This is an optimization exercise on Yosys and OpenROAD, whose aim is small area, not a production implementation. Where RTL was checked, it was by simulation tests only, not by an equivalence proof against the original. The series may have gaps, and a smaller design here may also do less where the tests do not look. The RTL of run 5 was laid out without a check of its function.

[design/flow/design.v]
module SinCos (Clock, ClkEn, Reset, Theta, Sine, Cosine);
    input wire Clock;
    input wire ClkEn;
    input wire Reset;
    input wire [9:0] Theta;
    output reg [9:0] Sine;
    output reg [9:0] Cosine;
    reg [19:0] rom [0:1023];
    initial $readmemh("sincos.hex", rom);
    always @(posedge Clock)
      if (Reset)
        begin
          Sine   <= 10'd0;
          Cosine <= 10'd0;
        end
      else if (ClkEn)
        begin
          Sine   <= rom[Theta][9:0];
          Cosine <= rom[Theta][19:10];
        end
endmodule
module Multiplier (Clock, ClkEn, Aclr, DataA, DataB, Result);
    input wire Clock;
    input wire ClkEn;
    input wire Aclr;
    input wire [9:0] DataA;
    input wire [9:0] DataB;
    output reg [19:0] Result;
    reg signed [9:0] rega;
    reg signed [9:0] regb;
    always @(posedge Clock)
      if (Aclr)
        begin
          rega   <= 10'd0;
          regb   <= 10'd0;
          Result <= 20'd0;
        end
      else if (ClkEn)
        begin
          rega   <= DataA;
          regb   <= DataB;
          Result <= rega * regb;
        end
endmodule
module nco_sig 
(clk,
rst,
phase_inc_carr,
phase_accum,
sin_out,
cos_out
);
input clk; 
input rst;
input [63:0] phase_inc_carr;
output sin_out;
output cos_out;
output reg [63:0] phase_accum;
assign sin_out = (phase_accum[63] == 1'b1)? 1'b0 : 1'b1 ; 
assign cos_out = ((phase_accum[63] ^ phase_accum[62]) == 1'b1)? 1'b0 :  1'b1;
always@(posedge clk) begin
	if (rst)
		phase_accum <= 64'd0;
	else
		phase_accum <= phase_accum + phase_inc_carr;
end
endmodule
module CIC 
  (input wire               osc_clk,
   input wire               rst,
   input wire [7:0]		Gain,
   input wire signed [19:0]  d_in,
   output reg signed [19:0]  d_out,
   output reg 				 d_clk);
  parameter width = 60;
  parameter decimation_ratio = 256;
  reg signed [width-1:0] d_tmp, d_d_tmp;
  reg signed [width-1:0] d1;
  reg signed [width-1:0] d2;
  reg signed [width-1:0] d3;
  reg signed [width-1:0] d4;
  reg signed [width-1:0] d5;
  reg signed [width-1:0] d6, d_d6;
  reg signed [width-1:0] d7, d_d7;
  reg signed [width-1:0] d8, d_d8;
  reg signed [width-1:0] d9, d_d9;
  reg signed [width-1:0] d10;
  reg [15:0] count;
  reg v_comb;   
  reg d_clk_tmp;
  always @(posedge osc_clk)
    if (rst)
      begin
        d1 <= 0; d2 <= 0; d3 <= 0; d4 <= 0; d5 <= 0;
        count <= 16'b0;
        d_tmp <= 0;
        d_clk_tmp <= 1'b0;
        v_comb <= 1'b0;
      end
    else
    begin
      d1 <= d_in + d1;
      d2 <= d1 + d2;
      d3 <= d2 + d3;
      d4 <= d3 + d4;
      d5 <= d4 + d5;
      if (count == decimation_ratio - 1)
        begin
          count <= 16'b0;
          d_tmp <= d5;
          d_clk_tmp <= 1'b1;
          v_comb <= 1'b1;
        end else if (count == decimation_ratio >> 1)
          begin
            d_clk_tmp <= 1'b0;
            count <= count + 16'd1;
            v_comb <= 1'b0;
          end else
            begin
              count <= count + 16'd1;
              v_comb <= 1'b0;
            end
    end
  always @(posedge osc_clk)   
    if (rst)
      begin
        d_clk <= 1'b0;
        d_d_tmp <= 0;
        d6 <= 0; d_d6 <= 0; d7 <= 0; d_d7 <= 0; d8 <= 0; d_d8 <= 0;
        d9 <= 0; d_d9 <= 0; d10 <= 0;
        d_out <= 0;
      end
    else
    begin
      d_clk <= d_clk_tmp;
      if (v_comb)
        begin
          d_d_tmp <= d_tmp;
          d6 <= d_tmp - d_d_tmp;
          d_d6 <= d6;
          d7 <= d6 - d_d6;
          d_d7 <= d7;
          d8 <= d7 - d_d7;
          d_d8 <= d8;
          d9 <= d8 - d_d8;
          d_d9 <= d9;
          d10 <= d9 - d_d9;
          d_out <= d10 >>> (width - 12 - Gain); 
        end
    end		
endmodule
module fpgarx
  (
   input             clk,
   input             rst,
   input             cmd_valid,
   input      [7:0]  cmd_byte,
   input      [9:0]  RFIn,
   output     [19:0] i_out,
   output     [19:0] q_out,
   output            out_clk,
   output            sinGen
   );
wire osc_clk = clk;
reg o_Rx_DV;
reg[7:0] o_Rx_Byte;
wire  cosGen;
wire signed [19:0] MixerOutSin;
wire signed [19:0] MixerOutCos;
wire signed [19:0] CIC1_outSin;
wire CIC1_out_clkSin;
wire signed [19:0] CIC1_outCos;
wire CIC1_out_clkCos;
wire [63:0] phase_accum;
wire signed [9:0] LOSine;
wire signed [9:0] LOCosine;
reg signed [63:0] phase_inc_carrGen;
reg signed [63:0] phase_inc_carrGen1;
reg [7:0] CICGain;
SinCos SinCos1 (
.Clock (osc_clk),
.ClkEn (1'b 1),
.Reset (rst),
.Theta (phase_accum[63:54]),
.Sine (LOSine),
.Cosine (LOCosine)
);
nco_sig	 ncoGen (
.clk (osc_clk),
.rst (rst),
.phase_inc_carr ( phase_inc_carrGen1),
.phase_accum (phase_accum),
.sin_out (sinGen),
.cos_out (cosGen)
);
CIC  #(.width(60), .decimation_ratio(256)) CIC1Sin (
.osc_clk (osc_clk),
.rst (rst),
.Gain (CICGain),
.d_in (MixerOutSin),
.d_out (CIC1_outSin),
.d_clk (CIC1_out_clkSin)
);
CIC  #(.width(60), .decimation_ratio(256)) CIC1Cos (
.osc_clk (osc_clk),
.rst (rst),
.Gain (CICGain),
.d_in (MixerOutCos),
.d_out (CIC1_outCos),
.d_clk (CIC1_out_clkCos)
);
Multiplier MixerI  (
	.Clock (osc_clk),
    .ClkEn (1'b1),
    .Aclr (rst),
    .DataA (LOSine[9:0]),
    .DataB (RFIn[9:0]),
    .Result (MixerOutSin[19:0])
);
Multiplier MixerQ  (
	.Clock (osc_clk),
    .ClkEn (1'b1),
    .Aclr (rst),
    .DataA (LOCosine[9:0]),
    .DataB (RFIn[9:0]),
    .Result (MixerOutCos[19:0])
);
assign i_out   = CIC1_outSin;
assign q_out   = CIC1_outCos;
assign out_clk = CIC1_out_clkSin;
always @ (posedge osc_clk)
	if (rst)
	begin
	phase_inc_carrGen1 <= 64'd0;
	phase_inc_carrGen  <= 64'd0;
	o_Rx_DV   <= 1'b0;
	o_Rx_Byte <= 8'd0;
	CICGain   <= 8'd0;
	end
	else
	begin
	phase_inc_carrGen1 <= phase_inc_carrGen;
	o_Rx_DV <= cmd_valid;
    o_Rx_Byte <= cmd_byte;
	if (o_Rx_DV)
		begin
 case (o_Rx_Byte)
    7'd48  : CICGain <= 7'd0;  
    7'd49  : CICGain <= 7'd1;  
	7'd50  : CICGain <= 7'd2;  
	7'd51  : CICGain <= 7'd3;  
 endcase
   case (o_Rx_Byte)
    97  : phase_inc_carrGen <= 64'h 2c6a19e88f1cfe2;  
    98  : phase_inc_carrGen <= 64'h 1aa60f8b8911654;  
	102  : phase_inc_carrGen <= 64'h 1dc38c076704516d;  
	103  : phase_inc_carrGen <= 64'h 1d60d923295482c6;  
	110 :  phase_inc_carrGen <= phase_inc_carrGen - 64'h 71b375868d170 ;  
	109 :  phase_inc_carrGen <= phase_inc_carrGen + 64'h 71b375868d170 ;  
	111 :  phase_inc_carrGen <= phase_inc_carrGen - 64'h 1436a8cdf6f3  ;  
	112 :  phase_inc_carrGen <= phase_inc_carrGen + 64'h 1436a8cdf6f3 ;  
	113 :  phase_inc_carrGen <= phase_inc_carrGen - 64'h ca22980ba57e ;  
	104 :  phase_inc_carrGen <= phase_inc_carrGen + 64'h ca22980ba57e ;  
  endcase
  end
end
endmodule
[design/flow/sincos.hex]
40000
40002
40003
40005
40006
40008
40009
4000b
4000d
4000e
40010
3fc11
3fc13
3fc14
3fc16
3fc18
3fc19
3fc1b
3f81c
3f81e
3f81f
3f821
3f822
3f424
3f426
3f427
3f429
3f02a
3f02c
3f02d
3f02f
3ec30
3ec32
3ec33
3e835
3e837
3e838
3e43a
3e43b
3e43d
3e03e
3e040
3e041
3dc43
3dc44
3d846
3d847
3d449
3d44a
3d44c
3d04d
3d04f
3cc50
3cc52
3c853
3c855
3c456
3c458
3c059
3bc5b
3bc5c
3b85e
3b85f
3b461
3b462
3b063
3ac65
3ac66
3a868
3a469
3a46b
3a06c
39c6d
39c6f
39870
39472
39473
39075
38c76
38c77
38879
3847a
3807b
3807d
37c7e
37880
37481
37082
37084
36c85
36886
36488
36089
35c8a
35c8c
3588d
3548e
35090
34c91
34892
34493
34095
33c96
33c97
33898
3349a
3309b
32c9c
3289d
3249f
320a0
31ca1
318a2
314a4
310a5
30ca6
308a7
304a8
300aa
2fcab
2f8ac
2f4ad
2f0ae
2e8af
2e4b1
2e0b2
2dcb3
2d8b4
2d4b5
2d0b6
2ccb7
2c8b8
2c4b9
2bcba
2b8bc
2b4bd
2b0be
2acbf
2a8c0
2a0c1
29cc2
298c3
294c4
290c5
288c6
284c7
280c8
27cc9
274ca
270cb
26ccc
268cd
260ce
25ccf
258cf
254d0
24cd1
248d2
244d3
240d4
238d5
234d6
230d7
228d7
224d8
220d9
218da
214db
210dc
208dc
204dd
200de
1f8df
1f4e0
1ece0
1e8e1
1e4e2
1dce3
1d8e3
1d4e4
1cce5
1c8e5
1c0e6
1bce7
1b4e7
1b0e8
1ace9
1a4e9
1a0ea
198eb
194eb
18cec
188ed
184ed
17cee
178ee
170ef
16cef
164f0
160f1
158f1
154f2
14cf2
148f3
140f3
13cf4
134f4
130f5
128f5
124f5
11cf6
118f6
110f7
10cf7
104f8
100f8
0f8f8
0f4f9
0ecf9
0e8f9
0e0fa
0dcfa
0d4fa
0ccfb
0c8fb
0c0fb
0bcfc
0b4fc
0b0fc
0a8fc
0a4fd
09cfd
098fd
090fd
088fe
084fe
07cfe
078fe
070fe
06cff
064ff
060ff
058ff
050ff
04cff
044ff
04100
03900
03500
02d00
02500
02100
01900
01500
00d00
00900
00100
ff900
ff500
fed00
fe900
fe100
fdd00
fd500
fcd00
fc900
fc100
fbcff
fb4ff
fb0ff
fa8ff
fa0ff
f9cff
f94ff
f90fe
f88fe
f84fe
f7cfe
f78fe
f70fd
f68fd
f64fd
f5cfd
f58fc
f50fc
f4cfc
f44fc
f40fb
f38fb
f34fb
f2cfa
f24fa
f20fa
f18f9
f14f9
f0cf9
f08f8
f00f8
efcf8
ef4f7
ef0f7
ee8f6
ee4f6
edcf5
ed8f5
ed0f5
eccf4
ec4f4
ec0f3
eb8f3
eb4f2
eacf2
ea8f1
ea0f1
e9cf0
e94ef
e90ef
e88ee
e84ee
e7ced
e78ed
e74ec
e6ceb
e68eb
e60ea
e5ce9
e54e9
e50e8
e4ce7
e44e7
e40e6
e38e5
e34e5
e2ce4
e28e3
e24e3
e1ce2
e18e1
e14e0
e0ce0
e08df
e00de
dfcdd
df8dc
df0dc
decdb
de8da
de0d9
ddcd8
dd8d7
dd0d7
dccd6
dc8d5
dc0d4
dbcd3
db8d2
db4d1
dacd0
da8cf
da4cf
da0ce
d98cd
d94cc
d90cb
d8cca
d84c9
d80c8
d7cc7
d78c6
d70c5
d6cc4
d68c3
d64c2
d60c1
d58c0
d54bf
d50be
d4cbd
d48bc
d44ba
d3cb9
d38b8
d34b7
d30b6
d2cb5
d28b4
d24b3
d20b2
d1cb1
d18af
d10ae
d0cad
d08ac
d04ab
d00aa
cfca8
cf8a7
cf4a6
cf0a5
ceca4
ce8a2
ce4a1
ce0a0
cdc9f
cd89d
cd49c
cd09b
ccc9a
cc898
cc497
cc496
cc095
cbc93
cb892
cb491
cb090
cac8e
ca88d
ca48c
ca48a
ca089
c9c88
c9886
c9485
c9084
c9082
c8c81
c8880
c847e
c807d
c807b
c7c7a
c7879
c7477
c7476
c7075
c6c73
c6c72
c6870
c646f
c646d
c606c
c5c6b
c5c69
c5868
c5466
c5465
c5063
c4c62
c4c61
c485f
c485e
c445c
c445b
c4059
c3c58
c3c56
c3855
c3853
c3452
c3450
c304f
c304d
c2c4c
c2c4a
c2c49
c2847
c2846
c2444
c2443
c2041
c2040
c203e
c1c3d
c1c3b
c1c3a
c1838
c1837
c1835
c1433
c1432
c1430
c102f
c102d
c102c
c102a
c0c29
c0c27
c0c26
c0c24
c0822
c0821
c081f
c081e
c081c
c041b
c0419
c0418
c0416
c0414
c0413
c0411
c0010
c000e
c000d
c000b
c0009
c0008
c0006
c0005
c0003
c0002
c0000
c03fe
c03fd
c03fb
c03fa
c03f8
c03f7
c03f5
c03f3
c03f2
c03f0
c07ef
c07ed
c07ec
c07ea
c07e8
c07e7
c07e5
c0be4
c0be2
c0be1
c0bdf
c0bde
c0fdc
c0fda
c0fd9
c0fd7
c13d6
c13d4
c13d3
c13d1
c17d0
c17ce
c17cd
c1bcb
c1bc9
c1bc8
c1fc6
c1fc5
c1fc3
c23c2
c23c0
c23bf
c27bd
c27bc
c2bba
c2bb9
c2fb7
c2fb6
c2fb4
c33b3
c33b1
c37b0
c37ae
c3bad
c3bab
c3faa
c3fa8
c43a7
c47a5
c47a4
c4ba2
c4ba1
c4f9f
c4f9e
c539d
c579b
c579a
c5b98
c5f97
c5f95
c6394
c6793
c6791
c6b90
c6f8e
c6f8d
c738b
c778a
c7789
c7b87
c7f86
c8385
c8383
c8782
c8b80
c8f7f
c937e
c937c
c977b
c9b7a
c9f78
ca377
ca776
ca774
cab73
caf72
cb370
cb76f
cbb6e
cbf6d
cc36b
cc76a
cc769
ccb68
ccf66
cd365
cd764
cdb63
cdf61
ce360
ce75f
ceb5e
cef5c
cf35b
cf75a
cfb59
cff58
d0356
d0755
d0b54
d0f53
d1352
d1b51
d1f4f
d234e
d274d
d2b4c
d2f4b
d334a
d3749
d3b48
d3f47
d4746
d4b44
d4f43
d5342
d5741
d5b40
d633f
d673e
d6b3d
d6f3c
d733b
d7b3a
d7f39
d8338
d8737
d8f36
d9335
d9734
d9b33
da332
da731
dab31
daf30
db72f
dbb2e
dbf2d
dc32c
dcb2b
dcf2a
dd329
ddb29
ddf28
de327
deb26
def25
df324
dfb24
dff23
e0322
e0b21
e0f20
e1720
e1b1f
e1f1e
e271d
e2b1d
e2f1c
e371b
e3b1b
e431a
e4719
e4f19
e5318
e5717
e5f17
e6316
e6b15
e6f15
e7714
e7b13
e7f13
e8712
e8b12
e9311
e9711
e9f10
ea30f
eab0f
eaf0e
eb70e
ebb0d
ec30d
ec70c
ecf0c
ed30b
edb0b
edf0b
ee70a
eeb0a
ef309
ef709
eff08
f0308
f0b08
f0f07
f1707
f1b07
f2306
f2706
f2f06
f3705
f3b05
f4305
f4704
f4f04
f5304
f5b04
f5f03
f6703
f6b03
f7303
f7b02
f7f02
f8702
f8b02
f9302
f9701
f9f01
fa301
fab01
fb301
fb701
fbf01
fc300
fcb00
fcf00
fd700
fdf00
fe300
feb00
fef00
ff700
ffb00
00300
00b00
00f00
01700
01b00
02300
02700
02f00
03700
03b00
04300
04701
04f01
05301
05b01
06301
06701
06f01
07302
07b02
07f02
08702
08b02
09303
09b03
09f03
0a703
0ab04
0b304
0b704
0bf04
0c305
0cb05
0cf05
0d706
0df06
0e306
0eb07
0ef07
0f707
0fb08
10308
10708
10f09
11309
11b0a
11f0a
1270b
12b0b
1330b
1370c
13f0c
1430d
14b0d
14f0e
1570e
15b0f
1630f
16710
16f11
17311
17b12
17f12
18713
18b13
18f14
19715
19b15
1a316
1a717
1af17
1b318
1b719
1bf19
1c31a
1cb1b
1cf1b
1d71c
1db1d
1df1d
1e71e
1eb1f
1ef20
1f720
1fb21
20322
20723
20b24
21324
21725
21b26
22327
22728
22b29
23329
2372a
23b2b
2432c
2472d
24b2e
24f2f
25730
25b31
25f31
26332
26b33
26f34
27335
27736
27f37
28338
28739
28b3a
2933b
2973c
29b3d
29f3e
2a33f
2ab40
2af41
2b342
2b743
2bb44
2bf46
2c747
2cb48
2cf49
2d34a
2d74b
2db4c
2df4d
2e34e
2e74f
2eb51
2f352
2f753
2fb54
2ff55
30356
30758
30b59
30f5a
3135b
3175c
31b5e
31f5f
32360
32761
32b63
32f64
33365
33766
33b68
33f69
33f6a
3436b
3476d
34b6e
34f6f
35370
35772
35b73
35f74
35f76
36377
36778
36b7a
36f7b
3737c
3737e
3777f
37b80
37f82
38383
38385
38786
38b87
38f89
38f8a
3938b
3978d
3978e
39b90
39f91
39f93
3a394
3a795
3a797
3ab98
3af9a
3af9b
3b39d
3b79e
3b79f
3bba1
3bba2
3bfa4
3bfa5
3c3a7
3c7a8
3c7aa
3cbab
3cbad
3cfae
3cfb0
3d3b1
3d3b3
3d7b4
3d7b6
3d7b7
3dbb9
3dbba
3dfbc
3dfbd
3e3bf
3e3c0
3e3c2
3e7c3
3e7c5
3e7c6
3ebc8
3ebc9
3ebcb
3efcd
3efce
3efd0
3f3d1
3f3d3
3f3d4
3f3d6
3f7d7
3f7d9
3f7da
3f7dc
3fbde
3fbdf
3fbe1
3fbe2
3fbe4
3ffe5
3ffe7
3ffe8
3ffea
3ffec
3ffed
3ffef
403f0
403f2
403f3
403f5
403f7
403f8
403fa
403fb
403fd
403fe
[design/flow/run.sh]
#!/bin/bash
# synth_recipe.tcl (not shown) runs the flow's synth.tcl, then flattens the netlist and writes it again
# the make line also repeats each setting of config.mk as NAME=value (left out here)
make -C /OpenROAD-flow-scripts/flow DESIGN_CONFIG=/design/flow/config.mk WORK_HOME=/design/flow/orfs CLKGATE_MAP_FILE= SYNTH_SCRIPT=/design/flow/synth_recipe.tcl finish
[design/flow/config.mk]
export PLATFORM = sky130hd
export DESIGN_NAME = fpgarx
export DESIGN_NICKNAME = fpgarx
export VERILOG_FILES = /design/flow/design.v
export SDC_FILE = /design/flow/constraint.sdc
export NUM_CORES = 4
export LEC_CHECK = 0
export CAP_MARGIN = 20
export CORE_MARGIN = 2
export CORE_UTILIZATION = 40
export SLEW_MARGIN = 20
export SYNTH_MEMORY_MAX_BITS = 32768
[design/flow/constraint.sdc]
create_clock -name core_clock -period 10.0 [get_ports {clk}]
set_input_delay 2.0000 -clock core_clock [delete_from_list [all_inputs] [get_ports {clk}]]
set_output_delay 2.0000 -clock core_clock [all_outputs]
set_load 0.01 [all_outputs]
==> flow_metrics.env, run 1 <==
export IMPL_tightest_slew_ns=1.11
export IMPL_syn_instance_count=19900
export IMPL_final_hold_viol_count=0
export IMPL_area_growth_pct=8.64
export IMPL_synth_edf_count=0
export IMPL_grt_max_degree=182
export IMPL_ys_ff_latch=2201
export IMPL_max_freq_mhz=170
export IMPL_synth_cell_area_um2=159000
export IMPL_grt_pass1_vias=129000
export IMPL_synth_compound_area_share_pct=22.4
export IMPL_fill_cells=39800
export IMPL_yosys_area_share_simple_pct=16.9
export IMPL_drt_initial_drc_count=9242
export IMPL_netlist_area_leader_share_pct=27.7
export IMPL_synth_xor_area_share_pct=6.95
export IMPL_crit_type="flop to flop"
export IMPL_cap_violations=0
export IMPL_synthMuxAreaShare_pct=6.18
export IMPL_io_pins=63
export IMPL_tns_ns=0
export IMPL_post_cts_resized=0
export IMPL_cts_sinks=2201
export IMPL_root_buffer="clkbuf_16"
export IMPL_required_ns=10.76
export IMPL_synth_fa_ha_area_share_pct=14.7
export IMPL_fin_skew_ns=0.0569
export IMPL_overflow=0
export IMPL_rsz0062_at_grt="false"
export IMPL_cts_buffers_inserted=267
export IMPL_synth_top_family_by_area="compound AO/OA/AOI/OAI gates"
export IMPL_avgRoutedWirePerCell_um=16.4
export IMPL_worstPathArrival_ns=6.65
export IMPL_dieArea_um2=403000
export IMPL_dp_hpwl_um=303000
export IMPL_async_flop_share_pct=0
export IMPL_synth_nets=21600
export IMPL_cts_path_max_buffers=4
export IMPL_path_clk_slew_ns=0.07
export IMPL_hp_class="flop to flop"
export IMPL_ant_nets=0
export IMPL_die_w_um=635
export IMPL_htreeDepth=5
export IMPL_syn_avg_cell_area_um2=8.01
export IMPL_synth_top_area_cell="dfxtp_1"
export IMPL_relSlewSlack_pct=26.0
export IMPL_ys_types=108
export IMPL_ys_flop_type="dfxtp_1"
export IMPL_critPathCaptureType="flop"
export IMPL_crit_fanout=20
export IMPL_port_buffers=62
export IMPL_grt_usage_pct=19.6
export IMPL_fin_nets=21100
export IMPL_slew_violations=0
export IMPL_cts_setup_buffers=0
export IMPL_setup_viol=0
export IMPL_crit_chain="nand2_1 -> fa_1 -> inv_1 -> fa_1 -> inv_1 -> fa_1 -> inv_1 -> fa_1 -> inv_1 -> fa_1 -> inv_1 -> ha_1 -> a21oi_1 -> o21bai_1 -> a21oi_1 -> o211ai_1 -> a41o_1 -> a21o_1 -> a21oi_1 -> xnor2_1 -> nor2_1"
export IMPL_antenna_found_initial=4
export IMPL_yosysSeqAreaShare_pct=27.7
export IMPL_drc_errors=0
export IMPL_cp_top_family="adder cells"
export IMPL_cts_hold_buf=0
export IMPL_top_regs="ncoGen.phase_accum x64, phase_inc_carrGen1 x64, phase_inc_carrGen x64"
export IMPL_crit_buf_inv=5
export IMPL_worst_skew_pair_late_latency_ns=0.93
export IMPL_ys_top_cells_by_area="dfxtp_1 (28%), ha_1 (12%), nor2_1 (5.8%)"
export IMPL_globalplace_congestion=0.894
export IMPL_cts_tree="done"
export IMPL_slowest_stage="dfxtp_1"
export IMPL_run_status="finished clean"
export IMPL_max_stage_delay_ns=0.89
export IMPL_fp_dieH_um=635
export IMPL_yosys_warnings=5
export IMPL_viasPerCell=5.46
export IMPL_start_kind="flop"
export IMPL_drive_gt1_share_pct=3.87
export IMPL_min_period_ns=5.90
export IMPL_first_pass_iters=7
export IMPL_period_share_pct=59.0
export IMPL_grt_pass1_wl_um=669000
==> run 1: worst register-to-register path, cell delays in order, from the launching register on <==
cell,delay [ns]
dfxtp_1,0.89
nand2_1,0.19
fa_1,0.55
inv_1,0.05
fa_1,0.49
inv_1,0.05
fa_1,0.52
inv_1,0.05
fa_1,0.47
inv_1,0.05
fa_1,0.47
inv_1,0.04
ha_1,0.28
a21oi_1,0.20
o21bai_1,0.11
a21oi_1,0.30
o211ai_1,0.20
a41o_1,0.29
a21o_1,0.18
a21oi_1,0.17
xnor2_1,0.13
nor2_1,0.05
==> run 1: layer usage <==
metal	up-vias	track usage, %	part of all wire [%]
li1	69100	-	-
met5	-	0	0
met1	63200	27.0	49
met4	0	4.66	2.4
met3	592	2.03	3.8
met2	2503	32.7	45
==> run 1: final cells by class <==
type                       count  area (um2)  share of cell area, %
timing repair buffer         155        1460                  0.846
clock buffer                 355        7600                   4.40
antenna                        5        12.5                0.00724
clock inverter               126        1580                  0.913
sequential                  2201       44100                   25.5
tap                         5242        6560                   3.80
inverter                    1241        4660                   2.70
multi-input combinational  15500      107000                   61.8
==> run 1: stage by stage <==
step	hold slack (ns)	worst slack [ns]	std cells	area [um2]
after global placement	0.448	4.06	24300	164000
after CTS	0.460	4.11	24800	173000
after detailed placement	0.454	4.13	24300	164000
final	0.449	4.10	24800	173000
after global routing	0.469	3.73	24800	173000
after floorplan	0.414	2.92	19900	159000
==> run 1: kinds of logic after synthesis <==
logic type / Yosys count
compound gates: 5552
mux: 927
simple gates: 5991
fa+ha+maj: 1746
buf+inv: 2187
flops: 2201
xor+xnor: 1262
==> run 1: cell usage after synthesis, types with 205 or more instances <==
master	instances
nor2_1	2445
dfxtp_1	2201
a21oi_1	1712
nand2_1	1601
ha_1	1540
inv_1	1236
o21ai_0	1030
a21o_1	953
mux2i_1	857
clkbuf_1	856
xnor2_1	700
xor2_1	562
nor2b_1	349
nand3_1	310
o21bai_1	278
nand4_1	260
nor3_1	256
a211oi_1	214
fa_1	205
==> run 1: worst paths after layout <==
check	endpoint	slack, ns	cells past startpoint	from
worst max register to register	MixerQ.Result[19]	4.10	21	MixerI.regb[2]
worst max-delay path	MixerQ.Result[19]	4.10	21	MixerI.regb[2]
worst min-delay path	CIC1Cos.d_tmp[56]	0.45	2	CIC1Cos.d5[56]
worst min register to register	CIC1Cos.d_tmp[56]	0.45	2	CIC1Cos.d5[56]
==> run 1: layout by cell type, fill, tap and decap left out, types with 144 or more instances in the layout <==
master / instances
nor2_1: 2442
dfxtp_1: 2193
a21oi_1: 1712
nand2_1: 1600
ha_1: 1540
inv_1: 1235
o21ai_0: 1030
a21o_1: 953
mux2i_1: 857
xnor2_1: 700
xor2_1: 562
nor2b_1: 348
nand3_1: 309
o21bai_1: 278
clkbuf_16: 273
nand4_1: 260
nor3_1: 255
a211oi_1: 214
fa_1: 205
nand2b_1: 184
a31oi_1: 173
o21a_1: 167
and2_1: 144
==> run_1/util_map.png <==
The die is cut into 32 by 32 equal tiles; white is low, dark blue is high, 0 to 100% covered.
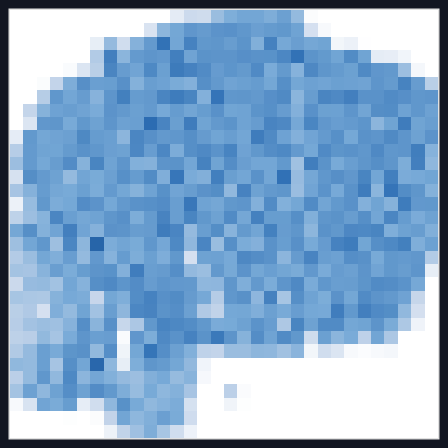
tiles over 75% full: 0.30%
emptiest ninth of the die: lower right
mean over tiles: 41%
nearly empty tiles: 19%
fullest tile: 79%
post-layout util: 43.6%
initial core utilization: 40.2%
core area: 396000 um2

==> run_1/m2.png <==
Cells faint in the background.
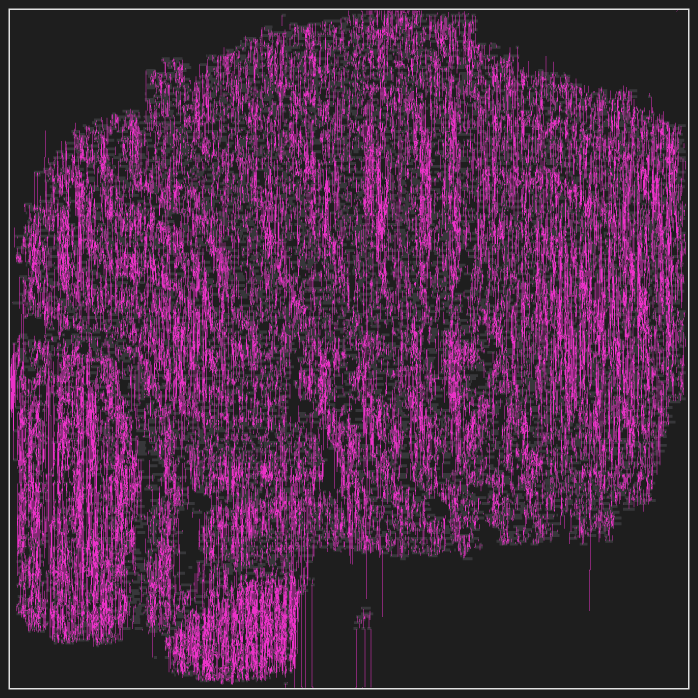
longest straight run: 199 um
nets with wire on the layer: 17089
routed via count: 135000
final wirelength: 408000 um
routing usage on met2: 32.7%

==> run_1/class_map.png <==
Fill, decap, tap and diode cells in gray.
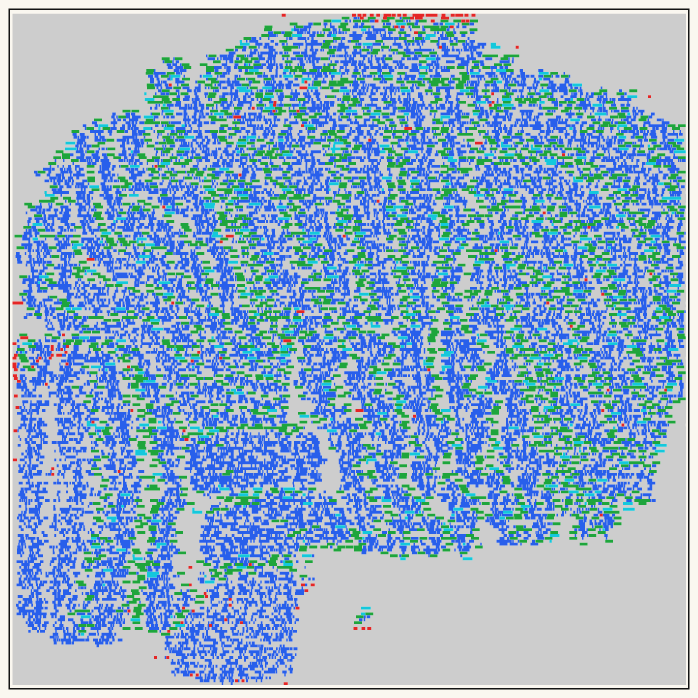
legend:
  remaining buffers and delay cells:
    color: red
    cells: 155
    share_of_their_area: 0.88%
  remaining logic cells:
    color: blue
    cells: 16719
    share_of_their_area: 67%
  clock drivers and dummy loads:
    color: cyan
    cells: 481
    share_of_their_area: 5.5%
  registers:
    color: green
    cells: 2201
    share_of_their_area: 27%
standard-cell row count: 231
Final Cell Area: 173000 um2
Seq/total area: 25.5%

==> run 2: a larger rewrite; changed files in full <==
removed: design/flow/sincos.hex
==> design/flow/design.v <==
module SinCos (Theta, SinSign, SinMag, CosSign, CosMag);
    input  wire [9:0] Theta;
    output wire       SinSign;
    output wire [8:0] SinMag;
    output wire       CosSign;
    output wire [8:0] CosMag;
    localparam [255:0] TS0 = 256'h003f83c38e3399b36db694ad56aaaa955a94b4b4924db366ccccccce663319cc;
    localparam [255:0] TS1 = 256'h003ffc03f03c1e3c71c718ce673333266cd926d92496da4b6969696b4b5a5296;
    localparam [255:0] TS2 = 256'h003ffffc003fe03f81f81f0f87c3c3c78f1e38e1c718e38c718e718c739c6318;
    localparam [255:0] TS3 = 256'h003fffffffc0003ffe001ff007fc03f80fe03f01f81f03f07e0f81f07c1f83e0;
    localparam [255:0] TS4 = 256'h003fffffffffffc000001ffff80003fff0003ffe001ffc007ff001ff801ffc00;
    localparam [255:0] TS5 = 256'h003fffffffffffffffffe000000003ffffffc000001fffff800001ffffe00000;
    localparam [255:0] TS6 = 256'h003ffffffffffffffffffffffffffc0000000000001ffffffffffe0000000000;
    localparam [255:0] TS7 = 256'h003fffffffffffffffffffffffffffffffffffffffe000000000000000000000;
    localparam [255:0] TS8 = 256'hffc0000000000000000000000000000000000000000000000000000000000000;
    localparam [255:0] TC0 = 256'h673198cce6666666cd9b64925a5a52b552aaaad56a52db6d9b3398e38783f800;
    localparam [255:0] TC1 = 256'hd294b5a5ad2d2d2da4b6d24936c9366cc99999cce631c71c78f0781f807ff800;
    localparam [255:0] TC2 = 256'h318c739c631ce31c638e31c70e38f1e3c78787c3e1f03f03f80ff8007ffff800;
    localparam [255:0] TC3 = 256'h0f83f07c1f03e0fc1f81f03f01f80fe03f807fc01ff000fff80007fffffff800;
    localparam [255:0] TC4 = 256'h007ff003ff001ffc007ff000fff8001fff80003ffff0000007fffffffffff800;
    localparam [255:0] TC5 = 256'h00000fffff000003fffff0000007ffffff800000000ffffffffffffffffff800;
    localparam [255:0] TC6 = 256'h0000000000fffffffffff00000000000007ffffffffffffffffffffffffff800;
    localparam [255:0] TC7 = 256'h000000000000000000000ffffffffffffffffffffffffffffffffffffffff800;
    localparam [255:0] TC8 = 256'h00000000000000000000000000000000000000000000000000000000000007ff;
    wire [7:0] i = Theta[7:0];
    wire [8:0] s = {TS8[i], TS7[i], TS6[i], TS5[i], TS4[i], TS3[i], TS2[i], TS1[i], TS0[i]};
    wire [8:0] c = {TC8[i], TC7[i], TC6[i], TC5[i], TC4[i], TC3[i], TC2[i], TC1[i], TC0[i]};
    assign SinMag  = Theta[8] ? c : s;
    assign CosMag  = Theta[8] ? s : c;
    assign SinSign = Theta[9];
    assign CosSign = Theta[9] ^ Theta[8];
endmodule
module Multiplier
  (input  wire              clk,
   input  wire              rst,
   input  wire              clr,       
   input  wire              s_in,      
   input  wire [8:0]        m_in,      
   input  wire signed [9:0] b,         
   output reg  [18:0]       qx,
   output reg               sg);
  reg       sa;
  reg [8:0] ma;
  wire signed [9:0]  mm = {1'b0, ma};
  wire signed [18:0] q = b * mm;
  always @(posedge clk)
    if (rst) begin
      sa <= 1'b0; ma <= 9'd0; qx <= 19'd0; sg <= 1'b0;
    end else begin
      sa <= s_in & ~clr;
      ma <= clr ? 9'd0 : m_in;
      qx <= q ^ {19{sa}};
      sg <= sa;
    end
endmodule
module rca #(parameter W = 8)
  (input  wire [W-1:0] a,
   input  wire [W-1:0] b,
   input  wire         ci,
   output wire [W-1:0] s,
   output wire         co);
  wire [W:0] c;
  assign c[0] = ci;
  genvar i;
  generate for (i = 0; i < W; i = i + 1) begin : g
    assign s[i]   = a[i] ^ b[i] ^ c[i];
    assign c[i+1] = (a[i] & b[i]) | (a[i] & c[i]) | (b[i] & c[i]);
  end endgenerate
  assign co = c[W];
endmodule
module nco_sig
  (input  wire       clk,
   input  wire       rst,
   input  wire [3:0] opP,      
   input  wire [3:0] opA,      
   output wire [9:0] addr,     
   output wire       sin_out);
  reg [3:0] opB, opC;                
  reg [12:0] I0;  reg [18:0] I1;  reg [17:0] I2;  reg [13:0] I3;
  reg [12:0] P0;  reg [18:0] P1;  reg [17:0] P2;  reg [13:0] P3;
  reg ic0, ic1, ic2, pc0, pc1, pc2;
  wire [63:0] yP, yA, yB, yC;
  wire        lP, lA, lB, lC;
  nco_cmd cP (.op(opP), .y(yP), .ld(lP));
  nco_cmd cA (.op(opA), .y(yA), .ld(lA));
  nco_cmd cB (.op(opB), .y(yB), .ld(lB));
  nco_cmd cC (.op(opC), .y(yC), .ld(lC));
  wire [12:0] i0n;  wire [18:0] i1n;  wire [17:0] i2n;  wire [13:0] i3n;
  wire i0c, i1c, i2c, i3c;
  rca #(13) ai0 (.a(lP ? 13'd0 : I0), .b(yP[12:0]),  .ci(1'b0), .s(i0n), .co(i0c));
  rca #(19) ai1 (.a(lA ? 19'd0 : I1), .b(yA[31:13]), .ci(ic0),  .s(i1n), .co(i1c));
  rca #(18) ai2 (.a(lB ? 18'd0 : I2), .b(yB[49:32]), .ci(ic1),  .s(i2n), .co(i2c));
  rca #(14) ai3 (.a(lC ? 14'd0 : I3), .b(yC[63:50]), .ci(ic2),  .s(i3n), .co(i3c));
  wire [12:0] p0n;  wire [18:0] p1n;  wire [17:0] p2n;  wire [13:0] p3n;
  wire p0c, p1c, p2c, p3c;
  rca #(13) ap0 (.a(P0), .b(I0), .ci(1'b0), .s(p0n), .co(p0c));
  rca #(19) ap1 (.a(P1), .b(I1), .ci(pc0),  .s(p1n), .co(p1c));
  rca #(18) ap2 (.a(P2), .b(I2), .ci(pc1),  .s(p2n), .co(p2c));
  rca #(14) ap3 (.a(P3), .b(I3), .ci(pc2),  .s(p3n), .co(p3c));
  always @(posedge clk)
    if (rst) begin
      opB <= 4'd0; opC <= 4'd0;
      I0 <= 13'd0; I1 <= 19'd0; I2 <= 18'd0; I3 <= 14'd0;
      P0 <= 13'd0; P1 <= 19'd0; P2 <= 18'd0; P3 <= 14'd0;
      ic0 <= 1'b0; ic1 <= 1'b0; ic2 <= 1'b0;
      pc0 <= 1'b0; pc1 <= 1'b0; pc2 <= 1'b0;
    end else begin
      opB <= opA; opC <= opB;
      I0 <= i0n; I1 <= i1n; I2 <= i2n; I3 <= i3n;
      ic0 <= i0c; ic1 <= i1c; ic2 <= i2c;
      P0 <= p0n; P1 <= p1n; P2 <= p2n; P3 <= p3n;
      pc0 <= p0c; pc1 <= p1c; pc2 <= p2c;
    end
  assign addr    = P3[13:4];
  assign sin_out = ~p3n[13];
endmodule
module nco_cmd (input wire [3:0] op, output wire [63:0] y, output wire ld);
  localparam [63:0] PA = 64'h02c6a19e88f1cfe2;    
  localparam [63:0] PB = 64'h01aa60f8b8911654;    
  localparam [63:0] PF = 64'h1dc38c076704516d;    
  localparam [63:0] PG = 64'h1d60d923295482c6;    
  localparam [63:0] K1 = 64'h00071b375868d170;    
  localparam [63:0] K2 = 64'h00001436a8cdf6f3;    
  localparam [63:0] K3 = 64'h0000ca22980ba57e;    
  localparam [63:0] N1 = 64'h0 - K1;
  localparam [63:0] N2 = 64'h0 - K2;
  localparam [63:0] N3 = 64'h0 - K3;
  assign y = ({64{op == 4'd1}}  & PA) | ({64{op == 4'd2}} & PB) |
             ({64{op == 4'd3}}  & PF) | ({64{op == 4'd4}} & PG) |
             ({64{op == 4'd5}}  & K1) | ({64{op == 4'd6}} & N1) |
             ({64{op == 4'd7}}  & K2) | ({64{op == 4'd8}} & N2) |
             ({64{op == 4'd9}}  & K3) | ({64{op == 4'd10}} & N3);
  assign ld = (op == 4'd1) | (op == 4'd2) | (op == 4'd3) | (op == 4'd4);
endmodule
module CIC
  (input  wire        clk,
   input  wire        rst,
   input  wire        rst1,      
   input  wire        rst2,      
   input  wire        ld0,       
   input  wire        ld1,       
   input  wire        ld2,       
   input  wire        pass,      
   input  wire        pfirst,    
   input  wire        fsh,       
   input  wire        zval,      
   input  wire        vcomb,     
   input  wire        oval,      
   input  wire [1:0]  gain,
   input  wire [18:0] qx,
   input  wire        sg,
   output wire [19:0] d_out);
  localparam W = 59;
  reg  [W-1:0] I1, I2, I3, I4, I5;
  reg  [5:1]   ca1, ca2;           
  reg          e1, e2;             
  wire [W-1:0] din = {{19{e2}}, {20{e1}}, qx[18], qx};
  wire [W-1:0] n1, n2, n3, n4, n5;
  wire [5:1]   c0, c1;
  wire [W-1:0] a5 = I5 & ~{{19{ld2}}, {20{ld1}}, {20{ld0}}};
  rca #(20) s10 (.a(I1[19:0]),  .b(din[19:0]),  .ci(sg),     .s(n1[19:0]),  .co(c0[1]));
  rca #(20) s11 (.a(I1[39:20]), .b(din[39:20]), .ci(ca1[1]), .s(n1[39:20]), .co(c1[1]));
  rca #(19) s12 (.a(I1[58:40]), .b(din[58:40]), .ci(ca2[1]), .s(n1[58:40]), .co());
  rca #(20) s20 (.a(I2[19:0]),  .b(I1[19:0]),   .ci(1'b0),   .s(n2[19:0]),  .co(c0[2]));
  rca #(20) s21 (.a(I2[39:20]), .b(I1[39:20]),  .ci(ca1[2]), .s(n2[39:20]), .co(c1[2]));
  rca #(19) s22 (.a(I2[58:40]), .b(I1[58:40]),  .ci(ca2[2]), .s(n2[58:40]), .co());
  rca #(20) s30 (.a(I3[19:0]),  .b(I2[19:0]),   .ci(1'b0),   .s(n3[19:0]),  .co(c0[3]));
  rca #(20) s31 (.a(I3[39:20]), .b(I2[39:20]),  .ci(ca1[3]), .s(n3[39:20]), .co(c1[3]));
  rca #(19) s32 (.a(I3[58:40]), .b(I2[58:40]),  .ci(ca2[3]), .s(n3[58:40]), .co());
  rca #(20) s40 (.a(I4[19:0]),  .b(I3[19:0]),   .ci(1'b0),   .s(n4[19:0]),  .co(c0[4]));
  rca #(20) s41 (.a(I4[39:20]), .b(I3[39:20]),  .ci(ca1[4]), .s(n4[39:20]), .co(c1[4]));
  rca #(19) s42 (.a(I4[58:40]), .b(I3[58:40]),  .ci(ca2[4]), .s(n4[58:40]), .co());
  rca #(20) s50 (.a(a5[19:0]),  .b(I4[19:0]),   .ci(1'b0),   .s(n5[19:0]),  .co(c0[5]));
  rca #(20) s51 (.a(a5[39:20]), .b(I4[39:20]),  .ci(ca1[5]), .s(n5[39:20]), .co(c1[5]));
  rca #(19) s52 (.a(a5[58:40]), .b(I4[58:40]),  .ci(ca2[5]), .s(n5[58:40]), .co());
  always @(posedge clk) begin
    e1 <= qx[18]; e2 <= e1;
    ca1 <= c0; ca2 <= c1;
    if (rst) begin
      I1[19:0] <= 20'd0; I2[19:0] <= 20'd0; I3[19:0] <= 20'd0; I4[19:0] <= 20'd0; I5[19:0] <= 20'd0;
    end else begin
      I1[19:0] <= n1[19:0]; I2[19:0] <= n2[19:0]; I3[19:0] <= n3[19:0]; I4[19:0] <= n4[19:0]; I5[19:0] <= n5[19:0];
    end
    if (rst1) begin
      I1[39:20] <= 20'd0; I2[39:20] <= 20'd0; I3[39:20] <= 20'd0; I4[39:20] <= 20'd0; I5[39:20] <= 20'd0;
    end else begin
      I1[39:20] <= n1[39:20]; I2[39:20] <= n2[39:20]; I3[39:20] <= n3[39:20]; I4[39:20] <= n4[39:20]; I5[39:20] <= n5[39:20];
    end
    if (rst2) begin
      I1[58:40] <= 19'd0; I2[58:40] <= 19'd0; I3[58:40] <= 19'd0; I4[58:40] <= 19'd0; I5[58:40] <= 19'd0;
    end else begin
      I1[58:40] <= n1[58:40]; I2[58:40] <= n2[58:40]; I3[58:40] <= n3[58:40]; I4[58:40] <= n4[58:40]; I5[58:40] <= n5[58:40];
    end
  end
  reg [56:0] C;
  integer p;
  always @(posedge clk)
    for (p = 0; p < 57; p = p + 1)
      if (ld0 && p < 20)
        C[p] <= I5[p];
      else if (ld1 && p >= 19 && p < 39)
        C[p] <= I5[p + 1];
      else if (ld2 && p >= 38)
        C[p] <= I5[p + 2];
      else
        C[p] <= (p == 56) ? 1'b0 : C[p + 1];
  reg [63:0] R1, R2, R3, R4;
  reg        b1, b2, b3, b4;       
  wire d1 = C[0];
  wire z1 = R1[0] & zval, z2 = R2[0] & zval, z3 = R3[0] & zval, z4 = R4[0] & zval;
  wire k1 = pfirst | b1, k2 = pfirst | b2, k3 = pfirst | b3, k4 = pfirst | b4;
  wire d2 = d1 ^ ~z1 ^ k1;
  wire d3 = d2 ^ ~z2 ^ k2;
  wire d4 = d3 ^ ~z3 ^ k3;
  wire d5 = d4 ^ ~z4 ^ k4;
  always @(posedge clk) begin
    b1 <= (d1 & ~z1) | (d1 & k1) | (~z1 & k1);
    b2 <= (d2 & ~z2) | (d2 & k2) | (~z2 & k2);
    b3 <= (d3 & ~z3) | (d3 & k3) | (~z3 & k3);
    b4 <= (d4 & ~z4) | (d4 & k4) | (~z4 & k4);
    R1 <= {pass ? d1 : R1[0], R1[63:1]};
    R2 <= {pass ? d2 : R2[0], R2[63:1]};
    R3 <= {pass ? d3 : R3[0], R3[63:1]};
    R4 <= {pass ? d4 : R4[0], R4[63:1]};
  end
  reg [69:0] F;
  always @(posedge clk)
    if (fsh) F <= {d5, F[69:1]};
  reg [13:0] O;
  wire [15:0] Fx = {F[13], F[13], F[13:0]};    
  wire [12:0] sel = (gain == 2'd0) ? Fx[15:3] :
                    (gain == 2'd1) ? Fx[14:2] :
                    (gain == 2'd2) ? Fx[13:1] : Fx[12:0];
  always @(posedge clk)
    if (rst)
      O <= 14'd0;
    else if (vcomb)
      O <= oval ? {F[13], sel} : 14'd0;
  assign d_out = {{6{O[13]}}, O};
endmodule
module fpgarx
  (
   input             clk,
   input             rst,
   input             cmd_valid,
   input      [7:0]  cmd_byte,
   input      [9:0]  RFIn,
   output     [19:0] i_out,
   output     [19:0] q_out,
   output            out_clk,
   output            sinGen
   );
wire [3:0] opP = ~cmd_valid          ? 4'd0 :
                 (cmd_byte == 8'd97)  ? 4'd1 :
                 (cmd_byte == 8'd98)  ? 4'd2 :
                 (cmd_byte == 8'd102) ? 4'd3 :
                 (cmd_byte == 8'd103) ? 4'd4 :
                 (cmd_byte == 8'd109) ? 4'd5 :
                 (cmd_byte == 8'd110) ? 4'd6 :
                 (cmd_byte == 8'd112) ? 4'd7 :
                 (cmd_byte == 8'd111) ? 4'd8 :
                 (cmd_byte == 8'd104) ? 4'd9 :
                 (cmd_byte == 8'd113) ? 4'd10 : 4'd0;
wire       gsP  = cmd_valid & (cmd_byte[7:2] == 6'b001100);    
reg  [3:0] opA;
reg        gsA;
reg  [1:0] gA;
reg  [1:0] CICGain;
reg        rst1, rst2;
always @(posedge clk) begin
  rst1 <= rst;
  rst2 <= rst1;
  if (rst) begin
    opA <= 4'd0; gsA <= 1'b0; gA <= 2'd0; CICGain <= 2'd0;
  end else begin
    opA <= opP; gsA <= gsP; gA <= cmd_byte[1:0];
    if (gsA) CICGain <= gA;
  end
end
wire [9:0] addr;
nco_sig ncoGen (.clk(clk), .rst(rst), .opP(opP), .opA(opA), .addr(addr), .sin_out(sinGen));
wire       sinS, cosS;
wire [8:0] sinM, cosM;
SinCos SinCos1 (.Theta(addr), .SinSign(sinS), .SinMag(sinM), .CosSign(cosS), .CosMag(cosM));
reg signed [9:0] regb;
always @(posedge clk)
  if (rst) regb <= 10'd0; else regb <= RFIn;
wire [18:0] qxI, qxQ;
wire        sgI, sgQ;
Multiplier MixerI (.clk(clk), .rst(rst), .clr(rst1), .s_in(sinS), .m_in(sinM), .b(regb), .qx(qxI), .sg(sgI));
Multiplier MixerQ (.clk(clk), .rst(rst), .clr(rst1), .s_in(cosS), .m_in(cosM), .b(regb), .qx(qxQ), .sg(sgQ));
reg [7:0] count;
reg       run;           
reg [4:0] val;           
reg       d_clk_tmp, d_clk;
wire ld0    = (count == 8'd255);
wire ld1    = (count == 8'd0);
wire ld2    = (count == 8'd1);
wire pass   = run & (count <= 8'd58);
wire fsh    = run & (count >= 8'd45) & (count <= 8'd58);
wire pend   = run & (count == 8'd58);
wire vcomb  = run & ld1;
always @(posedge clk)
  if (rst) begin
    count <= 8'd0; run <= 1'b0; val <= 5'd0; d_clk_tmp <= 1'b0; d_clk <= 1'b0;
  end else begin
    count <= count + 8'd1;
    d_clk <= d_clk_tmp;
    if (ld0) begin
      run <= 1'b1;
      d_clk_tmp <= 1'b1;
    end else if (count == 8'd128)
      d_clk_tmp <= 1'b0;
    if (pend) val <= {1'b1, val[4:1]};
  end
CIC CIC1Sin (.clk(clk), .rst(rst), .rst1(rst1), .rst2(rst2), .ld0(ld0), .ld1(ld1), .ld2(ld2),
             .pass(pass), .pfirst(ld1), .fsh(fsh), .zval(val[4]), .vcomb(vcomb), .oval(val[0]),
             .gain(CICGain), .qx(qxI), .sg(sgI), .d_out(i_out));
CIC CIC1Cos (.clk(clk), .rst(rst), .rst1(rst1), .rst2(rst2), .ld0(ld0), .ld1(ld1), .ld2(ld2),
             .pass(pass), .pfirst(ld1), .fsh(fsh), .zval(val[4]), .vcomb(vcomb), .oval(val[0]),
             .gain(CICGain), .qx(qxQ), .sg(sgQ), .d_out(q_out));
assign out_clk = d_clk;
endmodule
==> design/flow/config.mk <==
export PLATFORM = sky130hd
export DESIGN_NAME = fpgarx
export DESIGN_NICKNAME = fpgarx
export VERILOG_FILES = /design/flow/design.v
export SDC_FILE = /design/flow/constraint.sdc
export NUM_CORES = 4
export LEC_CHECK = 0
export CAP_MARGIN = 20
export CORE_MARGIN = 2
export CORE_UTILIZATION = 70
export CTS_BUF_LIST = sky130_fd_sc_hd__clkbuf_8
export SLEW_MARGIN = 20
export SYNTH_MEMORY_MAX_BITS = 32768
==> run_2/util_map.png <==
The die is cut into 32 by 32 equal tiles; white is low, dark blue is high, 0 to 100% covered.
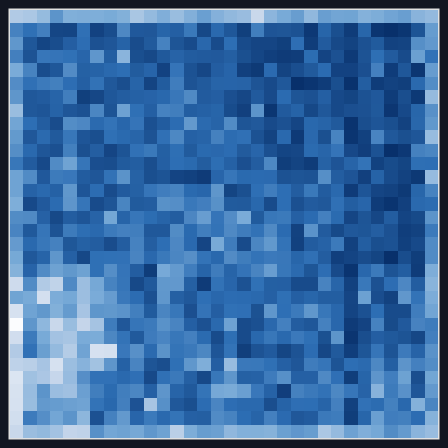
emptiest ninth of the die: lower left
nearly empty tiles: 0.10%
tiles over 75% full: 54%
mean over tiles: 73%
fullest tile: 100%
core area: 100000 um2
initial core utilization: 70.7%
post-layout util: 77.3%

==> run 2 against run 1 <==
Against the previous run:
- register-to-register slack got worse by 3.7 ns
- non-clock buffer count decreased by 42
- critical path type unchanged
- design area decreased by 55%
- clock-buffer cell count decreased by 66
- highest routed layer unchanged
- largest cell class is now flip-flops and latches
- synthesized area decreased by 55%
==> flow_metrics.env, run 2 <==
export IMPL_run_status="finished clean"
export IMPL_global_route_usage_met3_pct=3.62
export IMPL_cts_hold_buf=0
export IMPL_port_buffers=62
export IMPL_die_w_um=322
export IMPL_r2r_start="count[1]"
export IMPL_crit_type="flop to flop"
export IMPL_grt_max_degree=218
export IMPL_yosys_warnings=4
export IMPL_relSlewSlack_pct=29.3
export IMPL_via_count=38600
export IMPL_crit_fanout=6
export IMPL_fin_nets=6762
export IMPL_syn_avg_cell_area_um2=12.5
export IMPL_place_area_um2=72400
export IMPL_fin_ws_ns=0.356
export IMPL_drc_errors=0
export IMPL_ys_ff_latch=1655
export IMPL_drive_gt1_share_pct=9.64
export IMPL_first_pass_iters=8
export IMPL_ant_nets=0
export IMPL_overflow=0
export IMPL_final_hold_viol_count=0
export IMPL_async_flop_share_pct=0
export IMPL_synth_top_area_cell="dfxtp_1"
export IMPL_tightest_slew_ns=1.06
export IMPL_fp_dieH_um=322
export IMPL_start_kind="flop"
export IMPL_cts_sinks=1655
export IMPL_synth_cell_area_um2=70900
export IMPL_wirelength_um=117000
export IMPL_setup_viol=0
export IMPL_min_period_ns=9.64
export IMPL_grt_usage_pct=24.3
export IMPL_dieArea_um2=104000
export IMPL_dp_hpwl_um=75600
export IMPL_dp_slack_ns=0.0888
export IMPL_required_ns=10.83
export IMPL_grt_pass1_vias=41600
export IMPL_grt_pass1_wl_um=206000
export IMPL_final_cell_mix="dfxtp_1 (1509), fa_1 (840), nor2b_1 (695)"
export IMPL_max_freq_mhz=104
export IMPL_fin_skew_ns=0.0577
export IMPL_hp_start="CIC1Cos.R4[14]"
export IMPL_slew_violations=0
export IMPL_ys_types=104
export IMPL_cts_buffers_inserted=240
export IMPL_antenna_found_initial=1
export IMPL_period_share_pct=96.4
export IMPL_synth_nets=6676
export IMPL_rows=116
export IMPL_post_synth_top_count_cell="dfxtp_1"
export IMPL_path_clk_slew_ns=0.07
export IMPL_cts_path_max_buffers=3
export IMPL_worst_skew_pair_late_latency_ns=0.92
export IMPL_yosysSeqAreaShare_pct=48.7
export IMPL_gr_max_usage_layer="met2"
export IMPL_ys_flop_type="dfxtp_1"
export IMPL_io_pins=63
export IMPL_grt_util_met2_pct=40.4
export IMPL_ys_top_cells_by_area="dfxtp_1 (43%), fa_1 (24%), nor2b_1 (6.1%)"
export IMPL_worstPathArrival_ns=10.47
export IMPL_root_buffer="clkbuf_8"
export IMPL_yosys_top_cells_count="dfxtp_1 (1515), fa_1 (858), nor2b_1 (695), inv_1 (364), nand2_1 (342)"
export IMPL_cp_startpoint="count[1]"
export IMPL_top_regs="CIC1Cos.F x70, CIC1Sin.F x70"
export IMPL_globalplace_congestion=0.892
export IMPL_avgRoutedWirePerCell_um=15.9
export IMPL_finalInstanceArea_um2=77500
export IMPL_area_growth_pct=9.28
export IMPL_netlist_area_leader_share_pct=42.8
export IMPL_hp_class="flop to flop"
export IMPL_htreeDepth=4
export IMPL_grt_met1_usage_pct=32.9
export IMPL_drt_initial_drc_count=2346
export IMPL_critPathCaptureType="flop"
export IMPL_syn_instance_count=5687
export IMPL_hold_ws_ns=0.294
export IMPL_cts_tree="done"
export IMPL_cap_violations=0
export IMPL_viasPerCell=5.28
export IMPL_synth_edf_count=140
==> run_2/gates.png <==
Bar = 100 um.
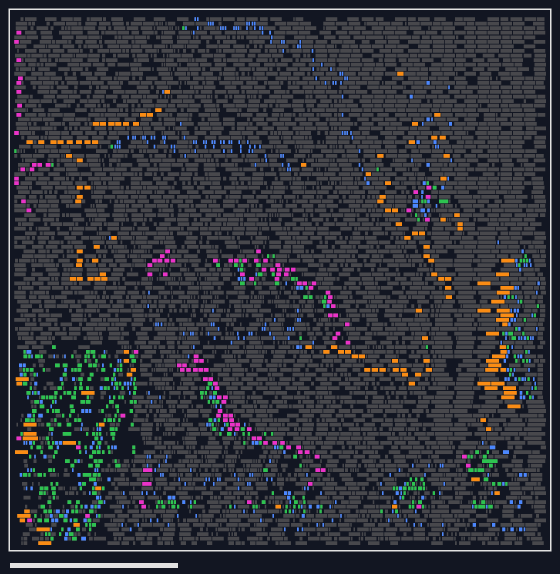
legend:
  aoi and oai cells:
    color: green
    cells: 380
  nand cells:
    color: blue
    cells: 478
    where: all over the die
  mux cells:
    color: orange
    cells: 140
  xor and xnor cells:
    color: magenta
    cells: 119
commonest non-fill, non-tap cell in the layout: dfxtp_1
fraction of area in multi-input gates: 43.7%

-- run 2: cell count changes after synthesis, sizes merged, moves of 653 or more --
cell and change:
a21o -941, a21oi -1578, clkbuf -691, dfxtp -686
fa +653, ha -1430, inv -872, mux2i -834
nand2 -1248, nor2 -2184, o21ai -1014
-- run 2: critical path: stages (launching register included) --
cell     delay (ns)
dfxtp_1        0.33
buf_4          0.13
ha_1           0.17
and3_4         0.24
and3_4         0.26
nor2b_1        0.06
ha_1           0.22
fa_1           0.45
fa_2           0.39
fa_2           0.37
fa_1           0.42
fa_1           0.42
fa_1           0.42
fa_1           0.43
fa_1           0.42
fa_1           0.42
fa_1           0.42
fa_1           0.43
fa_1           0.42
fa_1           0.42
fa_1           0.43
fa_1           0.43
fa_1           0.43
fa_1           0.42
fa_1           0.40
inv_1          0.09
fa_1           0.41
nor2_1         0.09
-- run 2: cell families (layout without fill, tap and decap cells) --
family / count (synthesis) / count (layout) / synth area share (%)
simple gates: 1727 / 1728 / 13.1
flops: 1655 / 1655 / 48.7
fa+ha+maj: 968 / 968 / 26.2
buf+inv: 639 / 916 / 3.72
compound gates: 439 / 439 / 4.13
mux: 140 / 140 / 2.70
xor+xnor: 119 / 119 / 1.47
other cells: 0 / 2 / 0
-- run 2: layout make-up --
cell class                      count  area (um2)
Multi-Input combinational cell   3394       33900
Inverter                          369        1390
Clock inverter                    145        1020
Clock buffer                      289        3980
Tap cell                         1357        1700
Sequential cell                  1655       34500
Fill cell                        6177       22800
Antenna cell                        2        5.00
Timing Repair Buffer              113        1020
-- run 2: layer usage --
metal	vias to the layer above	share of wire (%)
met5	-	0
met4	0	2.7
met3	229	4.0
met2	806	49
met1	19300	44
li1	18300	-
-- run 2: timing repair --
action	in CTS	in global routing
gates resized for setup	3	26
gates cloned	0	1
pin swaps	0	3
setup buffers	0	6
endpoints found under the setup margin	1	12
-- run 2: worst paths after layout --
| kind | depth (start not counted) | slack, ns | endpoint |
|---|---|---|---|
| worst min register to register | 0 | 0.29 | CIC1Cos.R4[13] |
| worst min-delay path | 0 | 0.29 | CIC1Cos.R4[13] |
| worst max-delay path | 27 | 0.36 | CIC1Cos.I5[19] |
| worst max register to register | 27 | 0.36 | CIC1Cos.I5[19] |
-- run 2: metrics by stage --
step	TNS (ns)	instances
after floorplan	0	5687
after global placement	0	6881
after detailed placement	0	6881
after CTS	0	7315
after global routing	-0.0800	7324
final	0	7324
## Run 3: what changed since run 2
--- a/design/flow/config.mk
+++ b/design/flow/config.mk
@@ -8,6 +8,5 @@
 export CAP_MARGIN = 20
 export CORE_MARGIN = 2
 export CORE_UTILIZATION = 70
-export CTS_BUF_LIST = sky130_fd_sc_hd__clkbuf_8
 export SLEW_MARGIN = 20
 export SYNTH_MEMORY_MAX_BITS = 32768
==> run_3/util_map.png <==
The die is cut into 32 by 32 equal tiles; white is low, dark blue is high, 0 to 100% covered.
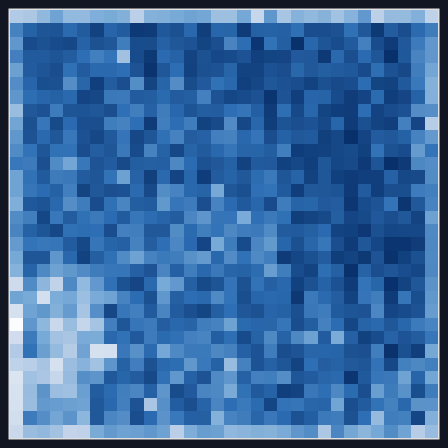
emptiest ninth of the die: lower left
fullest tile: 100%
mean over tiles: 74%
tiles over 75% full: 56%
post-layout util: 78.0%

==> run 3 against run 2 <==
Against the previous run:
- core utilization increased by 0.74 points
- critical path type unchanged
- still clean
- cell count decreased by 1.9%
- flip-flop and latch count unchanged
- global-route usage increased by 1.4 points
- clock skew increased by 0.015 ns
==> flow_metrics.env, run 3 <==
export IMPL_max_freq_mhz=104
export IMPL_period_share_pct=96.6
export IMPL_r2r_start="count[1]"
export IMPL_worstHoldEndpoint="CIC1Cos.R2[59]"
export IMPL_ys_top_cells_by_area="dfxtp_1 (43%), fa_1 (24%), nor2b_1 (6.1%)"
export IMPL_drive_gt1_share_pct=8.77
export IMPL_rows=116
export IMPL_syn_instance_count=5687
export IMPL_viasPerCell=5.36
export IMPL_start_kind="flop"
export IMPL_setup_viol=0
export IMPL_cts_hold_buf=0
export IMPL_place_area_um2=72400
export IMPL_synth_edf_count=140
export IMPL_yosys_top_cells_count="dfxtp_1 (1515), fa_1 (858), nor2b_1 (695), inv_1 (364), nand2_1 (342)"
export IMPL_run_status="finished clean"
export IMPL_r2r_slack_ns=0.34
export IMPL_dieArea_um2=104000
export IMPL_ys_ff_latch=1655
export IMPL_slowest_stage="fa_1"
export IMPL_relSlewSlack_pct=29.2
export IMPL_min_period_ns=9.66
export IMPL_hold_ws_ns=0.317
export IMPL_hp_start="CIC1Cos.R2[60]"
export IMPL_io_pins=63
export IMPL_synth_cell_area_um2=70900
export IMPL_path_clk_slew_ns=0.07
export IMPL_ys_types=104
export IMPL_cts_buffers_inserted=159
export IMPL_synth_top_area_cell="dfxtp_1"
export IMPL_core_area_um2=100000
export IMPL_post_synth_top_count_cell="dfxtp_1"
export IMPL_yosysSeqAreaShare_pct=48.7
export IMPL_syn_avg_cell_area_um2=12.5
export IMPL_root_buffer="clkbuf_16"
export IMPL_first_pass_iters=5
export IMPL_synth_nets=6676
export IMPL_final_cell_mix="dfxtp_1 (1509), fa_1 (839), nor2b_1 (695)"
export IMPL_cts_path_max_buffers=3
export IMPL_grt_usage_pct=25.7
export IMPL_grt_max_degree=218
export IMPL_port_buffers=62
export IMPL_slew_violations=0
export IMPL_rr_worst_depth=27
export IMPL_critPathCaptureType="flop"
export IMPL_drt_initial_drc_count=2426
export IMPL_fin_nets=6681
export IMPL_finalInstanceArea_um2=78200
export IMPL_overflow=0
export IMPL_ys_flop_type="dfxtp_1"
export IMPL_crit_type="flop to flop"
export IMPL_cts_tree="done"
export IMPL_fp_dieH_um=322
==> run_3/m2.png <==
Cells faint in the background.
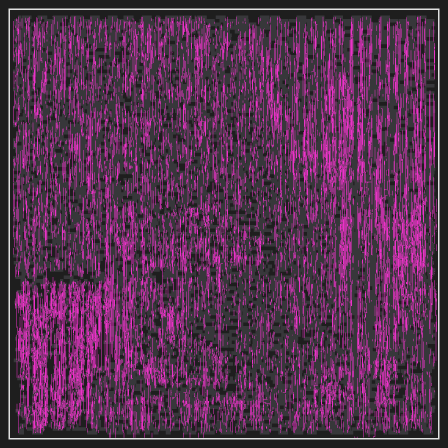
share of all routed wire: 51%
nets with wire on the layer: 5840
routed via count: 38500
routing usage on met2: 43.7%
final wirelength: 124000 um

-- run 3: cells by family after synthesis --
logic type      Yosys count  share of synthesized area (%)
fa+ha+maj               968                           26.2
mux                     140                           2.70
buf+inv                 639                           3.72
flops                  1655                           48.7
xor+xnor                119                           1.47
compound gates          439                           4.13
simple gates           1727                           13.1
-- run 3: worst max-delay path: cells and delay by family, from the launching register on --
family / cells / cell delay (ns)
adders and majority gates: 21 / 8.32
buffers and inverters: 2 / 0.23
DFF: 1 / 0.35
and+or+nand+nor: 4 / 0.64
-- run 3: worst max path at each step --
| stage | depth (start not counted) | end | start | slack (ns) |
|---|---|---|---|---|
| detailed placement | 25 | CIC1Cos.I5[39] | count[4] | 0.09 |
| global route | 26 | CIC1Sin.I5[39] | count[3] | -0.05 |
| global placement | 25 | CIC1Cos.I5[39] | count[4] | 0.18 |
| CTS | 26 | CIC1Cos.I5[39] | count[0] | 0.01 |
| floorplan | 24 | CIC1Cos.I1[39] | CIC1Cos.e1 | 0.15 |
| finish | 27 | CIC1Sin.I5[19] | count[1] | 0.34 |
-- run 3: cell type report --
class,count,area [um2]
fill,5978,22100
tap,1357,1700
clock inverter,69,1070
clock buffer,227,4640
multi-input combinational,3394,33900
timing repair buffer,113,1030
antenna,1,2.50
sequential,1655,34500
inverter,369,1390
-- run 3: repair_timing --
item / CTS / global route
resized for setup: 1 / 29
setup endpoints to repair: 1 / 14
cloned: 0 / 1
setup buffers: 0 / 6
endpoints found under the hold margin: 0 / 0
pin swaps: 0 / 3
-- run 3: through the flow --
| step | worst slack (ns) | std cells | setup TNS, ns | util, % |
|---|---|---|---|---|
| 2_1_floorplan | 0.149 | 5687 | 0 | - |
| 3_3_place_gp | 0.176 | 6881 | 0 | 72.2 |
| 3_5_place_dp | 0.0888 | 6881 | 0 | 72.2 |
| 4_1_cts | 0.0120 | 7177 | 0 | 77.9 |
| 5_1_grt | -0.0464 | 7184 | -0.0917 | 78.0 |
| 6_report | 0.343 | 7185 | 0 | 78.0 |
-- run 3: metal layers --
metal  GRT usage [%]  routed length [um]
met1            34.2               52800
met2            43.7               62500
met3            4.03                5090
met4            8.20                3420
met5               0                   0
==> run 4: a larger rewrite; changed files in full <==
==> design/flow/design.v <==
module SinCos (Theta, SinSign, SinMag, CosSign, CosMag);
    input  wire [9:0] Theta;
    output wire       SinSign;
    output wire [8:0] SinMag;
    output wire       CosSign;
    output wire [8:0] CosMag;
    localparam [127:0] TA0 = 128'h5a94b4b4924db366ccccccce663319cc;
    localparam [127:0] TA1 = 128'h6cd926d92496da4b6969696b4b5a5296;
    localparam [127:0] TA2 = 128'h8f1e38e1c718e38c718e718c739c6318;
    localparam [127:0] TA3 = 128'h0fe03f01f81f03f07e0f81f07c1f83e0;
    localparam [127:0] TA4 = 128'hf0003ffe001ffc007ff001ff801ffc00;
    localparam [127:0] TA5 = 128'hffffc000001fffff800001ffffe00000;
    localparam [127:0] TA6 = 128'h00000000001ffffffffffe0000000000;
    localparam [127:0] TA7 = 128'hffffffffffe000000000000000000000;
    localparam [127:0] TA8 = 128'h00000000000000000000000000000000;
    localparam [127:0] TB0 = 128'h52aaaad56a52db6d9b3398e38783f800;
    localparam [127:0] TB1 = 128'hc99999cce631c71c78f0781f807ff800;
    localparam [127:0] TB2 = 128'hc78787c3e1f03f03f80ff8007ffff800;
    localparam [127:0] TB3 = 128'h3f807fc01ff000fff80007fffffff800;
    localparam [127:0] TB4 = 128'hff80003ffff0000007fffffffffff800;
    localparam [127:0] TB5 = 128'hff800000000ffffffffffffffffff800;
    localparam [127:0] TB6 = 128'h007ffffffffffffffffffffffffff800;
    localparam [127:0] TB7 = 128'hfffffffffffffffffffffffffffff800;
    localparam [127:0] TB8 = 128'h000000000000000000000000000007ff;
    wire [7:0] i = Theta[7:0];
    wire [7:0] u = i[7] ? 8'd0 - i : i;
    wire       h = u[7];                      
    wire [6:0] k = u[6:0];
    wire [8:0] a = h ? 9'd181 : {TA8[k], TA7[k], TA6[k], TA5[k], TA4[k], TA3[k], TA2[k], TA1[k], TA0[k]};
    wire [8:0] b = h ? 9'd181 : {TB8[k], TB7[k], TB6[k], TB5[k], TB4[k], TB3[k], TB2[k], TB1[k], TB0[k]};
    wire       sw = Theta[8] ^ i[7];
    assign SinMag  = sw ? b : a;
    assign CosMag  = sw ? a : b;
    assign SinSign = Theta[9];
    assign CosSign = Theta[9] ^ Theta[8];
endmodule
module Multiplier
  (input  wire        clk,
   input  wire        rst,
   input  wire        clr,       
   input  wire        s_in,      
   input  wire [8:0]  m_in,      
   input  wire [9:0]  b,         
   output reg  [18:0] qx,
   output reg         sg);
  reg       sa;
  reg [8:0] ma;
  wire t1 = (b[0] & ma[0]);
  wire t2 = (b[1] & ma[0]);
  wire t3 = (b[0] & ma[1]);
  wire t4 = (b[2] & ma[0]);
  wire t5 = (b[1] & ma[1]);
  wire t6 = (b[0] & ma[2]);
  wire t7 = (b[3] & ma[0]);
  wire t8 = (b[2] & ma[1]);
  wire t9 = (b[1] & ma[2]);
  wire t10 = (b[0] & ma[3]);
  wire t11 = (b[4] & ma[0]);
  wire t12 = (b[3] & ma[1]);
  wire t13 = (b[2] & ma[2]);
  wire t14 = (b[1] & ma[3]);
  wire t15 = (b[0] & ma[4]);
  wire t16 = (b[5] & ma[0]);
  wire t17 = (b[4] & ma[1]);
  wire t18 = (b[3] & ma[2]);
  wire t19 = (b[2] & ma[3]);
  wire t20 = (b[1] & ma[4]);
  wire t21 = (b[0] & ma[5]);
  wire t22 = (b[6] & ma[0]);
  wire t23 = (b[5] & ma[1]);
  wire t24 = (b[4] & ma[2]);
  wire t25 = (b[3] & ma[3]);
  wire t26 = (b[2] & ma[4]);
  wire t27 = (b[1] & ma[5]);
  wire t28 = (b[0] & ma[6]);
  wire t29 = (b[7] & ma[0]);
  wire t30 = (b[6] & ma[1]);
  wire t31 = (b[5] & ma[2]);
  wire t32 = (b[4] & ma[3]);
  wire t33 = (b[3] & ma[4]);
  wire t34 = (b[2] & ma[5]);
  wire t35 = (b[1] & ma[6]);
  wire t36 = (b[0] & ma[7]);
  wire t37 = (b[8] & ma[0]);
  wire t38 = (b[7] & ma[1]);
  wire t39 = (b[6] & ma[2]);
  wire t40 = (b[5] & ma[3]);
  wire t41 = (b[4] & ma[4]);
  wire t42 = (b[3] & ma[5]);
  wire t43 = (b[2] & ma[6]);
  wire t44 = (b[1] & ma[7]);
  wire t45 = (b[0] & ma[8]);
  wire t46 = (b[9] & ma[0]);
  wire t47 = (b[8] & ma[1]);
  wire t48 = (b[7] & ma[2]);
  wire t49 = (b[6] & ma[3]);
  wire t50 = (b[5] & ma[4]);
  wire t51 = (b[4] & ma[5]);
  wire t52 = (b[3] & ma[6]);
  wire t53 = (b[2] & ma[7]);
  wire t54 = (b[1] & ma[8]);
  wire t55 = ~(b[9] & ma[0]);
  wire t56 = ~(b[9] & ma[1]);
  wire t57 = (b[8] & ma[2]);
  wire t58 = (b[7] & ma[3]);
  wire t59 = (b[6] & ma[4]);
  wire t60 = (b[5] & ma[5]);
  wire t61 = (b[4] & ma[6]);
  wire t62 = (b[3] & ma[7]);
  wire t63 = (b[2] & ma[8]);
  wire t64 = ~(b[9] & ma[2]);
  wire t65 = (b[8] & ma[3]);
  wire t66 = (b[7] & ma[4]);
  wire t67 = (b[6] & ma[5]);
  wire t68 = (b[5] & ma[6]);
  wire t69 = (b[4] & ma[7]);
  wire t70 = (b[3] & ma[8]);
  wire t71 = ~(b[9] & ma[3]);
  wire t72 = (b[8] & ma[4]);
  wire t73 = (b[7] & ma[5]);
  wire t74 = (b[6] & ma[6]);
  wire t75 = (b[5] & ma[7]);
  wire t76 = (b[4] & ma[8]);
  wire t77 = ~(b[9] & ma[4]);
  wire t78 = (b[8] & ma[5]);
  wire t79 = (b[7] & ma[6]);
  wire t80 = (b[6] & ma[7]);
  wire t81 = (b[5] & ma[8]);
  wire t82 = ~(b[9] & ma[5]);
  wire t83 = (b[8] & ma[6]);
  wire t84 = (b[7] & ma[7]);
  wire t85 = (b[6] & ma[8]);
  wire t86 = ~(b[9] & ma[6]);
  wire t87 = (b[8] & ma[7]);
  wire t88 = (b[7] & ma[8]);
  wire t89 = ~(b[9] & ma[7]);
  wire t90 = (b[8] & ma[8]);
  wire t91 = ~(b[9] & ma[8]);
  wire t92 = t22 ^ t23;
  wire t93 = t22 & t23;
  wire t94 = t29 ^ t30 ^ t31;
  wire t95 = (t29 & t30) | (t29 & t31) | (t30 & t31);
  wire t96 = t32 ^ t33;
  wire t97 = t32 & t33;
  wire t98 = t37 ^ t38 ^ t39;
  wire t99 = (t37 & t38) | (t37 & t39) | (t38 & t39);
  wire t100 = t40 ^ t41 ^ t42;
  wire t101 = (t40 & t41) | (t40 & t42) | (t41 & t42);
  wire t102 = t43 ^ t44;
  wire t103 = t43 & t44;
  wire t104 = t46 ^ t47 ^ t48;
  wire t105 = (t46 & t47) | (t46 & t48) | (t47 & t48);
  wire t106 = t49 ^ t50 ^ t51;
  wire t107 = (t49 & t50) | (t49 & t51) | (t50 & t51);
  wire t108 = t52 ^ t53 ^ t54;
  wire t109 = (t52 & t53) | (t52 & t54) | (t53 & t54);
  wire t110 = t55 ^ t56 ^ t57;
  wire t111 = (t55 & t56) | (t55 & t57) | (t56 & t57);
  wire t112 = t58 ^ t59 ^ t60;
  wire t113 = (t58 & t59) | (t58 & t60) | (t59 & t60);
  wire t114 = t61 ^ t62 ^ t63;
  wire t115 = (t61 & t62) | (t61 & t63) | (t62 & t63);
  wire t116 = t64 ^ t65 ^ t66;
  wire t117 = (t64 & t65) | (t64 & t66) | (t65 & t66);
  wire t118 = t67 ^ t68 ^ t69;
  wire t119 = (t67 & t68) | (t67 & t69) | (t68 & t69);
  wire t120 = t71 ^ t72 ^ t73;
  wire t121 = (t71 & t72) | (t71 & t73) | (t72 & t73);
  wire t122 = t11 ^ t12;
  wire t123 = t11 & t12;
  wire t124 = t16 ^ t17 ^ t18;
  wire t125 = (t16 & t17) | (t16 & t18) | (t17 & t18);
  wire t126 = t19 ^ t20;
  wire t127 = t19 & t20;
  wire t128 = t92 ^ t24 ^ t25;
  wire t129 = (t92 & t24) | (t92 & t25) | (t24 & t25);
  wire t130 = t26 ^ t27 ^ t28;
  wire t131 = (t26 & t27) | (t26 & t28) | (t27 & t28);
  wire t132 = t93 ^ t94 ^ t96;
  wire t133 = (t93 & t94) | (t93 & t96) | (t94 & t96);
  wire t134 = t34 ^ t35 ^ t36;
  wire t135 = (t34 & t35) | (t34 & t36) | (t35 & t36);
  wire t136 = t95 ^ t97 ^ t98;
  wire t137 = (t95 & t97) | (t95 & t98) | (t97 & t98);
  wire t138 = t100 ^ t102 ^ t45;
  wire t139 = (t100 & t102) | (t100 & t45) | (t102 & t45);
  wire t140 = t99 ^ t101 ^ t103;
  wire t141 = (t99 & t101) | (t99 & t103) | (t101 & t103);
  wire t142 = t104 ^ t106 ^ t108;
  wire t143 = (t104 & t106) | (t104 & t108) | (t106 & t108);
  wire t144 = t105 ^ t107 ^ t109;
  wire t145 = (t105 & t107) | (t105 & t109) | (t107 & t109);
  wire t146 = t110 ^ t112 ^ t114;
  wire t147 = (t110 & t112) | (t110 & t114) | (t112 & t114);
  wire t148 = t111 ^ t113 ^ t115;
  wire t149 = (t111 & t113) | (t111 & t115) | (t113 & t115);
  wire t150 = t116 ^ t118 ^ t70;
  wire t151 = (t116 & t118) | (t116 & t70) | (t118 & t70);
  wire t152 = t117 ^ t119 ^ t120;
  wire t153 = (t117 & t119) | (t117 & t120) | (t119 & t120);
  wire t154 = t74 ^ t75 ^ t76;
  wire t155 = (t74 & t75) | (t74 & t76) | (t75 & t76);
  wire t156 = t121 ^ t77 ^ t78;
  wire t157 = (t121 & t77) | (t121 & t78) | (t77 & t78);
  wire t158 = t79 ^ t80 ^ t81;
  wire t159 = (t79 & t80) | (t79 & t81) | (t80 & t81);
  wire t160 = t82 ^ t83 ^ t84;
  wire t161 = (t82 & t83) | (t82 & t84) | (t83 & t84);
  wire t162 = t7 ^ t8;
  wire t163 = t7 & t8;
  wire t164 = t122 ^ t13 ^ t14;
  wire t165 = (t122 & t13) | (t122 & t14) | (t13 & t14);
  wire t166 = t123 ^ t124 ^ t126;
  wire t167 = (t123 & t124) | (t123 & t126) | (t124 & t126);
  wire t168 = t125 ^ t127 ^ t128;
  wire t169 = (t125 & t127) | (t125 & t128) | (t127 & t128);
  wire t170 = t129 ^ t131 ^ t132;
  wire t171 = (t129 & t131) | (t129 & t132) | (t131 & t132);
  wire t172 = t133 ^ t135 ^ t136;
  wire t173 = (t133 & t135) | (t133 & t136) | (t135 & t136);
  wire t174 = t137 ^ t139 ^ t140;
  wire t175 = (t137 & t139) | (t137 & t140) | (t139 & t140);
  wire t176 = t141 ^ t143 ^ t144;
  wire t177 = (t141 & t143) | (t141 & t144) | (t143 & t144);
  wire t178 = t145 ^ t147 ^ t148;
  wire t179 = (t145 & t147) | (t145 & t148) | (t147 & t148);
  wire t180 = t149 ^ t151 ^ t152;
  wire t181 = (t149 & t151) | (t149 & t152) | (t151 & t152);
  wire t182 = t153 ^ t155 ^ t156;
  wire t183 = (t153 & t155) | (t153 & t156) | (t155 & t156);
  wire t184 = t157 ^ t159 ^ t160;
  wire t185 = (t157 & t159) | (t157 & t160) | (t159 & t160);
  wire t186 = t161 ^ t86 ^ t87;
  wire t187 = (t161 & t86) | (t161 & t87) | (t86 & t87);
  wire t188 = t4 ^ t5;
  wire t189 = t4 & t5;
  wire t190 = t162 ^ t9 ^ t10;
  wire t191 = (t162 & t9) | (t162 & t10) | (t9 & t10);
  wire t192 = t163 ^ t164 ^ t15;
  wire t193 = (t163 & t164) | (t163 & t15) | (t164 & t15);
  wire t194 = t165 ^ t166 ^ t21;
  wire t195 = (t165 & t166) | (t165 & t21) | (t166 & t21);
  wire t196 = t167 ^ t168 ^ t130;
  wire t197 = (t167 & t168) | (t167 & t130) | (t168 & t130);
  wire t198 = t169 ^ t170 ^ t134;
  wire t199 = (t169 & t170) | (t169 & t134) | (t170 & t134);
  wire t200 = t171 ^ t172 ^ t138;
  wire t201 = (t171 & t172) | (t171 & t138) | (t172 & t138);
  wire t202 = t173 ^ t174 ^ t142;
  wire t203 = (t173 & t174) | (t173 & t142) | (t174 & t142);
  wire t204 = t175 ^ t176 ^ t146;
  wire t205 = (t175 & t176) | (t175 & t146) | (t176 & t146);
  wire t206 = t177 ^ t178 ^ t150;
  wire t207 = (t177 & t178) | (t177 & t150) | (t178 & t150);
  wire t208 = t179 ^ t180 ^ t154;
  wire t209 = (t179 & t180) | (t179 & t154) | (t180 & t154);
  wire t210 = t181 ^ t182 ^ t158;
  wire t211 = (t181 & t182) | (t181 & t158) | (t182 & t158);
  wire t212 = t183 ^ t184 ^ t85;
  wire t213 = (t183 & t184) | (t183 & t85) | (t184 & t85);
  wire t214 = t185 ^ t186 ^ t88;
  wire t215 = (t185 & t186) | (t185 & t88) | (t186 & t88);
  wire t216 = t187 ^ t89 ^ t90;
  wire t217 = (t187 & t89) | (t187 & t90) | (t89 & t90);
  wire [18:0] ra = {1'b1, t217, t215, t213, t211, t209, t207, t205, t203, t201, t199, t197, t195, t193, t191, t189, t188, t2, t1};
  wire [18:0] rb = {1'b0, t91, t216, t214, t212, t210, t208, t206, t204, t202, t200, t198, t196, t194, t192, t190, t6, t3, 1'b0};
  wire [18:0] q;
  rca #(19) fin (.a(ra), .b(rb), .ci(1'b0), .s(q), .co());
  always @(posedge clk)
    if (rst) begin
      sa <= 1'b0; ma <= 9'd0; qx <= 19'd0; sg <= 1'b0;
    end else begin
      sa <= s_in & ~clr;
      ma <= clr ? 9'd0 : m_in;
      qx <= q;
      sg <= sa;
    end
endmodule
module rca #(parameter W = 8)
  (input  wire [W-1:0] a,
   input  wire [W-1:0] b,
   input  wire         ci,
   output wire [W-1:0] s,
   output wire         co);
  wire [W:0] c;
  assign c[0] = ci;
  genvar i;
  generate for (i = 0; i < W; i = i + 1) begin : g
    assign s[i]   = a[i] ^ b[i] ^ c[i];
    assign c[i+1] = (a[i] & b[i]) | (a[i] & c[i]) | (b[i] & c[i]);
  end endgenerate
  assign co = c[W];
endmodule
module nco_sig
  (input  wire       clk,
   input  wire       rst,
   input  wire [3:0] opP,      
   input  wire [3:0] opA,      
   output wire [9:0] addr,     
   output wire       sin_out);
  reg [3:0] opB, opC;                
  reg [12:0] I0;  reg [18:0] I1;  reg [17:0] I2;  reg [13:0] I3;
  reg [12:0] P0;  reg [18:0] P1;  reg [17:0] P2;  reg [13:0] P3;
  reg ic0, ic1, ic2, pc0, pc1, pc2;
  wire [63:0] yP, yA, yB, yC;
  wire        lP, lA, lB, lC;
  nco_cmd cP (.op(opP), .y(yP), .ld(lP));
  nco_cmd cA (.op(opA), .y(yA), .ld(lA));
  nco_cmd cB (.op(opB), .y(yB), .ld(lB));
  nco_cmd cC (.op(opC), .y(yC), .ld(lC));
  wire [12:0] i0n;  wire [18:0] i1n;  wire [17:0] i2n;  wire [13:0] i3n;
  wire i0c, i1c, i2c, i3c;
  rca #(13) ai0 (.a(lP ? 13'd0 : I0), .b(yP[12:0]),  .ci(1'b0), .s(i0n), .co(i0c));
  rca #(19) ai1 (.a(lA ? 19'd0 : I1), .b(yA[31:13]), .ci(ic0),  .s(i1n), .co(i1c));
  rca #(18) ai2 (.a(lB ? 18'd0 : I2), .b(yB[49:32]), .ci(ic1),  .s(i2n), .co(i2c));
  rca #(14) ai3 (.a(lC ? 14'd0 : I3), .b(yC[63:50]), .ci(ic2),  .s(i3n), .co(i3c));
  wire [12:0] p0n;  wire [18:0] p1n;  wire [17:0] p2n;  wire [13:0] p3n;
  wire p0c, p1c, p2c, p3c;
  rca #(13) ap0 (.a(P0), .b(I0), .ci(1'b0), .s(p0n), .co(p0c));
  rca #(19) ap1 (.a(P1), .b(I1), .ci(pc0),  .s(p1n), .co(p1c));
  rca #(18) ap2 (.a(P2), .b(I2), .ci(pc1),  .s(p2n), .co(p2c));
  rca #(14) ap3 (.a(P3), .b(I3), .ci(pc2),  .s(p3n), .co(p3c));
  always @(posedge clk)
    if (rst) begin
      opB <= 4'd0; opC <= 4'd0;
      I0 <= 13'd0; I1 <= 19'd0; I2 <= 18'd0; I3 <= 14'd0;
      P0 <= 13'd0; P1 <= 19'd0; P2 <= 18'd0; P3 <= 14'd0;
      ic0 <= 1'b0; ic1 <= 1'b0; ic2 <= 1'b0;
      pc0 <= 1'b0; pc1 <= 1'b0; pc2 <= 1'b0;
    end else begin
      opB <= opA; opC <= opB;
      I0 <= i0n; I1 <= i1n; I2 <= i2n; I3 <= i3n;
      ic0 <= i0c; ic1 <= i1c; ic2 <= i2c;
      P0 <= p0n; P1 <= p1n; P2 <= p2n; P3 <= p3n;
      pc0 <= p0c; pc1 <= p1c; pc2 <= p2c;
    end
  assign addr    = P3[13:4];
  assign sin_out = ~p3n[13];
endmodule
module nco_cmd (input wire [3:0] op, output wire [63:0] y, output wire ld);
  localparam [63:0] PA = 64'h02c6a19e88f1cfe2;    
  localparam [63:0] PB = 64'h01aa60f8b8911654;    
  localparam [63:0] PF = 64'h1dc38c076704516d;    
  localparam [63:0] PG = 64'h1d60d923295482c6;    
  localparam [63:0] K1 = 64'h00071b375868d170;    
  localparam [63:0] K2 = 64'h00001436a8cdf6f3;    
  localparam [63:0] K3 = 64'h0000ca22980ba57e;    
  localparam [63:0] N1 = 64'h0 - K1;
  localparam [63:0] N2 = 64'h0 - K2;
  localparam [63:0] N3 = 64'h0 - K3;
  assign y = ({64{op == 4'd1}}  & PA) | ({64{op == 4'd2}} & PB) |
             ({64{op == 4'd3}}  & PF) | ({64{op == 4'd4}} & PG) |
             ({64{op == 4'd5}}  & K1) | ({64{op == 4'd6}} & N1) |
             ({64{op == 4'd7}}  & K2) | ({64{op == 4'd8}} & N2) |
             ({64{op == 4'd9}}  & K3) | ({64{op == 4'd10}} & N3);
  assign ld = (op == 4'd1) | (op == 4'd2) | (op == 4'd3) | (op == 4'd4);
endmodule
module CIC
  (input  wire        clk,
   input  wire        rst,
   input  wire        rst1,      
   input  wire        rst2,      
   input  wire        ld0,       
   input  wire        ld1,       
   input  wire        ld2,       
   input  wire        pass,      
   input  wire        pfirst,    
   input  wire        fsh,       
   input  wire        zval,      
   input  wire        vcomb,     
   input  wire        oval,      
   input  wire [1:0]  gain,
   input  wire [18:0] qx,
   input  wire        sg,
   output wire [19:0] d_out);
  localparam W = 59;
  reg  [W-1:0] I1, I2, I3, I4, I5;
  reg  [5:1]   ca1, ca2;           
  reg          e1, e2;             
  wire [18:0]  qs  = qx ^ {19{sg}};    
  wire [W-1:0] din = {{19{e2}}, {20{e1}}, qs[18], qs};
  wire [W-1:0] n1, n2, n3, n4, n5;
  wire [5:1]   c0, c1;
  wire [W-1:0] a5 = I5 & ~{{19{ld2}}, {20{ld1}}, {20{ld0}}};
  rca #(20) s10 (.a(I1[19:0]),  .b(din[19:0]),  .ci(sg),     .s(n1[19:0]),  .co(c0[1]));
  rca #(20) s11 (.a(I1[39:20]), .b(din[39:20]), .ci(ca1[1]), .s(n1[39:20]), .co(c1[1]));
  rca #(19) s12 (.a(I1[58:40]), .b(din[58:40]), .ci(ca2[1]), .s(n1[58:40]), .co());
  rca #(20) s20 (.a(I2[19:0]),  .b(I1[19:0]),   .ci(1'b0),   .s(n2[19:0]),  .co(c0[2]));
  rca #(20) s21 (.a(I2[39:20]), .b(I1[39:20]),  .ci(ca1[2]), .s(n2[39:20]), .co(c1[2]));
  rca #(19) s22 (.a(I2[58:40]), .b(I1[58:40]),  .ci(ca2[2]), .s(n2[58:40]), .co());
  rca #(20) s30 (.a(I3[19:0]),  .b(I2[19:0]),   .ci(1'b0),   .s(n3[19:0]),  .co(c0[3]));
  rca #(20) s31 (.a(I3[39:20]), .b(I2[39:20]),  .ci(ca1[3]), .s(n3[39:20]), .co(c1[3]));
  rca #(19) s32 (.a(I3[58:40]), .b(I2[58:40]),  .ci(ca2[3]), .s(n3[58:40]), .co());
  rca #(20) s40 (.a(I4[19:0]),  .b(I3[19:0]),   .ci(1'b0),   .s(n4[19:0]),  .co(c0[4]));
  rca #(20) s41 (.a(I4[39:20]), .b(I3[39:20]),  .ci(ca1[4]), .s(n4[39:20]), .co(c1[4]));
  rca #(19) s42 (.a(I4[58:40]), .b(I3[58:40]),  .ci(ca2[4]), .s(n4[58:40]), .co());
  rca #(20) s50 (.a(a5[19:0]),  .b(I4[19:0]),   .ci(1'b0),   .s(n5[19:0]),  .co(c0[5]));
  rca #(20) s51 (.a(a5[39:20]), .b(I4[39:20]),  .ci(ca1[5]), .s(n5[39:20]), .co(c1[5]));
  rca #(19) s52 (.a(a5[58:40]), .b(I4[58:40]),  .ci(ca2[5]), .s(n5[58:40]), .co());
  always @(posedge clk) begin
    e1 <= qs[18]; e2 <= e1;
    ca1 <= c0; ca2 <= c1;
    if (rst) begin
      I1[19:0] <= 20'd0; I2[19:0] <= 20'd0; I3[19:0] <= 20'd0; I4[19:0] <= 20'd0; I5[19:0] <= 20'd0;
    end else begin
      I1[19:0] <= n1[19:0]; I2[19:0] <= n2[19:0]; I3[19:0] <= n3[19:0]; I4[19:0] <= n4[19:0]; I5[19:0] <= n5[19:0];
    end
    if (rst1) begin
      I1[39:20] <= 20'd0; I2[39:20] <= 20'd0; I3[39:20] <= 20'd0; I4[39:20] <= 20'd0; I5[39:20] <= 20'd0;
    end else begin
      I1[39:20] <= n1[39:20]; I2[39:20] <= n2[39:20]; I3[39:20] <= n3[39:20]; I4[39:20] <= n4[39:20]; I5[39:20] <= n5[39:20];
    end
    if (rst2) begin
      I1[58:40] <= 19'd0; I2[58:40] <= 19'd0; I3[58:40] <= 19'd0; I4[58:40] <= 19'd0; I5[58:40] <= 19'd0;
    end else begin
      I1[58:40] <= n1[58:40]; I2[58:40] <= n2[58:40]; I3[58:40] <= n3[58:40]; I4[58:40] <= n4[58:40]; I5[58:40] <= n5[58:40];
    end
  end
  reg [56:0] C;
  integer p;
  always @(posedge clk)
    for (p = 0; p < 57; p = p + 1)
      if (ld0 && p < 20)
        C[p] <= I5[p];
      else if (ld1 && p >= 19 && p < 39)
        C[p] <= I5[p + 1];
      else if (ld2 && p >= 38)
        C[p] <= I5[p + 2];
      else
        C[p] <= (p == 56) ? 1'b0 : C[p + 1];
  reg [63:0] R1, R2, R3, R4;
  reg        b1, b2, b3, b4;       
  wire d1 = C[0];
  wire z1 = R1[0] & zval, z2 = R2[0] & zval, z3 = R3[0] & zval, z4 = R4[0] & zval;
  wire k1 = pfirst | b1, k2 = pfirst | b2, k3 = pfirst | b3, k4 = pfirst | b4;
  wire d2 = d1 ^ ~z1 ^ k1;
  wire d3 = d2 ^ ~z2 ^ k2;
  wire d4 = d3 ^ ~z3 ^ k3;
  wire d5 = d4 ^ ~z4 ^ k4;
  always @(posedge clk) begin
    b1 <= (d1 & ~z1) | (d1 & k1) | (~z1 & k1);
    b2 <= (d2 & ~z2) | (d2 & k2) | (~z2 & k2);
    b3 <= (d3 & ~z3) | (d3 & k3) | (~z3 & k3);
    b4 <= (d4 & ~z4) | (d4 & k4) | (~z4 & k4);
    R1 <= {pass ? d1 : R1[0], R1[63:1]};
    R2 <= {pass ? d2 : R2[0], R2[63:1]};
    R3 <= {pass ? d3 : R3[0], R3[63:1]};
    R4 <= {pass ? d4 : R4[0], R4[63:1]};
  end
  reg [69:0] F;
  always @(posedge clk)
    if (fsh) F <= {d5, F[69:1]};
  reg [13:0] O;
  wire [15:0] Fx = {F[13], F[13], F[13:0]};    
  wire [12:0] sel = (gain == 2'd0) ? Fx[15:3] :
                    (gain == 2'd1) ? Fx[14:2] :
                    (gain == 2'd2) ? Fx[13:1] : Fx[12:0];
  always @(posedge clk)
    if (rst)
      O <= 14'd0;
    else if (vcomb)
      O <= oval ? {F[13], sel} : 14'd0;
  assign d_out = {{6{O[13]}}, O};
endmodule
module fpgarx
  (
   input             clk,
   input             rst,
   input             cmd_valid,
   input      [7:0]  cmd_byte,
   input      [9:0]  RFIn,
   output     [19:0] i_out,
   output     [19:0] q_out,
   output            out_clk,
   output            sinGen
   );
wire [3:0] opP = ~cmd_valid          ? 4'd0 :
                 (cmd_byte == 8'd97)  ? 4'd1 :
                 (cmd_byte == 8'd98)  ? 4'd2 :
                 (cmd_byte == 8'd102) ? 4'd3 :
                 (cmd_byte == 8'd103) ? 4'd4 :
                 (cmd_byte == 8'd109) ? 4'd5 :
                 (cmd_byte == 8'd110) ? 4'd6 :
                 (cmd_byte == 8'd112) ? 4'd7 :
                 (cmd_byte == 8'd111) ? 4'd8 :
                 (cmd_byte == 8'd104) ? 4'd9 :
                 (cmd_byte == 8'd113) ? 4'd10 : 4'd0;
wire       gsP  = cmd_valid & (cmd_byte[7:2] == 6'b001100);    
reg  [3:0] opA;
reg        gsA;
reg  [1:0] gA;
reg  [1:0] CICGain;
reg        rst1, rst2;
always @(posedge clk) begin
  rst1 <= rst;
  rst2 <= rst1;
  if (rst) begin
    opA <= 4'd0; gsA <= 1'b0; gA <= 2'd0; CICGain <= 2'd0;
  end else begin
    opA <= opP; gsA <= gsP; gA <= cmd_byte[1:0];
    if (gsA) CICGain <= gA;
  end
end
wire [9:0] addr;
nco_sig ncoGen (.clk(clk), .rst(rst), .opP(opP), .opA(opA), .addr(addr), .sin_out(sinGen));
wire       sinS, cosS;
wire [8:0] sinM, cosM;
SinCos SinCos1 (.Theta(addr), .SinSign(sinS), .SinMag(sinM), .CosSign(cosS), .CosMag(cosM));
reg signed [9:0] regb;
always @(posedge clk)
  if (rst) regb <= 10'd0; else regb <= RFIn;
wire [18:0] qxI, qxQ;
wire        sgI, sgQ;
Multiplier MixerI (.clk(clk), .rst(rst), .clr(rst1), .s_in(sinS), .m_in(sinM), .b(regb), .qx(qxI), .sg(sgI));
Multiplier MixerQ (.clk(clk), .rst(rst), .clr(rst1), .s_in(cosS), .m_in(cosM), .b(regb), .qx(qxQ), .sg(sgQ));
reg [7:0] count;
reg       run;           
reg [4:0] val;           
reg       d_clk_tmp, d_clk;
wire ld0    = (count == 8'd255);
wire ld1    = (count == 8'd0);
wire ld2    = (count == 8'd1);
wire pass   = run & (count <= 8'd58);
wire fsh    = run & (count >= 8'd45) & (count <= 8'd58);
wire pend   = run & (count == 8'd58);
wire vcomb  = run & ld1;
always @(posedge clk)
  if (rst) begin
    count <= 8'd0; run <= 1'b0; val <= 5'd0; d_clk_tmp <= 1'b0; d_clk <= 1'b0;
  end else begin
    count <= count + 8'd1;
    d_clk <= d_clk_tmp;
    if (ld0) begin
      run <= 1'b1;
      d_clk_tmp <= 1'b1;
    end else if (count == 8'd128)
      d_clk_tmp <= 1'b0;
    if (pend) val <= {1'b1, val[4:1]};
  end
CIC CIC1Sin (.clk(clk), .rst(rst), .rst1(rst1), .rst2(rst2), .ld0(ld0), .ld1(ld1), .ld2(ld2),
             .pass(pass), .pfirst(ld1), .fsh(fsh), .zval(val[4]), .vcomb(vcomb), .oval(val[0]),
             .gain(CICGain), .qx(qxI), .sg(sgI), .d_out(i_out));
CIC CIC1Cos (.clk(clk), .rst(rst), .rst1(rst1), .rst2(rst2), .ld0(ld0), .ld1(ld1), .ld2(ld2),
             .pass(pass), .pfirst(ld1), .fsh(fsh), .zval(val[4]), .vcomb(vcomb), .oval(val[0]),
             .gain(CICGain), .qx(qxQ), .sg(sgQ), .d_out(q_out));
assign out_clk = d_clk;
endmodule
==> design/flow/config.mk <==
export PLATFORM = sky130hd
export DESIGN_NAME = fpgarx
export DESIGN_NICKNAME = fpgarx
export VERILOG_FILES = /design/flow/design.v
export SDC_FILE = /design/flow/constraint.sdc
export NUM_CORES = 4
export LEC_CHECK = 0
export CAP_MARGIN = 20
export CORE_MARGIN = 2
export CORE_UTILIZATION = 75
export CTS_BUF_LIST = sky130_fd_sc_hd__clkbuf_8
export SLEW_MARGIN = 20
export SYNTH_MEMORY_MAX_BITS = 32768
==> run_4/class_map.png <==
Fill, decap, tap and diode cells in gray.
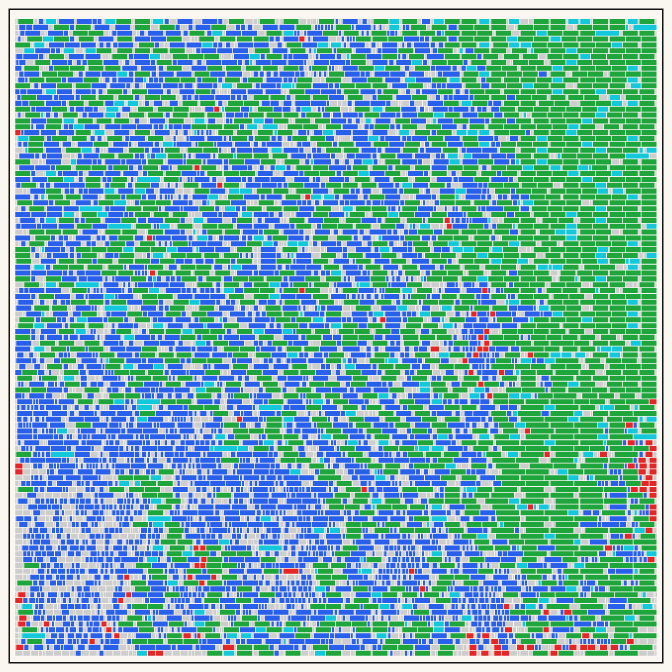
legend:
  clock drivers and dummy loads:
    color: cyan
    cells: 437
    share_of_their_area: 7.4%
  remaining logic cells:
    color: blue
    cells: 3258
    share_of_their_area: 44%
  remaining buffers and delay cells:
    color: red
    cells: 117
    share_of_their_area: 1.4%
  registers:
    color: green
    cells: 1655
    share_of_their_area: 47%
post-layout util: 83.8%
Seq/total area: 46.6%
core area: 88500 um2
Final Cell Area: 74200 um2

==> run 4 against run 3 <==
Against the previous run:
- critical path depth is 3 lower
- flip-flop and latch count stayed put
- clock skew is 0.020 ns lower
- critical endpoint is now CIC1Sin.I1[39]
==> flow_metrics.env, run 4 <==
export IMPL_run_status="finished clean"
export IMPL_port_buffers=62
export IMPL_ant_nets=0
export IMPL_cts_path_max_buffers=3
export IMPL_min_period_ns=9.62
export IMPL_yosys_warnings=4
export IMPL_wl_met3_um=4370
export IMPL_drive_gt1_share_pct=11.5
export IMPL_top_regs="CIC1Cos.F x70, CIC1Sin.F x70"
export IMPL_max_stage_delay_ns=0.48
export IMPL_wl_met2_um=53200
export IMPL_ys_types=78
export IMPL_overflow=0
export IMPL_synth_top_area_cell="dfxtp_1"
export IMPL_rows=109
export IMPL_start_kind="flop"
export IMPL_cp_top_family="adder cells"
export IMPL_period_share_pct=96.2
export IMPL_grt_pass1_vias=37700
export IMPL_async_flop_share_pct=0
export IMPL_path_clk_slew_ns=0.11
export IMPL_cap_violations=0
export IMPL_fin_nets=6187
export IMPL_dp_hpwl_um=65900
export IMPL_worst_skew_pair_late_latency_ns=0.91
export IMPL_post_synth_top_count_cell="dfxtp_1"
export IMPL_ys_flop_type="dfxtp_1"
export IMPL_drc_errors=0
export IMPL_hp_class="flop to flop"
export IMPL_synth_edf_count=140
export IMPL_initial_core_util_pct=75.9
export IMPL_fp_dieH_um=303
export IMPL_slew_violations=0
export IMPL_ys_ff_latch=1655
export IMPL_avgRoutedWirePerCell_um=16.2
export IMPL_yosysSeqAreaShare_pct=51.4
export IMPL_wl_met1_um=46700
export IMPL_crit_fanout=2
export IMPL_globalplace_congestion=0.873
export IMPL_netlist_area_leader_share_pct=45.2
export IMPL_grt_usage_pct=25.2
export IMPL_first_pass_iters=5
export IMPL_mostFrequentLayoutCell="dfxtp_1"
export IMPL_via_count=34800
export IMPL_max_freq_mhz=104
export IMPL_slowest_stage="fa_1"
export IMPL_cts_buffers_inserted=237
export IMPL_root_buffer="clkbuf_8"
export IMPL_cts_sinks=1655
export IMPL_crit_buf_inv=3
export IMPL_rsz0062_at_grt="false"
export IMPL_antenna_found_initial=2
export IMPL_cts_tree="done"
export IMPL_grt_pass1_wl_um=187000
export IMPL_tightest_slew_ns=1.13
export IMPL_top_layer="met4"
export IMPL_placed_cells=6186
export IMPL_synth_nets=6055
==> run_4/gates.png <==
Bar = 100 um.
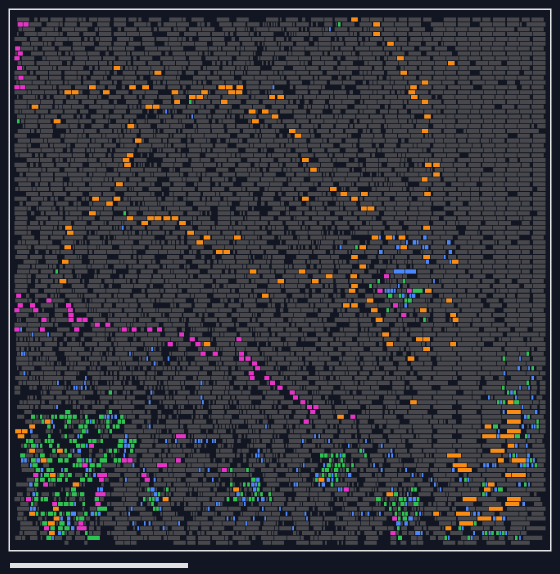
legend:
  nand cells:
    color: blue
    cells: 269
  xor and xnor cells:
    color: magenta
    cells: 85
  aoi and oai cells:
    color: green
    cells: 254
    where: a band across the bottom
  mux cells:
    color: orange
    cells: 173
    where: all over the die
fraction of area in multi-input gates: 41.1%
fin cells: 6633

## run 4: changes by cell type in the layout (fill, tap and decap cells not counted), sizes merged, moves of 23 or more
cell / before / now
clkbuf: 227 / 313
ha: 110 / 51
nand2b: 51 / 28
mux2: 85 / 126
a21oi: 137 / 102
nor2b: 695 / 634
nand2: 353 / 183
and2: 196 / 258
inv: 371 / 417
o21ai: 76 / 43
## run 4: final cells by class
| class | count | area [um2] |
|---|---|---|
| clock inverters | 125 | 1060 |
| well taps | 1165 | 1460 |
| fillers | 4587 | 14300 |
| repair buffers | 117 | 1050 |
| inverters | 350 | 1310 |
| flip-flops and latches | 1655 | 34500 |
| multi-input cells | 2908 | 30500 |
| clock buffers | 312 | 4290 |
| diodes | 1 | 2.50 |
## run 4: final timing paths
path | startpoint | to | slack, ns | cells after the start
worst max register to register | CIC1Sin.e1 | CIC1Sin.I1[39] | 0.38 | 24
worst max-delay path | CIC1Sin.e1 | CIC1Sin.I1[39] | 0.38 | 24
worst min register to register | CIC1Sin.R3[55] | CIC1Sin.R3[54] | 0.29 | 0
worst min-delay path | CIC1Sin.R3[55] | CIC1Sin.R3[54] | 0.29 | 0
## run 4: kinds of logic (layout without fill, tap and decap cells)
group	Yosys count	count (layout)	share of synthesized area [%]
AO/OA/AOI/OAI	275	275	2.63
XOR/XNOR	85	85	1.11
adder cells (fa/ha/maj)	897	897	26.2
buffers and inverters	574	904	3.39
flip-flops	1655	1655	51.4
multiplexers	173	173	3.15
other	0	1	0
AND/OR/NAND/NOR	1478	1478	12.1
## run 4: worst register-to-register path, stage by stage (launching register included)
cell and delay, ns:
dfxtp_1 0.31, inv_1 0.17, fa_1 0.20, inv_1 0.05, fa_1 0.44, fa_1 0.46, fa_1 0.45, fa_1 0.45
fa_1 0.48, fa_1 0.47, fa_1 0.46, fa_1 0.46, fa_1 0.46, fa_1 0.46, fa_1 0.46, fa_1 0.46
fa_1 0.47, fa_1 0.46, fa_1 0.46, fa_1 0.46, fa_1 0.45, fa_1 0.43, inv_1 0.09, fa_1 0.39
nor2_1 0.09
## run 4: timing repair
action,CTS,global route
pin swaps,1,2
buffers inserted,7,2
setup endpoints to repair,3,13
gates resized for setup,2,30
## run 4: routing by layer
layer | global-route usage (%) | vias to the layer above
met5 | 0 | -
met4 | 8.63 | 0
met3 | 3.87 | 200
met2 | 40.9 | 677
met1 | 35.2 | 17500
li1 | - | 16400
## run 4: through the flow
| stage | setup WS [ns] |
|---|---|
| floorplan | -0.0339 |
| finish | 0.377 |
| global route | 0.00921 |
| detailed placement | -0.0215 |
| CTS | 0.0675 |
| global placement | 0.0655 |
## Run 5: what changed since run 4
--- a/design/flow/design.v
+++ b/design/flow/design.v
@@ -302,18 +302,22 @@
   reg [12:0] I0;  reg [18:0] I1;  reg [17:0] I2;  reg [13:0] I3;
   reg [12:0] P0;  reg [18:0] P1;  reg [17:0] P2;  reg [13:0] P3;
   reg ic0, ic1, ic2, pc0, pc1, pc2;
-  wire [63:0] yP, yA, yB, yC;
+  wire [63:0] yP, yA, yB, yC, rP, rA, rB, rC;
   wire        lP, lA, lB, lC;
-  nco_cmd cP (.op(opP), .y(yP), .ld(lP));
-  nco_cmd cA (.op(opA), .y(yA), .ld(lA));
-  nco_cmd cB (.op(opB), .y(yB), .ld(lB));
-  nco_cmd cC (.op(opC), .y(yC), .ld(lC));
-  wire [12:0] i0n;  wire [18:0] i1n;  wire [17:0] i2n;  wire [13:0] i3n;
+  nco_cmd cP (.op(opP), .y(yP), .pr(rP), .ld(lP));
+  nco_cmd cA (.op(opA), .y(yA), .pr(rA), .ld(lA));
+  nco_cmd cB (.op(opB), .y(yB), .pr(rB), .ld(lB));
+  nco_cmd cC (.op(opC), .y(yC), .pr(rC), .ld(lC));
+  wire [12:0] i0s;  wire [18:0] i1s;  wire [17:0] i2s;  wire [13:0] i3s;
   wire i0c, i1c, i2c, i3c;
-  rca #(13) ai0 (.a(lP ? 13'd0 : I0), .b(yP[12:0]),  .ci(1'b0), .s(i0n), .co(i0c));
-  rca #(19) ai1 (.a(lA ? 19'd0 : I1), .b(yA[31:13]), .ci(ic0),  .s(i1n), .co(i1c));
-  rca #(18) ai2 (.a(lB ? 18'd0 : I2), .b(yB[49:32]), .ci(ic1),  .s(i2n), .co(i2c));
-  rca #(14) ai3 (.a(lC ? 14'd0 : I3), .b(yC[63:50]), .ci(ic2),  .s(i3n), .co(i3c));
+  rca #(13) ai0 (.a(I0), .b(yP[12:0]),  .ci(1'b0), .s(i0s), .co(i0c));
+  rca #(19) ai1 (.a(I1), .b(yA[31:13]), .ci(ic0),  .s(i1s), .co(i1c));
+  rca #(18) ai2 (.a(I2), .b(yB[49:32]), .ci(ic1),  .s(i2s), .co(i2c));
+  rca #(14) ai3 (.a(I3), .b(yC[63:50]), .ci(ic2),  .s(i3s), .co(i3c));
+  wire [12:0] i0n = lP ? rP[12:0]  : i0s;
+  wire [18:0] i1n = lA ? rA[31:13] : i1s;
+  wire [17:0] i2n = lB ? rB[49:32] : i2s;
+  wire [13:0] i3n = lC ? rC[63:50] : i3s;
   wire [12:0] p0n;  wire [18:0] p1n;  wire [17:0] p2n;  wire [13:0] p3n;
   wire p0c, p1c, p2c, p3c;
   rca #(13) ap0 (.a(P0), .b(I0), .ci(1'b0), .s(p0n), .co(p0c));
@@ -330,14 +334,14 @@
     end else begin
       opB <= opA; opC <= opB;
       I0 <= i0n; I1 <= i1n; I2 <= i2n; I3 <= i3n;
-      ic0 <= i0c; ic1 <= i1c; ic2 <= i2c;
+      ic0 <= i0c & ~lP; ic1 <= i1c & ~lA; ic2 <= i2c & ~lB;
       P0 <= p0n; P1 <= p1n; P2 <= p2n; P3 <= p3n;
       pc0 <= p0c; pc1 <= p1c; pc2 <= p2c;
     end
   assign addr    = P3[13:4];
   assign sin_out = ~p3n[13];
 endmodule
-module nco_cmd (input wire [3:0] op, output wire [63:0] y, output wire ld);
+module nco_cmd (input wire [3:0] op, output wire [63:0] y, output wire [63:0] pr, output wire ld);
   localparam [63:0] PA = 64'h02c6a19e88f1cfe2;    
   localparam [63:0] PB = 64'h01aa60f8b8911654;    
   localparam [63:0] PF = 64'h1dc38c076704516d;    
@@ -348,11 +352,11 @@
   localparam [63:0] N1 = 64'h0 - K1;
   localparam [63:0] N2 = 64'h0 - K2;
   localparam [63:0] N3 = 64'h0 - K3;
-  assign y = ({64{op == 4'd1}}  & PA) | ({64{op == 4'd2}} & PB) |
-             ({64{op == 4'd3}}  & PF) | ({64{op == 4'd4}} & PG) |
-             ({64{op == 4'd5}}  & K1) | ({64{op == 4'd6}} & N1) |
-             ({64{op == 4'd7}}  & K2) | ({64{op == 4'd8}} & N2) |
-             ({64{op == 4'd9}}  & K3) | ({64{op == 4'd10}} & N3);
+  assign pr = ({64{op == 4'd1}}  & PA) | ({64{op == 4'd2}} & PB) |
+              ({64{op == 4'd3}}  & PF) | ({64{op == 4'd4}} & PG);
+  assign y  = ({64{op == 4'd5}}  & K1) | ({64{op == 4'd6}} & N1) |
+              ({64{op == 4'd7}}  & K2) | ({64{op == 4'd8}} & N2) |
+              ({64{op == 4'd9}}  & K3) | ({64{op == 4'd10}} & N3);
   assign ld = (op == 4'd1) | (op == 4'd2) | (op == 4'd3) | (op == 4'd4);
 endmodule
 module CIC
@@ -366,6 +370,7 @@
    input  wire        pass,      
    input  wire        pfirst,    
    input  wire        fsh,       
+   input  wire [1:0]  slot,      
    input  wire        zval,      
    input  wire        vcomb,     
    input  wire        oval,      
@@ -447,11 +452,20 @@
     R3 <= {pass ? d3 : R3[0], R3[63:1]};
     R4 <= {pass ? d4 : R4[0], R4[63:1]};
   end
-  reg [69:0] F;
-  always @(posedge clk)
-    if (fsh) F <= {d5, F[69:1]};
+  reg [63:0] Q;
+  reg [13:0] S;
+  wire qr = (slot == 2'd0) ? Q[19] : (slot == 2'd1) ? Q[33] :
+            (slot == 2'd2) ? Q[47] : Q[61];
+  always @(posedge clk) begin
+    Q <= {Q[0], Q[63:62],
+          (fsh && slot == 2'd3) ? d5 : Q[61], Q[60:48],
+          (fsh && slot == 2'd2) ? d5 : Q[47], Q[46:34],
+          (fsh && slot == 2'd1) ? d5 : Q[33], Q[32:20],
+          (fsh && slot == 2'd0) ? d5 : Q[19], Q[18:1]};
+    if (fsh) S <= {qr, S[13:1]};
+  end
   reg [13:0] O;
-  wire [15:0] Fx = {F[13], F[13], F[13:0]};    
+  wire [15:0] Fx = {S[13], S[13], S[13:0]};    
   wire [12:0] sel = (gain == 2'd0) ? Fx[15:3] :
                     (gain == 2'd1) ? Fx[14:2] :
                     (gain == 2'd2) ? Fx[13:1] : Fx[12:0];
@@ -459,7 +473,7 @@
     if (rst)
       O <= 14'd0;
     else if (vcomb)
-      O <= oval ? {F[13], sel} : 14'd0;
+      O <= oval ? {S[13], sel} : 14'd0;
   assign d_out = {{6{O[13]}}, O};
 endmodule
 module fpgarx
@@ -517,6 +531,7 @@
 reg       run;           
 reg [4:0] val;           
 reg       d_clk_tmp, d_clk;
+reg [1:0] slot;          
 wire ld0    = (count == 8'd255);
 wire ld1    = (count == 8'd0);
 wire ld2    = (count == 8'd1);
@@ -526,7 +541,7 @@
 wire vcomb  = run & ld1;
 always @(posedge clk)
   if (rst) begin
-    count <= 8'd0; run <= 1'b0; val <= 5'd0; d_clk_tmp <= 1'b0; d_clk <= 1'b0;
+    count <= 8'd0; run <= 1'b0; val <= 5'd0; d_clk_tmp <= 1'b0; d_clk <= 1'b0; slot <= 2'd0;
   end else begin
     count <= count + 8'd1;
     d_clk <= d_clk_tmp;
@@ -535,13 +550,16 @@
       d_clk_tmp <= 1'b1;
     end else if (count == 8'd128)
       d_clk_tmp <= 1'b0;
-    if (pend) val <= {1'b1, val[4:1]};
+    if (pend) begin
+      val <= {1'b1, val[4:1]};
+      slot <= slot + 2'd1;
+    end
   end
 CIC CIC1Sin (.clk(clk), .rst(rst), .rst1(rst1), .rst2(rst2), .ld0(ld0), .ld1(ld1), .ld2(ld2),
-             .pass(pass), .pfirst(ld1), .fsh(fsh), .zval(val[4]), .vcomb(vcomb), .oval(val[0]),
+             .pass(pass), .pfirst(ld1), .fsh(fsh), .slot(slot), .zval(val[4]), .vcomb(vcomb), .oval(val[0]),
              .gain(CICGain), .qx(qxI), .sg(sgI), .d_out(i_out));
 CIC CIC1Cos (.clk(clk), .rst(rst), .rst1(rst1), .rst2(rst2), .ld0(ld0), .ld1(ld1), .ld2(ld2),
-             .pass(pass), .pfirst(ld1), .fsh(fsh), .zval(val[4]), .vcomb(vcomb), .oval(val[0]),
+             .pass(pass), .pfirst(ld1), .fsh(fsh), .slot(slot), .zval(val[4]), .vcomb(vcomb), .oval(val[0]),
              .gain(CICGain), .qx(qxQ), .sg(sgQ), .d_out(q_out));
 assign out_clk = d_clk;
 endmodule
--- a/design/flow/config.mk
+++ b/design/flow/config.mk
@@ -8,6 +8,8 @@
 export CAP_MARGIN = 20
 export CORE_MARGIN = 2
 export CORE_UTILIZATION = 75
-export CTS_BUF_LIST = sky130_fd_sc_hd__clkbuf_8
+export CTS_BUF_LIST = sky130_fd_sc_hd__clkbuf_16
+export CTS_CLUSTER_DIAMETER = 100
+export CTS_CLUSTER_SIZE = 30
 export SLEW_MARGIN = 20
 export SYNTH_MEMORY_MAX_BITS = 32768
==> run_5/util_map.png <==
The die is cut into 30 by 30 equal tiles; white is low, dark blue is high, 0 to 100% covered.
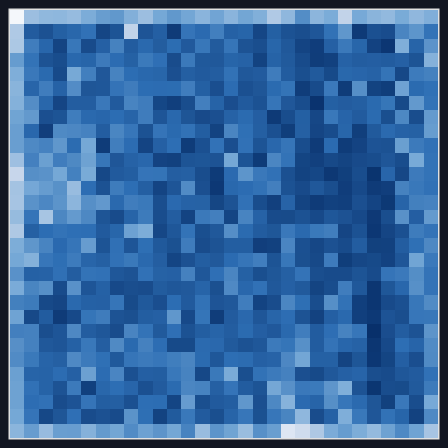
tiles over 75% full: 59%
fullest tile: 100%
mean over tiles: 75%
initial core utilization: 75.7%
core area: 88400 um2

==> run 5 against run 4 <==
Against the previous run:
- first-iteration DRC count increased by 15%
- still clean
- critical path depth increased by 2
- via count decreased by 3.3%
- sequential share of layout area increased by 1.3 points
==> flow_metrics.env, run 5 <==
export IMPL_run_status="finished clean"
export IMPL_cts_sinks=1673
export IMPL_ant_nets=0
export IMPL_yosys_top_cells_count="dfxtp_1 (1645), fa_1 (846), nor2b_1 (626), inv_1 (402), and2_1 (253)"
export IMPL_grt_pass1_wl_um=185000
export IMPL_path_clk_slew_ns=0.11
export IMPL_setup_viol=0
export IMPL_worstPathArrival_ns=10.17
export IMPL_fin_nets=6132
export IMPL_required_ns=10.59
export IMPL_post_synth_top_count_cell="dfxtp_1"
export IMPL_tns_ns=0
export IMPL_final_cell_mix="dfxtp_1 (1640), fa_1 (826), nor2b_1 (626)"
export IMPL_max_stage_delay_ns=0.45
export IMPL_post_route_util_pct=79.9
export IMPL_min_period_ns=9.58
export IMPL_ys_top_cells_by_area="dfxtp_1 (49%), fa_1 (25%), nor2b_1 (5.9%)"
export IMPL_slowest_stage="fa_1"
export IMPL_cap_violations=0
export IMPL_crit_type="flop to flop"
export IMPL_io_pins=63
export IMPL_first_pass_iters=5
export IMPL_netlist_area_leader_share_pct=49.2
export IMPL_slew_violations=0
export IMPL_max_freq_mhz=104
export IMPL_cts_tree="done"
export IMPL_via_count=33600
export IMPL_area_growth_pct=5.47
export IMPL_finalInstanceArea_um2=70600
export IMPL_syn_instance_count=5251
export IMPL_drt_initial_drc_count=2194
export IMPL_diodes=0
export IMPL_crit_fanout=5
export IMPL_antenna_found_initial=5
export IMPL_overflow=0
export IMPL_rsz0062_at_grt="false"
export IMPL_dieArea_um2=91600
export IMPL_relSlewSlack_pct=25.1
export IMPL_dp_hpwl_um=72200
export IMPL_port_buffers=62
export IMPL_yosys_warnings=4
export IMPL_cpMostUsedCell="fa_1"
export IMPL_worst_skew_pair_late_latency_ns=0.68
export IMPL_drive_gt1_share_pct=6.64
export IMPL_synth_top_area_cell="dfxtp_1"
export IMPL_root_buffer="clkbuf_16"
export IMPL_drc_errors=0
export IMPL_syn_avg_cell_area_um2=12.7
export IMPL_grt_pass1_vias=35800
export IMPL_tightest_slew_ns=1.12
export IMPL_wirelength_um=109000
export IMPL_start_kind="flop"
export IMPL_cts_buffers_inserted=66
export IMPL_mostFrequentLayoutCell="dfxtp_1"
export IMPL_synth_nets=6173
export IMPL_cts_hold_buf=0
export IMPL_fin_skew_ns=0.0399
export IMPL_final_hold_viol_count=0
export IMPL_ys_flop_type="dfxtp_1"
export IMPL_ys_types=84
export IMPL_htreeDepth=3
export IMPL_fp_dieH_um=303
export IMPL_cts_path_max_buffers=3
export IMPL_synth_cell_area_um2=66900
export IMPL_period_share_pct=95.8
export IMPL_rows=109
export IMPL_yosysSeqAreaShare_pct=50.5
export IMPL_grt_max_degree=247
export IMPL_viasPerCell=5.26
export IMPL_critPathCaptureType="flop"
export IMPL_avgRoutedWirePerCell_um=17.1
export IMPL_ys_ff_latch=1673
export IMPL_globalplace_congestion=0.851
export IMPL_hp_class="flop to flop"
export IMPL_place_area_um2=68500
==> run_5/gates.png <==
Bar = 100 um.
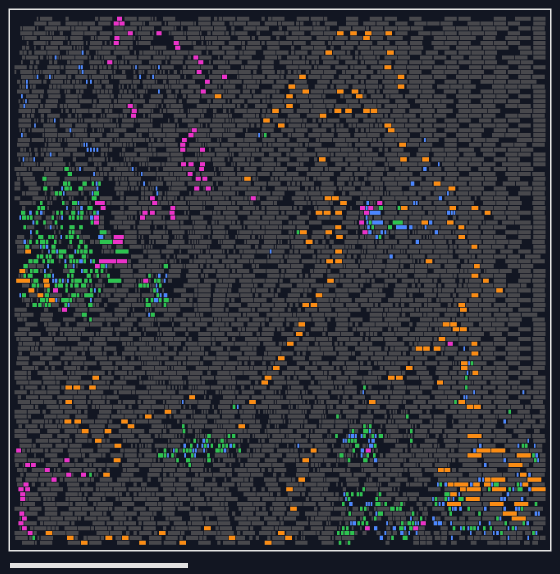
legend:
  xor and xnor cells:
    color: magenta
    cells: 84
    where: all over the die
  mux cells:
    color: orange
    cells: 173
    where: all over the die
  nand cells:
    color: blue
    cells: 244
    where: all over the die
  aoi and oai cells:
    color: green
    cells: 311
fraction of area in multi-input gates: 43.6%
fin cells: 6390

[run 5: cell types whose count changed after synthesis, moves of 9 or more]
cell,change
a211oi_1,+13
a21oi_1,+29
dfxtp_1,+130
edfxtp_1,-112
inv_1,+56
nand2_1,-11
nor3_1,+12
o21ai_0,+30
xnor2_1,-9
[run 5: layer usage]
layer / part of all wire [%] / vias to the layer above / global-route usage [%]
li1: - / 16100 / -
met1: 45 / 16800 / 36.2
met2: 49 / 589 / 41.5
met3: 3.3 / 148 / 3.02
met4: 2.5 / 0 / 6.90
met5: 0 / - / 0
[run 5: final cells by class]
cell class / count / area [um2]
timing repair buffer: 118 / 1110
clock inverter: 17 / 279
inverter: 405 / 1520
fill: 5113 / 17800
clock buffer: 66 / 1650
multi-input combinational: 2946 / 30800
tap: 1165 / 1460
sequential: 1673 / 33800
[run 5: metrics by stage]
stage / setup slack (ns) / instances / hold WS (ns)
finish: 0.415 / 6390 / 0.325
global route: 0.000428 / 6390 / 0.325
CTS: 0.00887 / 6387 / 0.317
detailed placement: 0.0289 / 6303 / 0.312
global placement: 0.164 / 6303 / 0.311
floorplan: 0.0147 / 5251 / 0.310
[run 5: repair_timing]
item,CTS,global route
hold endpoints to repair,0,0
pin swaps,1,2
gates resized for setup,2,27
setup endpoints to repair,2,12
buffers inserted,1,0
[run 5: logic make-up (layout without fill, tap and decap cells)]
group | Yosys count | count (layout) | synth area share, %
buffers and inverters | 632 | 606 | 3.75
DFF | 1673 | 1673 | 50.5
muxes | 173 | 173 | 3.19
adders and majority gates | 901 | 901 | 26.3
xor gates and xnor gates | 84 | 84 | 1.16
AOI/OAI and AO/OA | 338 | 338 | 3.17
and+or+nand+nor | 1450 | 1450 | 11.9
[run 5: path summary, 6_finish.rpt]
kind | start | endpoint | slack (ns) | cells past startpoint
setup / recovery | count[2] | CIC1Cos.I5[39] | 0.42 | 26
hold / removal | CIC1Sin.Q[23] | CIC1Sin.Q[22] | 0.33 | 0
setup reg to reg | count[2] | CIC1Cos.I5[39] | 0.42 | 26
hold reg to reg | CIC1Sin.Q[23] | CIC1Sin.Q[22] | 0.33 | 0
[run 5: critical path: cells and delay by family (launching register included)]
kind	cells	cell delay (ns)
fa+ha+maj	20	8.19
flops	1	0.34
simple gates	4	0.69
buf+inv	2	0.28
## Run 6: what changed since run 5
--- a/design/flow/design.v
+++ b/design/flow/design.v
@@ -267,14 +267,12 @@
   wire [18:0] q;
   rca #(19) fin (.a(ra), .b(rb), .ci(1'b0), .s(q), .co());
   always @(posedge clk)
-    if (rst) begin
-      sa <= 1'b0; ma <= 9'd0; qx <= 19'd0; sg <= 1'b0;
-    end else begin
-      sa <= s_in & ~clr;
-      ma <= clr ? 9'd0 : m_in;
-      qx <= q;
-      sg <= sa;
-    end
+  begin
+    sa <= s_in & ~(rst | clr);
+    ma <= (rst | clr) ? 9'd0 : m_in;
+    qx <= q;           
+    sg <= sa;
+  end
 endmodule
 module rca #(parameter W = 8)
   (input  wire [W-1:0] a,
@@ -364,6 +362,7 @@
    input  wire        rst,
    input  wire        rst1,      
    input  wire        rst2,      
+   input  wire        rst3,      
    input  wire        ld0,       
    input  wire        ld1,       
    input  wire        ld2,       
@@ -386,7 +385,7 @@
   wire [W-1:0] din = {{19{e2}}, {20{e1}}, qs[18], qs};
   wire [W-1:0] n1, n2, n3, n4, n5;
   wire [5:1]   c0, c1;
-  wire [W-1:0] a5 = I5 & ~{{19{ld2}}, {20{ld1}}, {20{ld0}}};
+  wire [W-1:0] a5 = I5 & ~{{19{ld2 | rst3}}, {20{ld1 | rst2}}, {20{ld0 | rst1}}};
   rca #(20) s10 (.a(I1[19:0]),  .b(din[19:0]),  .ci(sg),     .s(n1[19:0]),  .co(c0[1]));
   rca #(20) s11 (.a(I1[39:20]), .b(din[39:20]), .ci(ca1[1]), .s(n1[39:20]), .co(c1[1]));
   rca #(19) s12 (.a(I1[58:40]), .b(din[58:40]), .ci(ca2[1]), .s(n1[58:40]), .co());
@@ -403,22 +402,26 @@
   rca #(20) s51 (.a(a5[39:20]), .b(I4[39:20]),  .ci(ca1[5]), .s(n5[39:20]), .co(c1[5]));
   rca #(19) s52 (.a(a5[58:40]), .b(I4[58:40]),  .ci(ca2[5]), .s(n5[58:40]), .co());
   always @(posedge clk) begin
+    I5 <= n5;
     e1 <= qs[18]; e2 <= e1;
     ca1 <= c0; ca2 <= c1;
+    if (rst | rst1) I1[19:0] <= 20'd0; else I1[19:0] <= n1[19:0];
+    if (rst1 | rst2) I1[39:20] <= 20'd0; else I1[39:20] <= n1[39:20];
+    if (rst2 | rst3) I1[58:40] <= 19'd0; else I1[58:40] <= n1[58:40];
     if (rst) begin
-      I1[19:0] <= 20'd0; I2[19:0] <= 20'd0; I3[19:0] <= 20'd0; I4[19:0] <= 20'd0; I5[19:0] <= 20'd0;
+      I2[19:0] <= 20'd0; I3[19:0] <= 20'd0; I4[19:0] <= 20'd0;
     end else begin
-      I1[19:0] <= n1[19:0]; I2[19:0] <= n2[19:0]; I3[19:0] <= n3[19:0]; I4[19:0] <= n4[19:0]; I5[19:0] <= n5[19:0];
+      I2[19:0] <= n2[19:0]; I3[19:0] <= n3[19:0]; I4[19:0] <= n4[19:0];
     end
     if (rst1) begin
-      I1[39:20] <= 20'd0; I2[39:20] <= 20'd0; I3[39:20] <= 20'd0; I4[39:20] <= 20'd0; I5[39:20] <= 20'd0;
+      I2[39:20] <= 20'd0; I3[39:20] <= 20'd0; I4[39:20] <= 20'd0;
     end else begin
-      I1[39:20] <= n1[39:20]; I2[39:20] <= n2[39:20]; I3[39:20] <= n3[39:20]; I4[39:20] <= n4[39:20]; I5[39:20] <= n5[39:20];
+      I2[39:20] <= n2[39:20]; I3[39:20] <= n3[39:20]; I4[39:20] <= n4[39:20];
     end
     if (rst2) begin
-      I1[58:40] <= 19'd0; I2[58:40] <= 19'd0; I3[58:40] <= 19'd0; I4[58:40] <= 19'd0; I5[58:40] <= 19'd0;
+      I2[58:40] <= 19'd0; I3[58:40] <= 19'd0; I4[58:40] <= 19'd0;
     end else begin
-      I1[58:40] <= n1[58:40]; I2[58:40] <= n2[58:40]; I3[58:40] <= n3[58:40]; I4[58:40] <= n4[58:40]; I5[58:40] <= n5[58:40];
+      I2[58:40] <= n2[58:40]; I3[58:40] <= n3[58:40]; I4[58:40] <= n4[58:40];
     end
   end
   reg [56:0] C;
@@ -504,10 +507,11 @@
 reg        gsA;
 reg  [1:0] gA;
 reg  [1:0] CICGain;
-reg        rst1, rst2;
+reg        rst1, rst2, rst3;
 always @(posedge clk) begin
   rst1 <= rst;
   rst2 <= rst1;
+  rst3 <= rst2;
   if (rst) begin
     opA <= 4'd0; gsA <= 1'b0; gA <= 2'd0; CICGain <= 2'd0;
   end else begin
@@ -522,7 +526,7 @@
 SinCos SinCos1 (.Theta(addr), .SinSign(sinS), .SinMag(sinM), .CosSign(cosS), .CosMag(cosM));
 reg signed [9:0] regb;
 always @(posedge clk)
-  if (rst) regb <= 10'd0; else regb <= RFIn;
+  regb <= RFIn;        
 wire [18:0] qxI, qxQ;
 wire        sgI, sgQ;
 Multiplier MixerI (.clk(clk), .rst(rst), .clr(rst1), .s_in(sinS), .m_in(sinM), .b(regb), .qx(qxI), .sg(sgI));
@@ -555,10 +559,10 @@
       slot <= slot + 2'd1;
     end
   end
-CIC CIC1Sin (.clk(clk), .rst(rst), .rst1(rst1), .rst2(rst2), .ld0(ld0), .ld1(ld1), .ld2(ld2),
+CIC CIC1Sin (.clk(clk), .rst(rst), .rst1(rst1), .rst2(rst2), .rst3(rst3), .ld0(ld0), .ld1(ld1), .ld2(ld2),
              .pass(pass), .pfirst(ld1), .fsh(fsh), .slot(slot), .zval(val[4]), .vcomb(vcomb), .oval(val[0]),
              .gain(CICGain), .qx(qxI), .sg(sgI), .d_out(i_out));
-CIC CIC1Cos (.clk(clk), .rst(rst), .rst1(rst1), .rst2(rst2), .ld0(ld0), .ld1(ld1), .ld2(ld2),
+CIC CIC1Cos (.clk(clk), .rst(rst), .rst1(rst1), .rst2(rst2), .rst3(rst3), .ld0(ld0), .ld1(ld1), .ld2(ld2),
              .pass(pass), .pfirst(ld1), .fsh(fsh), .slot(slot), .zval(val[4]), .vcomb(vcomb), .oval(val[0]),
              .gain(CICGain), .qx(qxQ), .sg(sgQ), .d_out(q_out));
 assign out_clk = d_clk;
--- a/design/flow/config.mk
+++ b/design/flow/config.mk
@@ -7,9 +7,9 @@
 export LEC_CHECK = 0
 export CAP_MARGIN = 20
 export CORE_MARGIN = 2
-export CORE_UTILIZATION = 75
+export CORE_UTILIZATION = 80
 export CTS_BUF_LIST = sky130_fd_sc_hd__clkbuf_16
-export CTS_CLUSTER_DIAMETER = 100
-export CTS_CLUSTER_SIZE = 30
+export CTS_CLUSTER_DIAMETER = 80
+export CTS_CLUSTER_SIZE = 25
 export SLEW_MARGIN = 20
 export SYNTH_MEMORY_MAX_BITS = 32768
==> run_6/cts.png <==
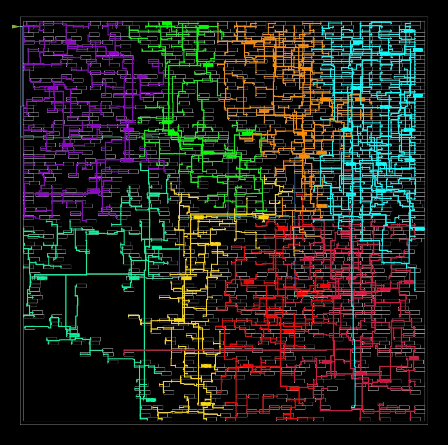
CTS root buf: clkbuf_16
H-tree Lvls: 3
sequential cells: 1674
CTS buffer count: 78

==> run 6 against run 5 <==
Against the previous run:
- still clean
- clock-buffer cell count grew 12
- hold slack got worse by 0.022 ns
- die area down 7.2%
- maximum frequency fell by 1.2%
- sequential share of layout area is 0.35 points higher
- register-to-register slack worse by 0.12 ns
- synthesized cell count is 1.5% lower
- flip-flop and latch count grew 1
- largest cell class unchanged
==> flow_metrics.env, run 6 <==
export IMPL_avgRoutedWirePerCell_um=20.4
export IMPL_mostFrequentLayoutCell="dfxtp_1"
export IMPL_fp_dieH_um=292
export IMPL_min_period_ns=9.70
export IMPL_post_synth_top_count_cell="dfxtp_1"
export IMPL_tns_ns=0
export IMPL_max_freq_mhz=103
export IMPL_io_pins=63
export IMPL_cts_hold_buf=0
export IMPL_period_share_pct=97.0
export IMPL_cpMostUsedCell="fa_1"
export IMPL_required_ns=10.61
export IMPL_syn_avg_cell_area_um2=12.8
export IMPL_r2r_slack_ns=0.30
export IMPL_drt_initial_drc_count=2411
export IMPL_yosys_warnings=4
export IMPL_post_route_util_pct=85.5
export IMPL_cap_violations=0
export IMPL_cts_sinks=1674
export IMPL_slew_violations=0
export IMPL_first_pass_iters=8
export IMPL_synth_top_area_cell="dfxtp_1"
export IMPL_critPathCaptureType="flop"
export IMPL_synth_nets=6092
export IMPL_ant_nets=0
export IMPL_yosysSeqAreaShare_pct=51.1
export IMPL_worstPathArrival_ns=10.31
export IMPL_grt_pass1_vias=39200
export IMPL_netlist_area_leader_share_pct=49.8
export IMPL_drc_errors=0
export IMPL_fin_skew_ns=0.0605
export IMPL_rows=105
export IMPL_die_w_um=292
export IMPL_crit_type="flop to flop"
export IMPL_max_stage_delay_ns=0.45
export IMPL_final_hold_viol_count=0
export IMPL_crit_fanout=4
export IMPL_cts_tree="done"
export IMPL_syn_instance_count=5171
export IMPL_async_flop_share_pct=0
export IMPL_area_growth_pct=6.00
export IMPL_worst_skew_pair_late_latency_ns=0.71
export IMPL_cts_path_max_buffers=3
export IMPL_path_clk_slew_ns=0.10
export IMPL_slowest_stage="fa_1"
export IMPL_relSlewSlack_pct=29.3
export IMPL_ys_top_cells_by_area="dfxtp_1 (50%), fa_1 (26%), nor2b_1 (3.8%)"
export IMPL_run_status="finished clean"
export IMPL_fill_cells=3800
export IMPL_core_area_um2=82000
export IMPL_dp_hpwl_um=78000
export IMPL_grt_pass1_wl_um=210000
export IMPL_ys_types=82
export IMPL_grt_usage_pct=31.3
export IMPL_setup_viol=0
export IMPL_drive_gt1_share_pct=6.45
export IMPL_overflow=0
export IMPL_ys_ff_latch=1674
export IMPL_globalplace_congestion=0.862
export IMPL_synth_edf_count=28
export IMPL_final_cell_mix="dfxtp_1 (1643), fa_1 (814), inv_1 (428)"
export IMPL_fin_nets=6080
export IMPL_synth_cell_area_um2=66100
export IMPL_viasPerCell=5.64
export IMPL_ys_flop_type="dfxtp_1"
export IMPL_antenna_found_initial=1
export IMPL_hp_class="flop to flop"
export IMPL_yosys_top_cells_count="dfxtp_1 (1646), fa_1 (846), inv_1 (419), nor2b_1 (404), and2_1 (332)"
export IMPL_grt_max_degree=191
export IMPL_dieArea_um2=85000
export IMPL_tightest_slew_ns=1.06
export IMPL_port_buffers=62
export IMPL_initial_core_util_pct=80.7
export IMPL_start_kind="flop"
==> run_6/m2.png <==
Cells faint in the background.
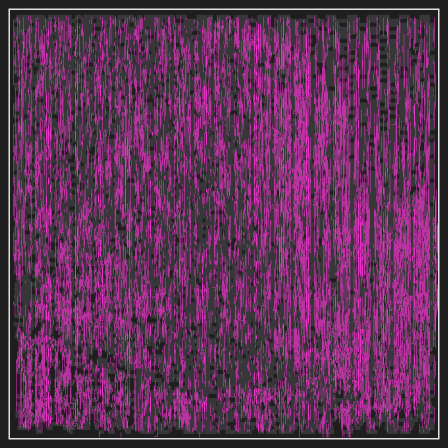
wire length on this layer: 66.3 mm
longest straight run: 70.4 um
routed via count: 35300
routing usage on met2: 54.3%
final wirelength: 128000 um

run 6: cell count changes after synthesis, sizes merged, moves of 7 or more:
cell,before,now
nor2b,626,404
nand2,173,272
and2,253,332
mux2,130,97
a21oi,131,102
clkbuf,170,146
nor2,248,226
inv,404,422
nand3,44,55
o21ai,79,69
mux2i,24,32
buf,57,64
o22ai,11,18
run 6: repair_timing:
item,CTS,global route
resized for setup,13,29
pin swaps,0,2
gates cloned,0,0
setup buffers,0,1
setup endpoints to repair,6,13
run 6: critical path, delay by kind of cell (launching register included):
kind,cells,cell delay [ns]
buf+inv,2,0.15
fa+ha+maj,20,8.28
simple gates,4,0.87
flops,1,0.36
run 6: cell type report:
type	count	area [um2]	area share (%)
diodes	3	7.51	0.0107
clock buffers	78	1950	2.78
multi-input cells	2863	30000	42.8
repair buffers	118	1090	1.56
well taps	1070	1340	1.91
flip-flops and latches	1674	33800	48.2
inverters	424	1590	2.27
clock inverters	24	297	0.423
run 6: metal layers:
metal	track usage [%]	vias to the layer above	wire length (um)
li1	-	16000	-
met1	41.3	17900	50900
met2	54.3	1073	66300
met3	3.74	313	5670
met4	11.5	0	4940
met5	0	-	0
run 6: logic make-up (layout without fill, tap and decap cells):
kind of cell	count (synthesis)	count (layout)	share of synthesized area (%)
AO/OA/AOI/OAI	326	326	3.20
AND/OR/NAND/NOR	1400	1400	11.3
other	0	3	0
buffers and inverters	634	644	3.76
XOR/XNOR	90	90	1.31
multiplexers	147	147	2.75
adder cells (fa/ha/maj)	900	900	26.6
flip-flops	1674	1674	51.1
run 6: final timing paths:
check	from	cells after the start	to
setup reg to reg	count[2]	26	CIC1Sin.I5[39]
hold reg to reg	CIC1Sin.R2[21]	0	CIC1Sin.R2[20]
setup / recovery	count[2]	26	CIC1Sin.I5[39]
hold / removal	CIC1Sin.R2[21]	0	CIC1Sin.R2[20]
run 6: per-stage QoR:
stage          setup WS (ns)  hold WS, ns  instances  area, um2
5_1_grt             -0.00456        0.322       6253      70100
2_1_floorplan         0.0314        0.310       5171      66200
3_5_place_dp         -0.0253        0.312       6147      67700
4_1_cts               0.0273        0.306       6249      70000
6_report               0.299        0.303       6254      70100
3_3_place_gp           0.174        0.310       6147      67700

## what the ideal ports hide
No port has a modelled driver above. Below, the same layouts with a new extraction and two added sets of constraints.
Step 1: set_driving_cell puts a clkbuf_16 on clk and a buf_2 on each other input, an assumption about the parent block.
Step 2 times the ports against the registers' clock, not the clock port: input delays grow and output delays shrink by t, the midpoint of the rising clock arrivals with the driver on.
Three values: ideal ports, drivers, drivers and shift; two values: the first two.
run | t, ns | slack for setup (ns) | worst slew at a driven data input, ns
run 1 | 1.023 | 4.105 / 4.105 / 4.105 | 0.18
run 2 | 0.959 | 0.356 / 0.356 / 0.356 | 0.07
run 3 | 0.837 | 0.343 / 0.343 / 0.343 | 0.06
run 4 | 0.956 | 0.377 / 0.359 / 0.062 | 0.05
run 5 | 0.732 | 0.415 / 0.415 / 0.275 | 0.08
run 6 | 0.750 | 0.299 / 0.299 / 0.222 | 0.05
After both steps every run listed still meets setup and hold. The setup slack of run 4, which loses most, moves by -0.018 ns with the drivers and by -0.315 ns with both steps.
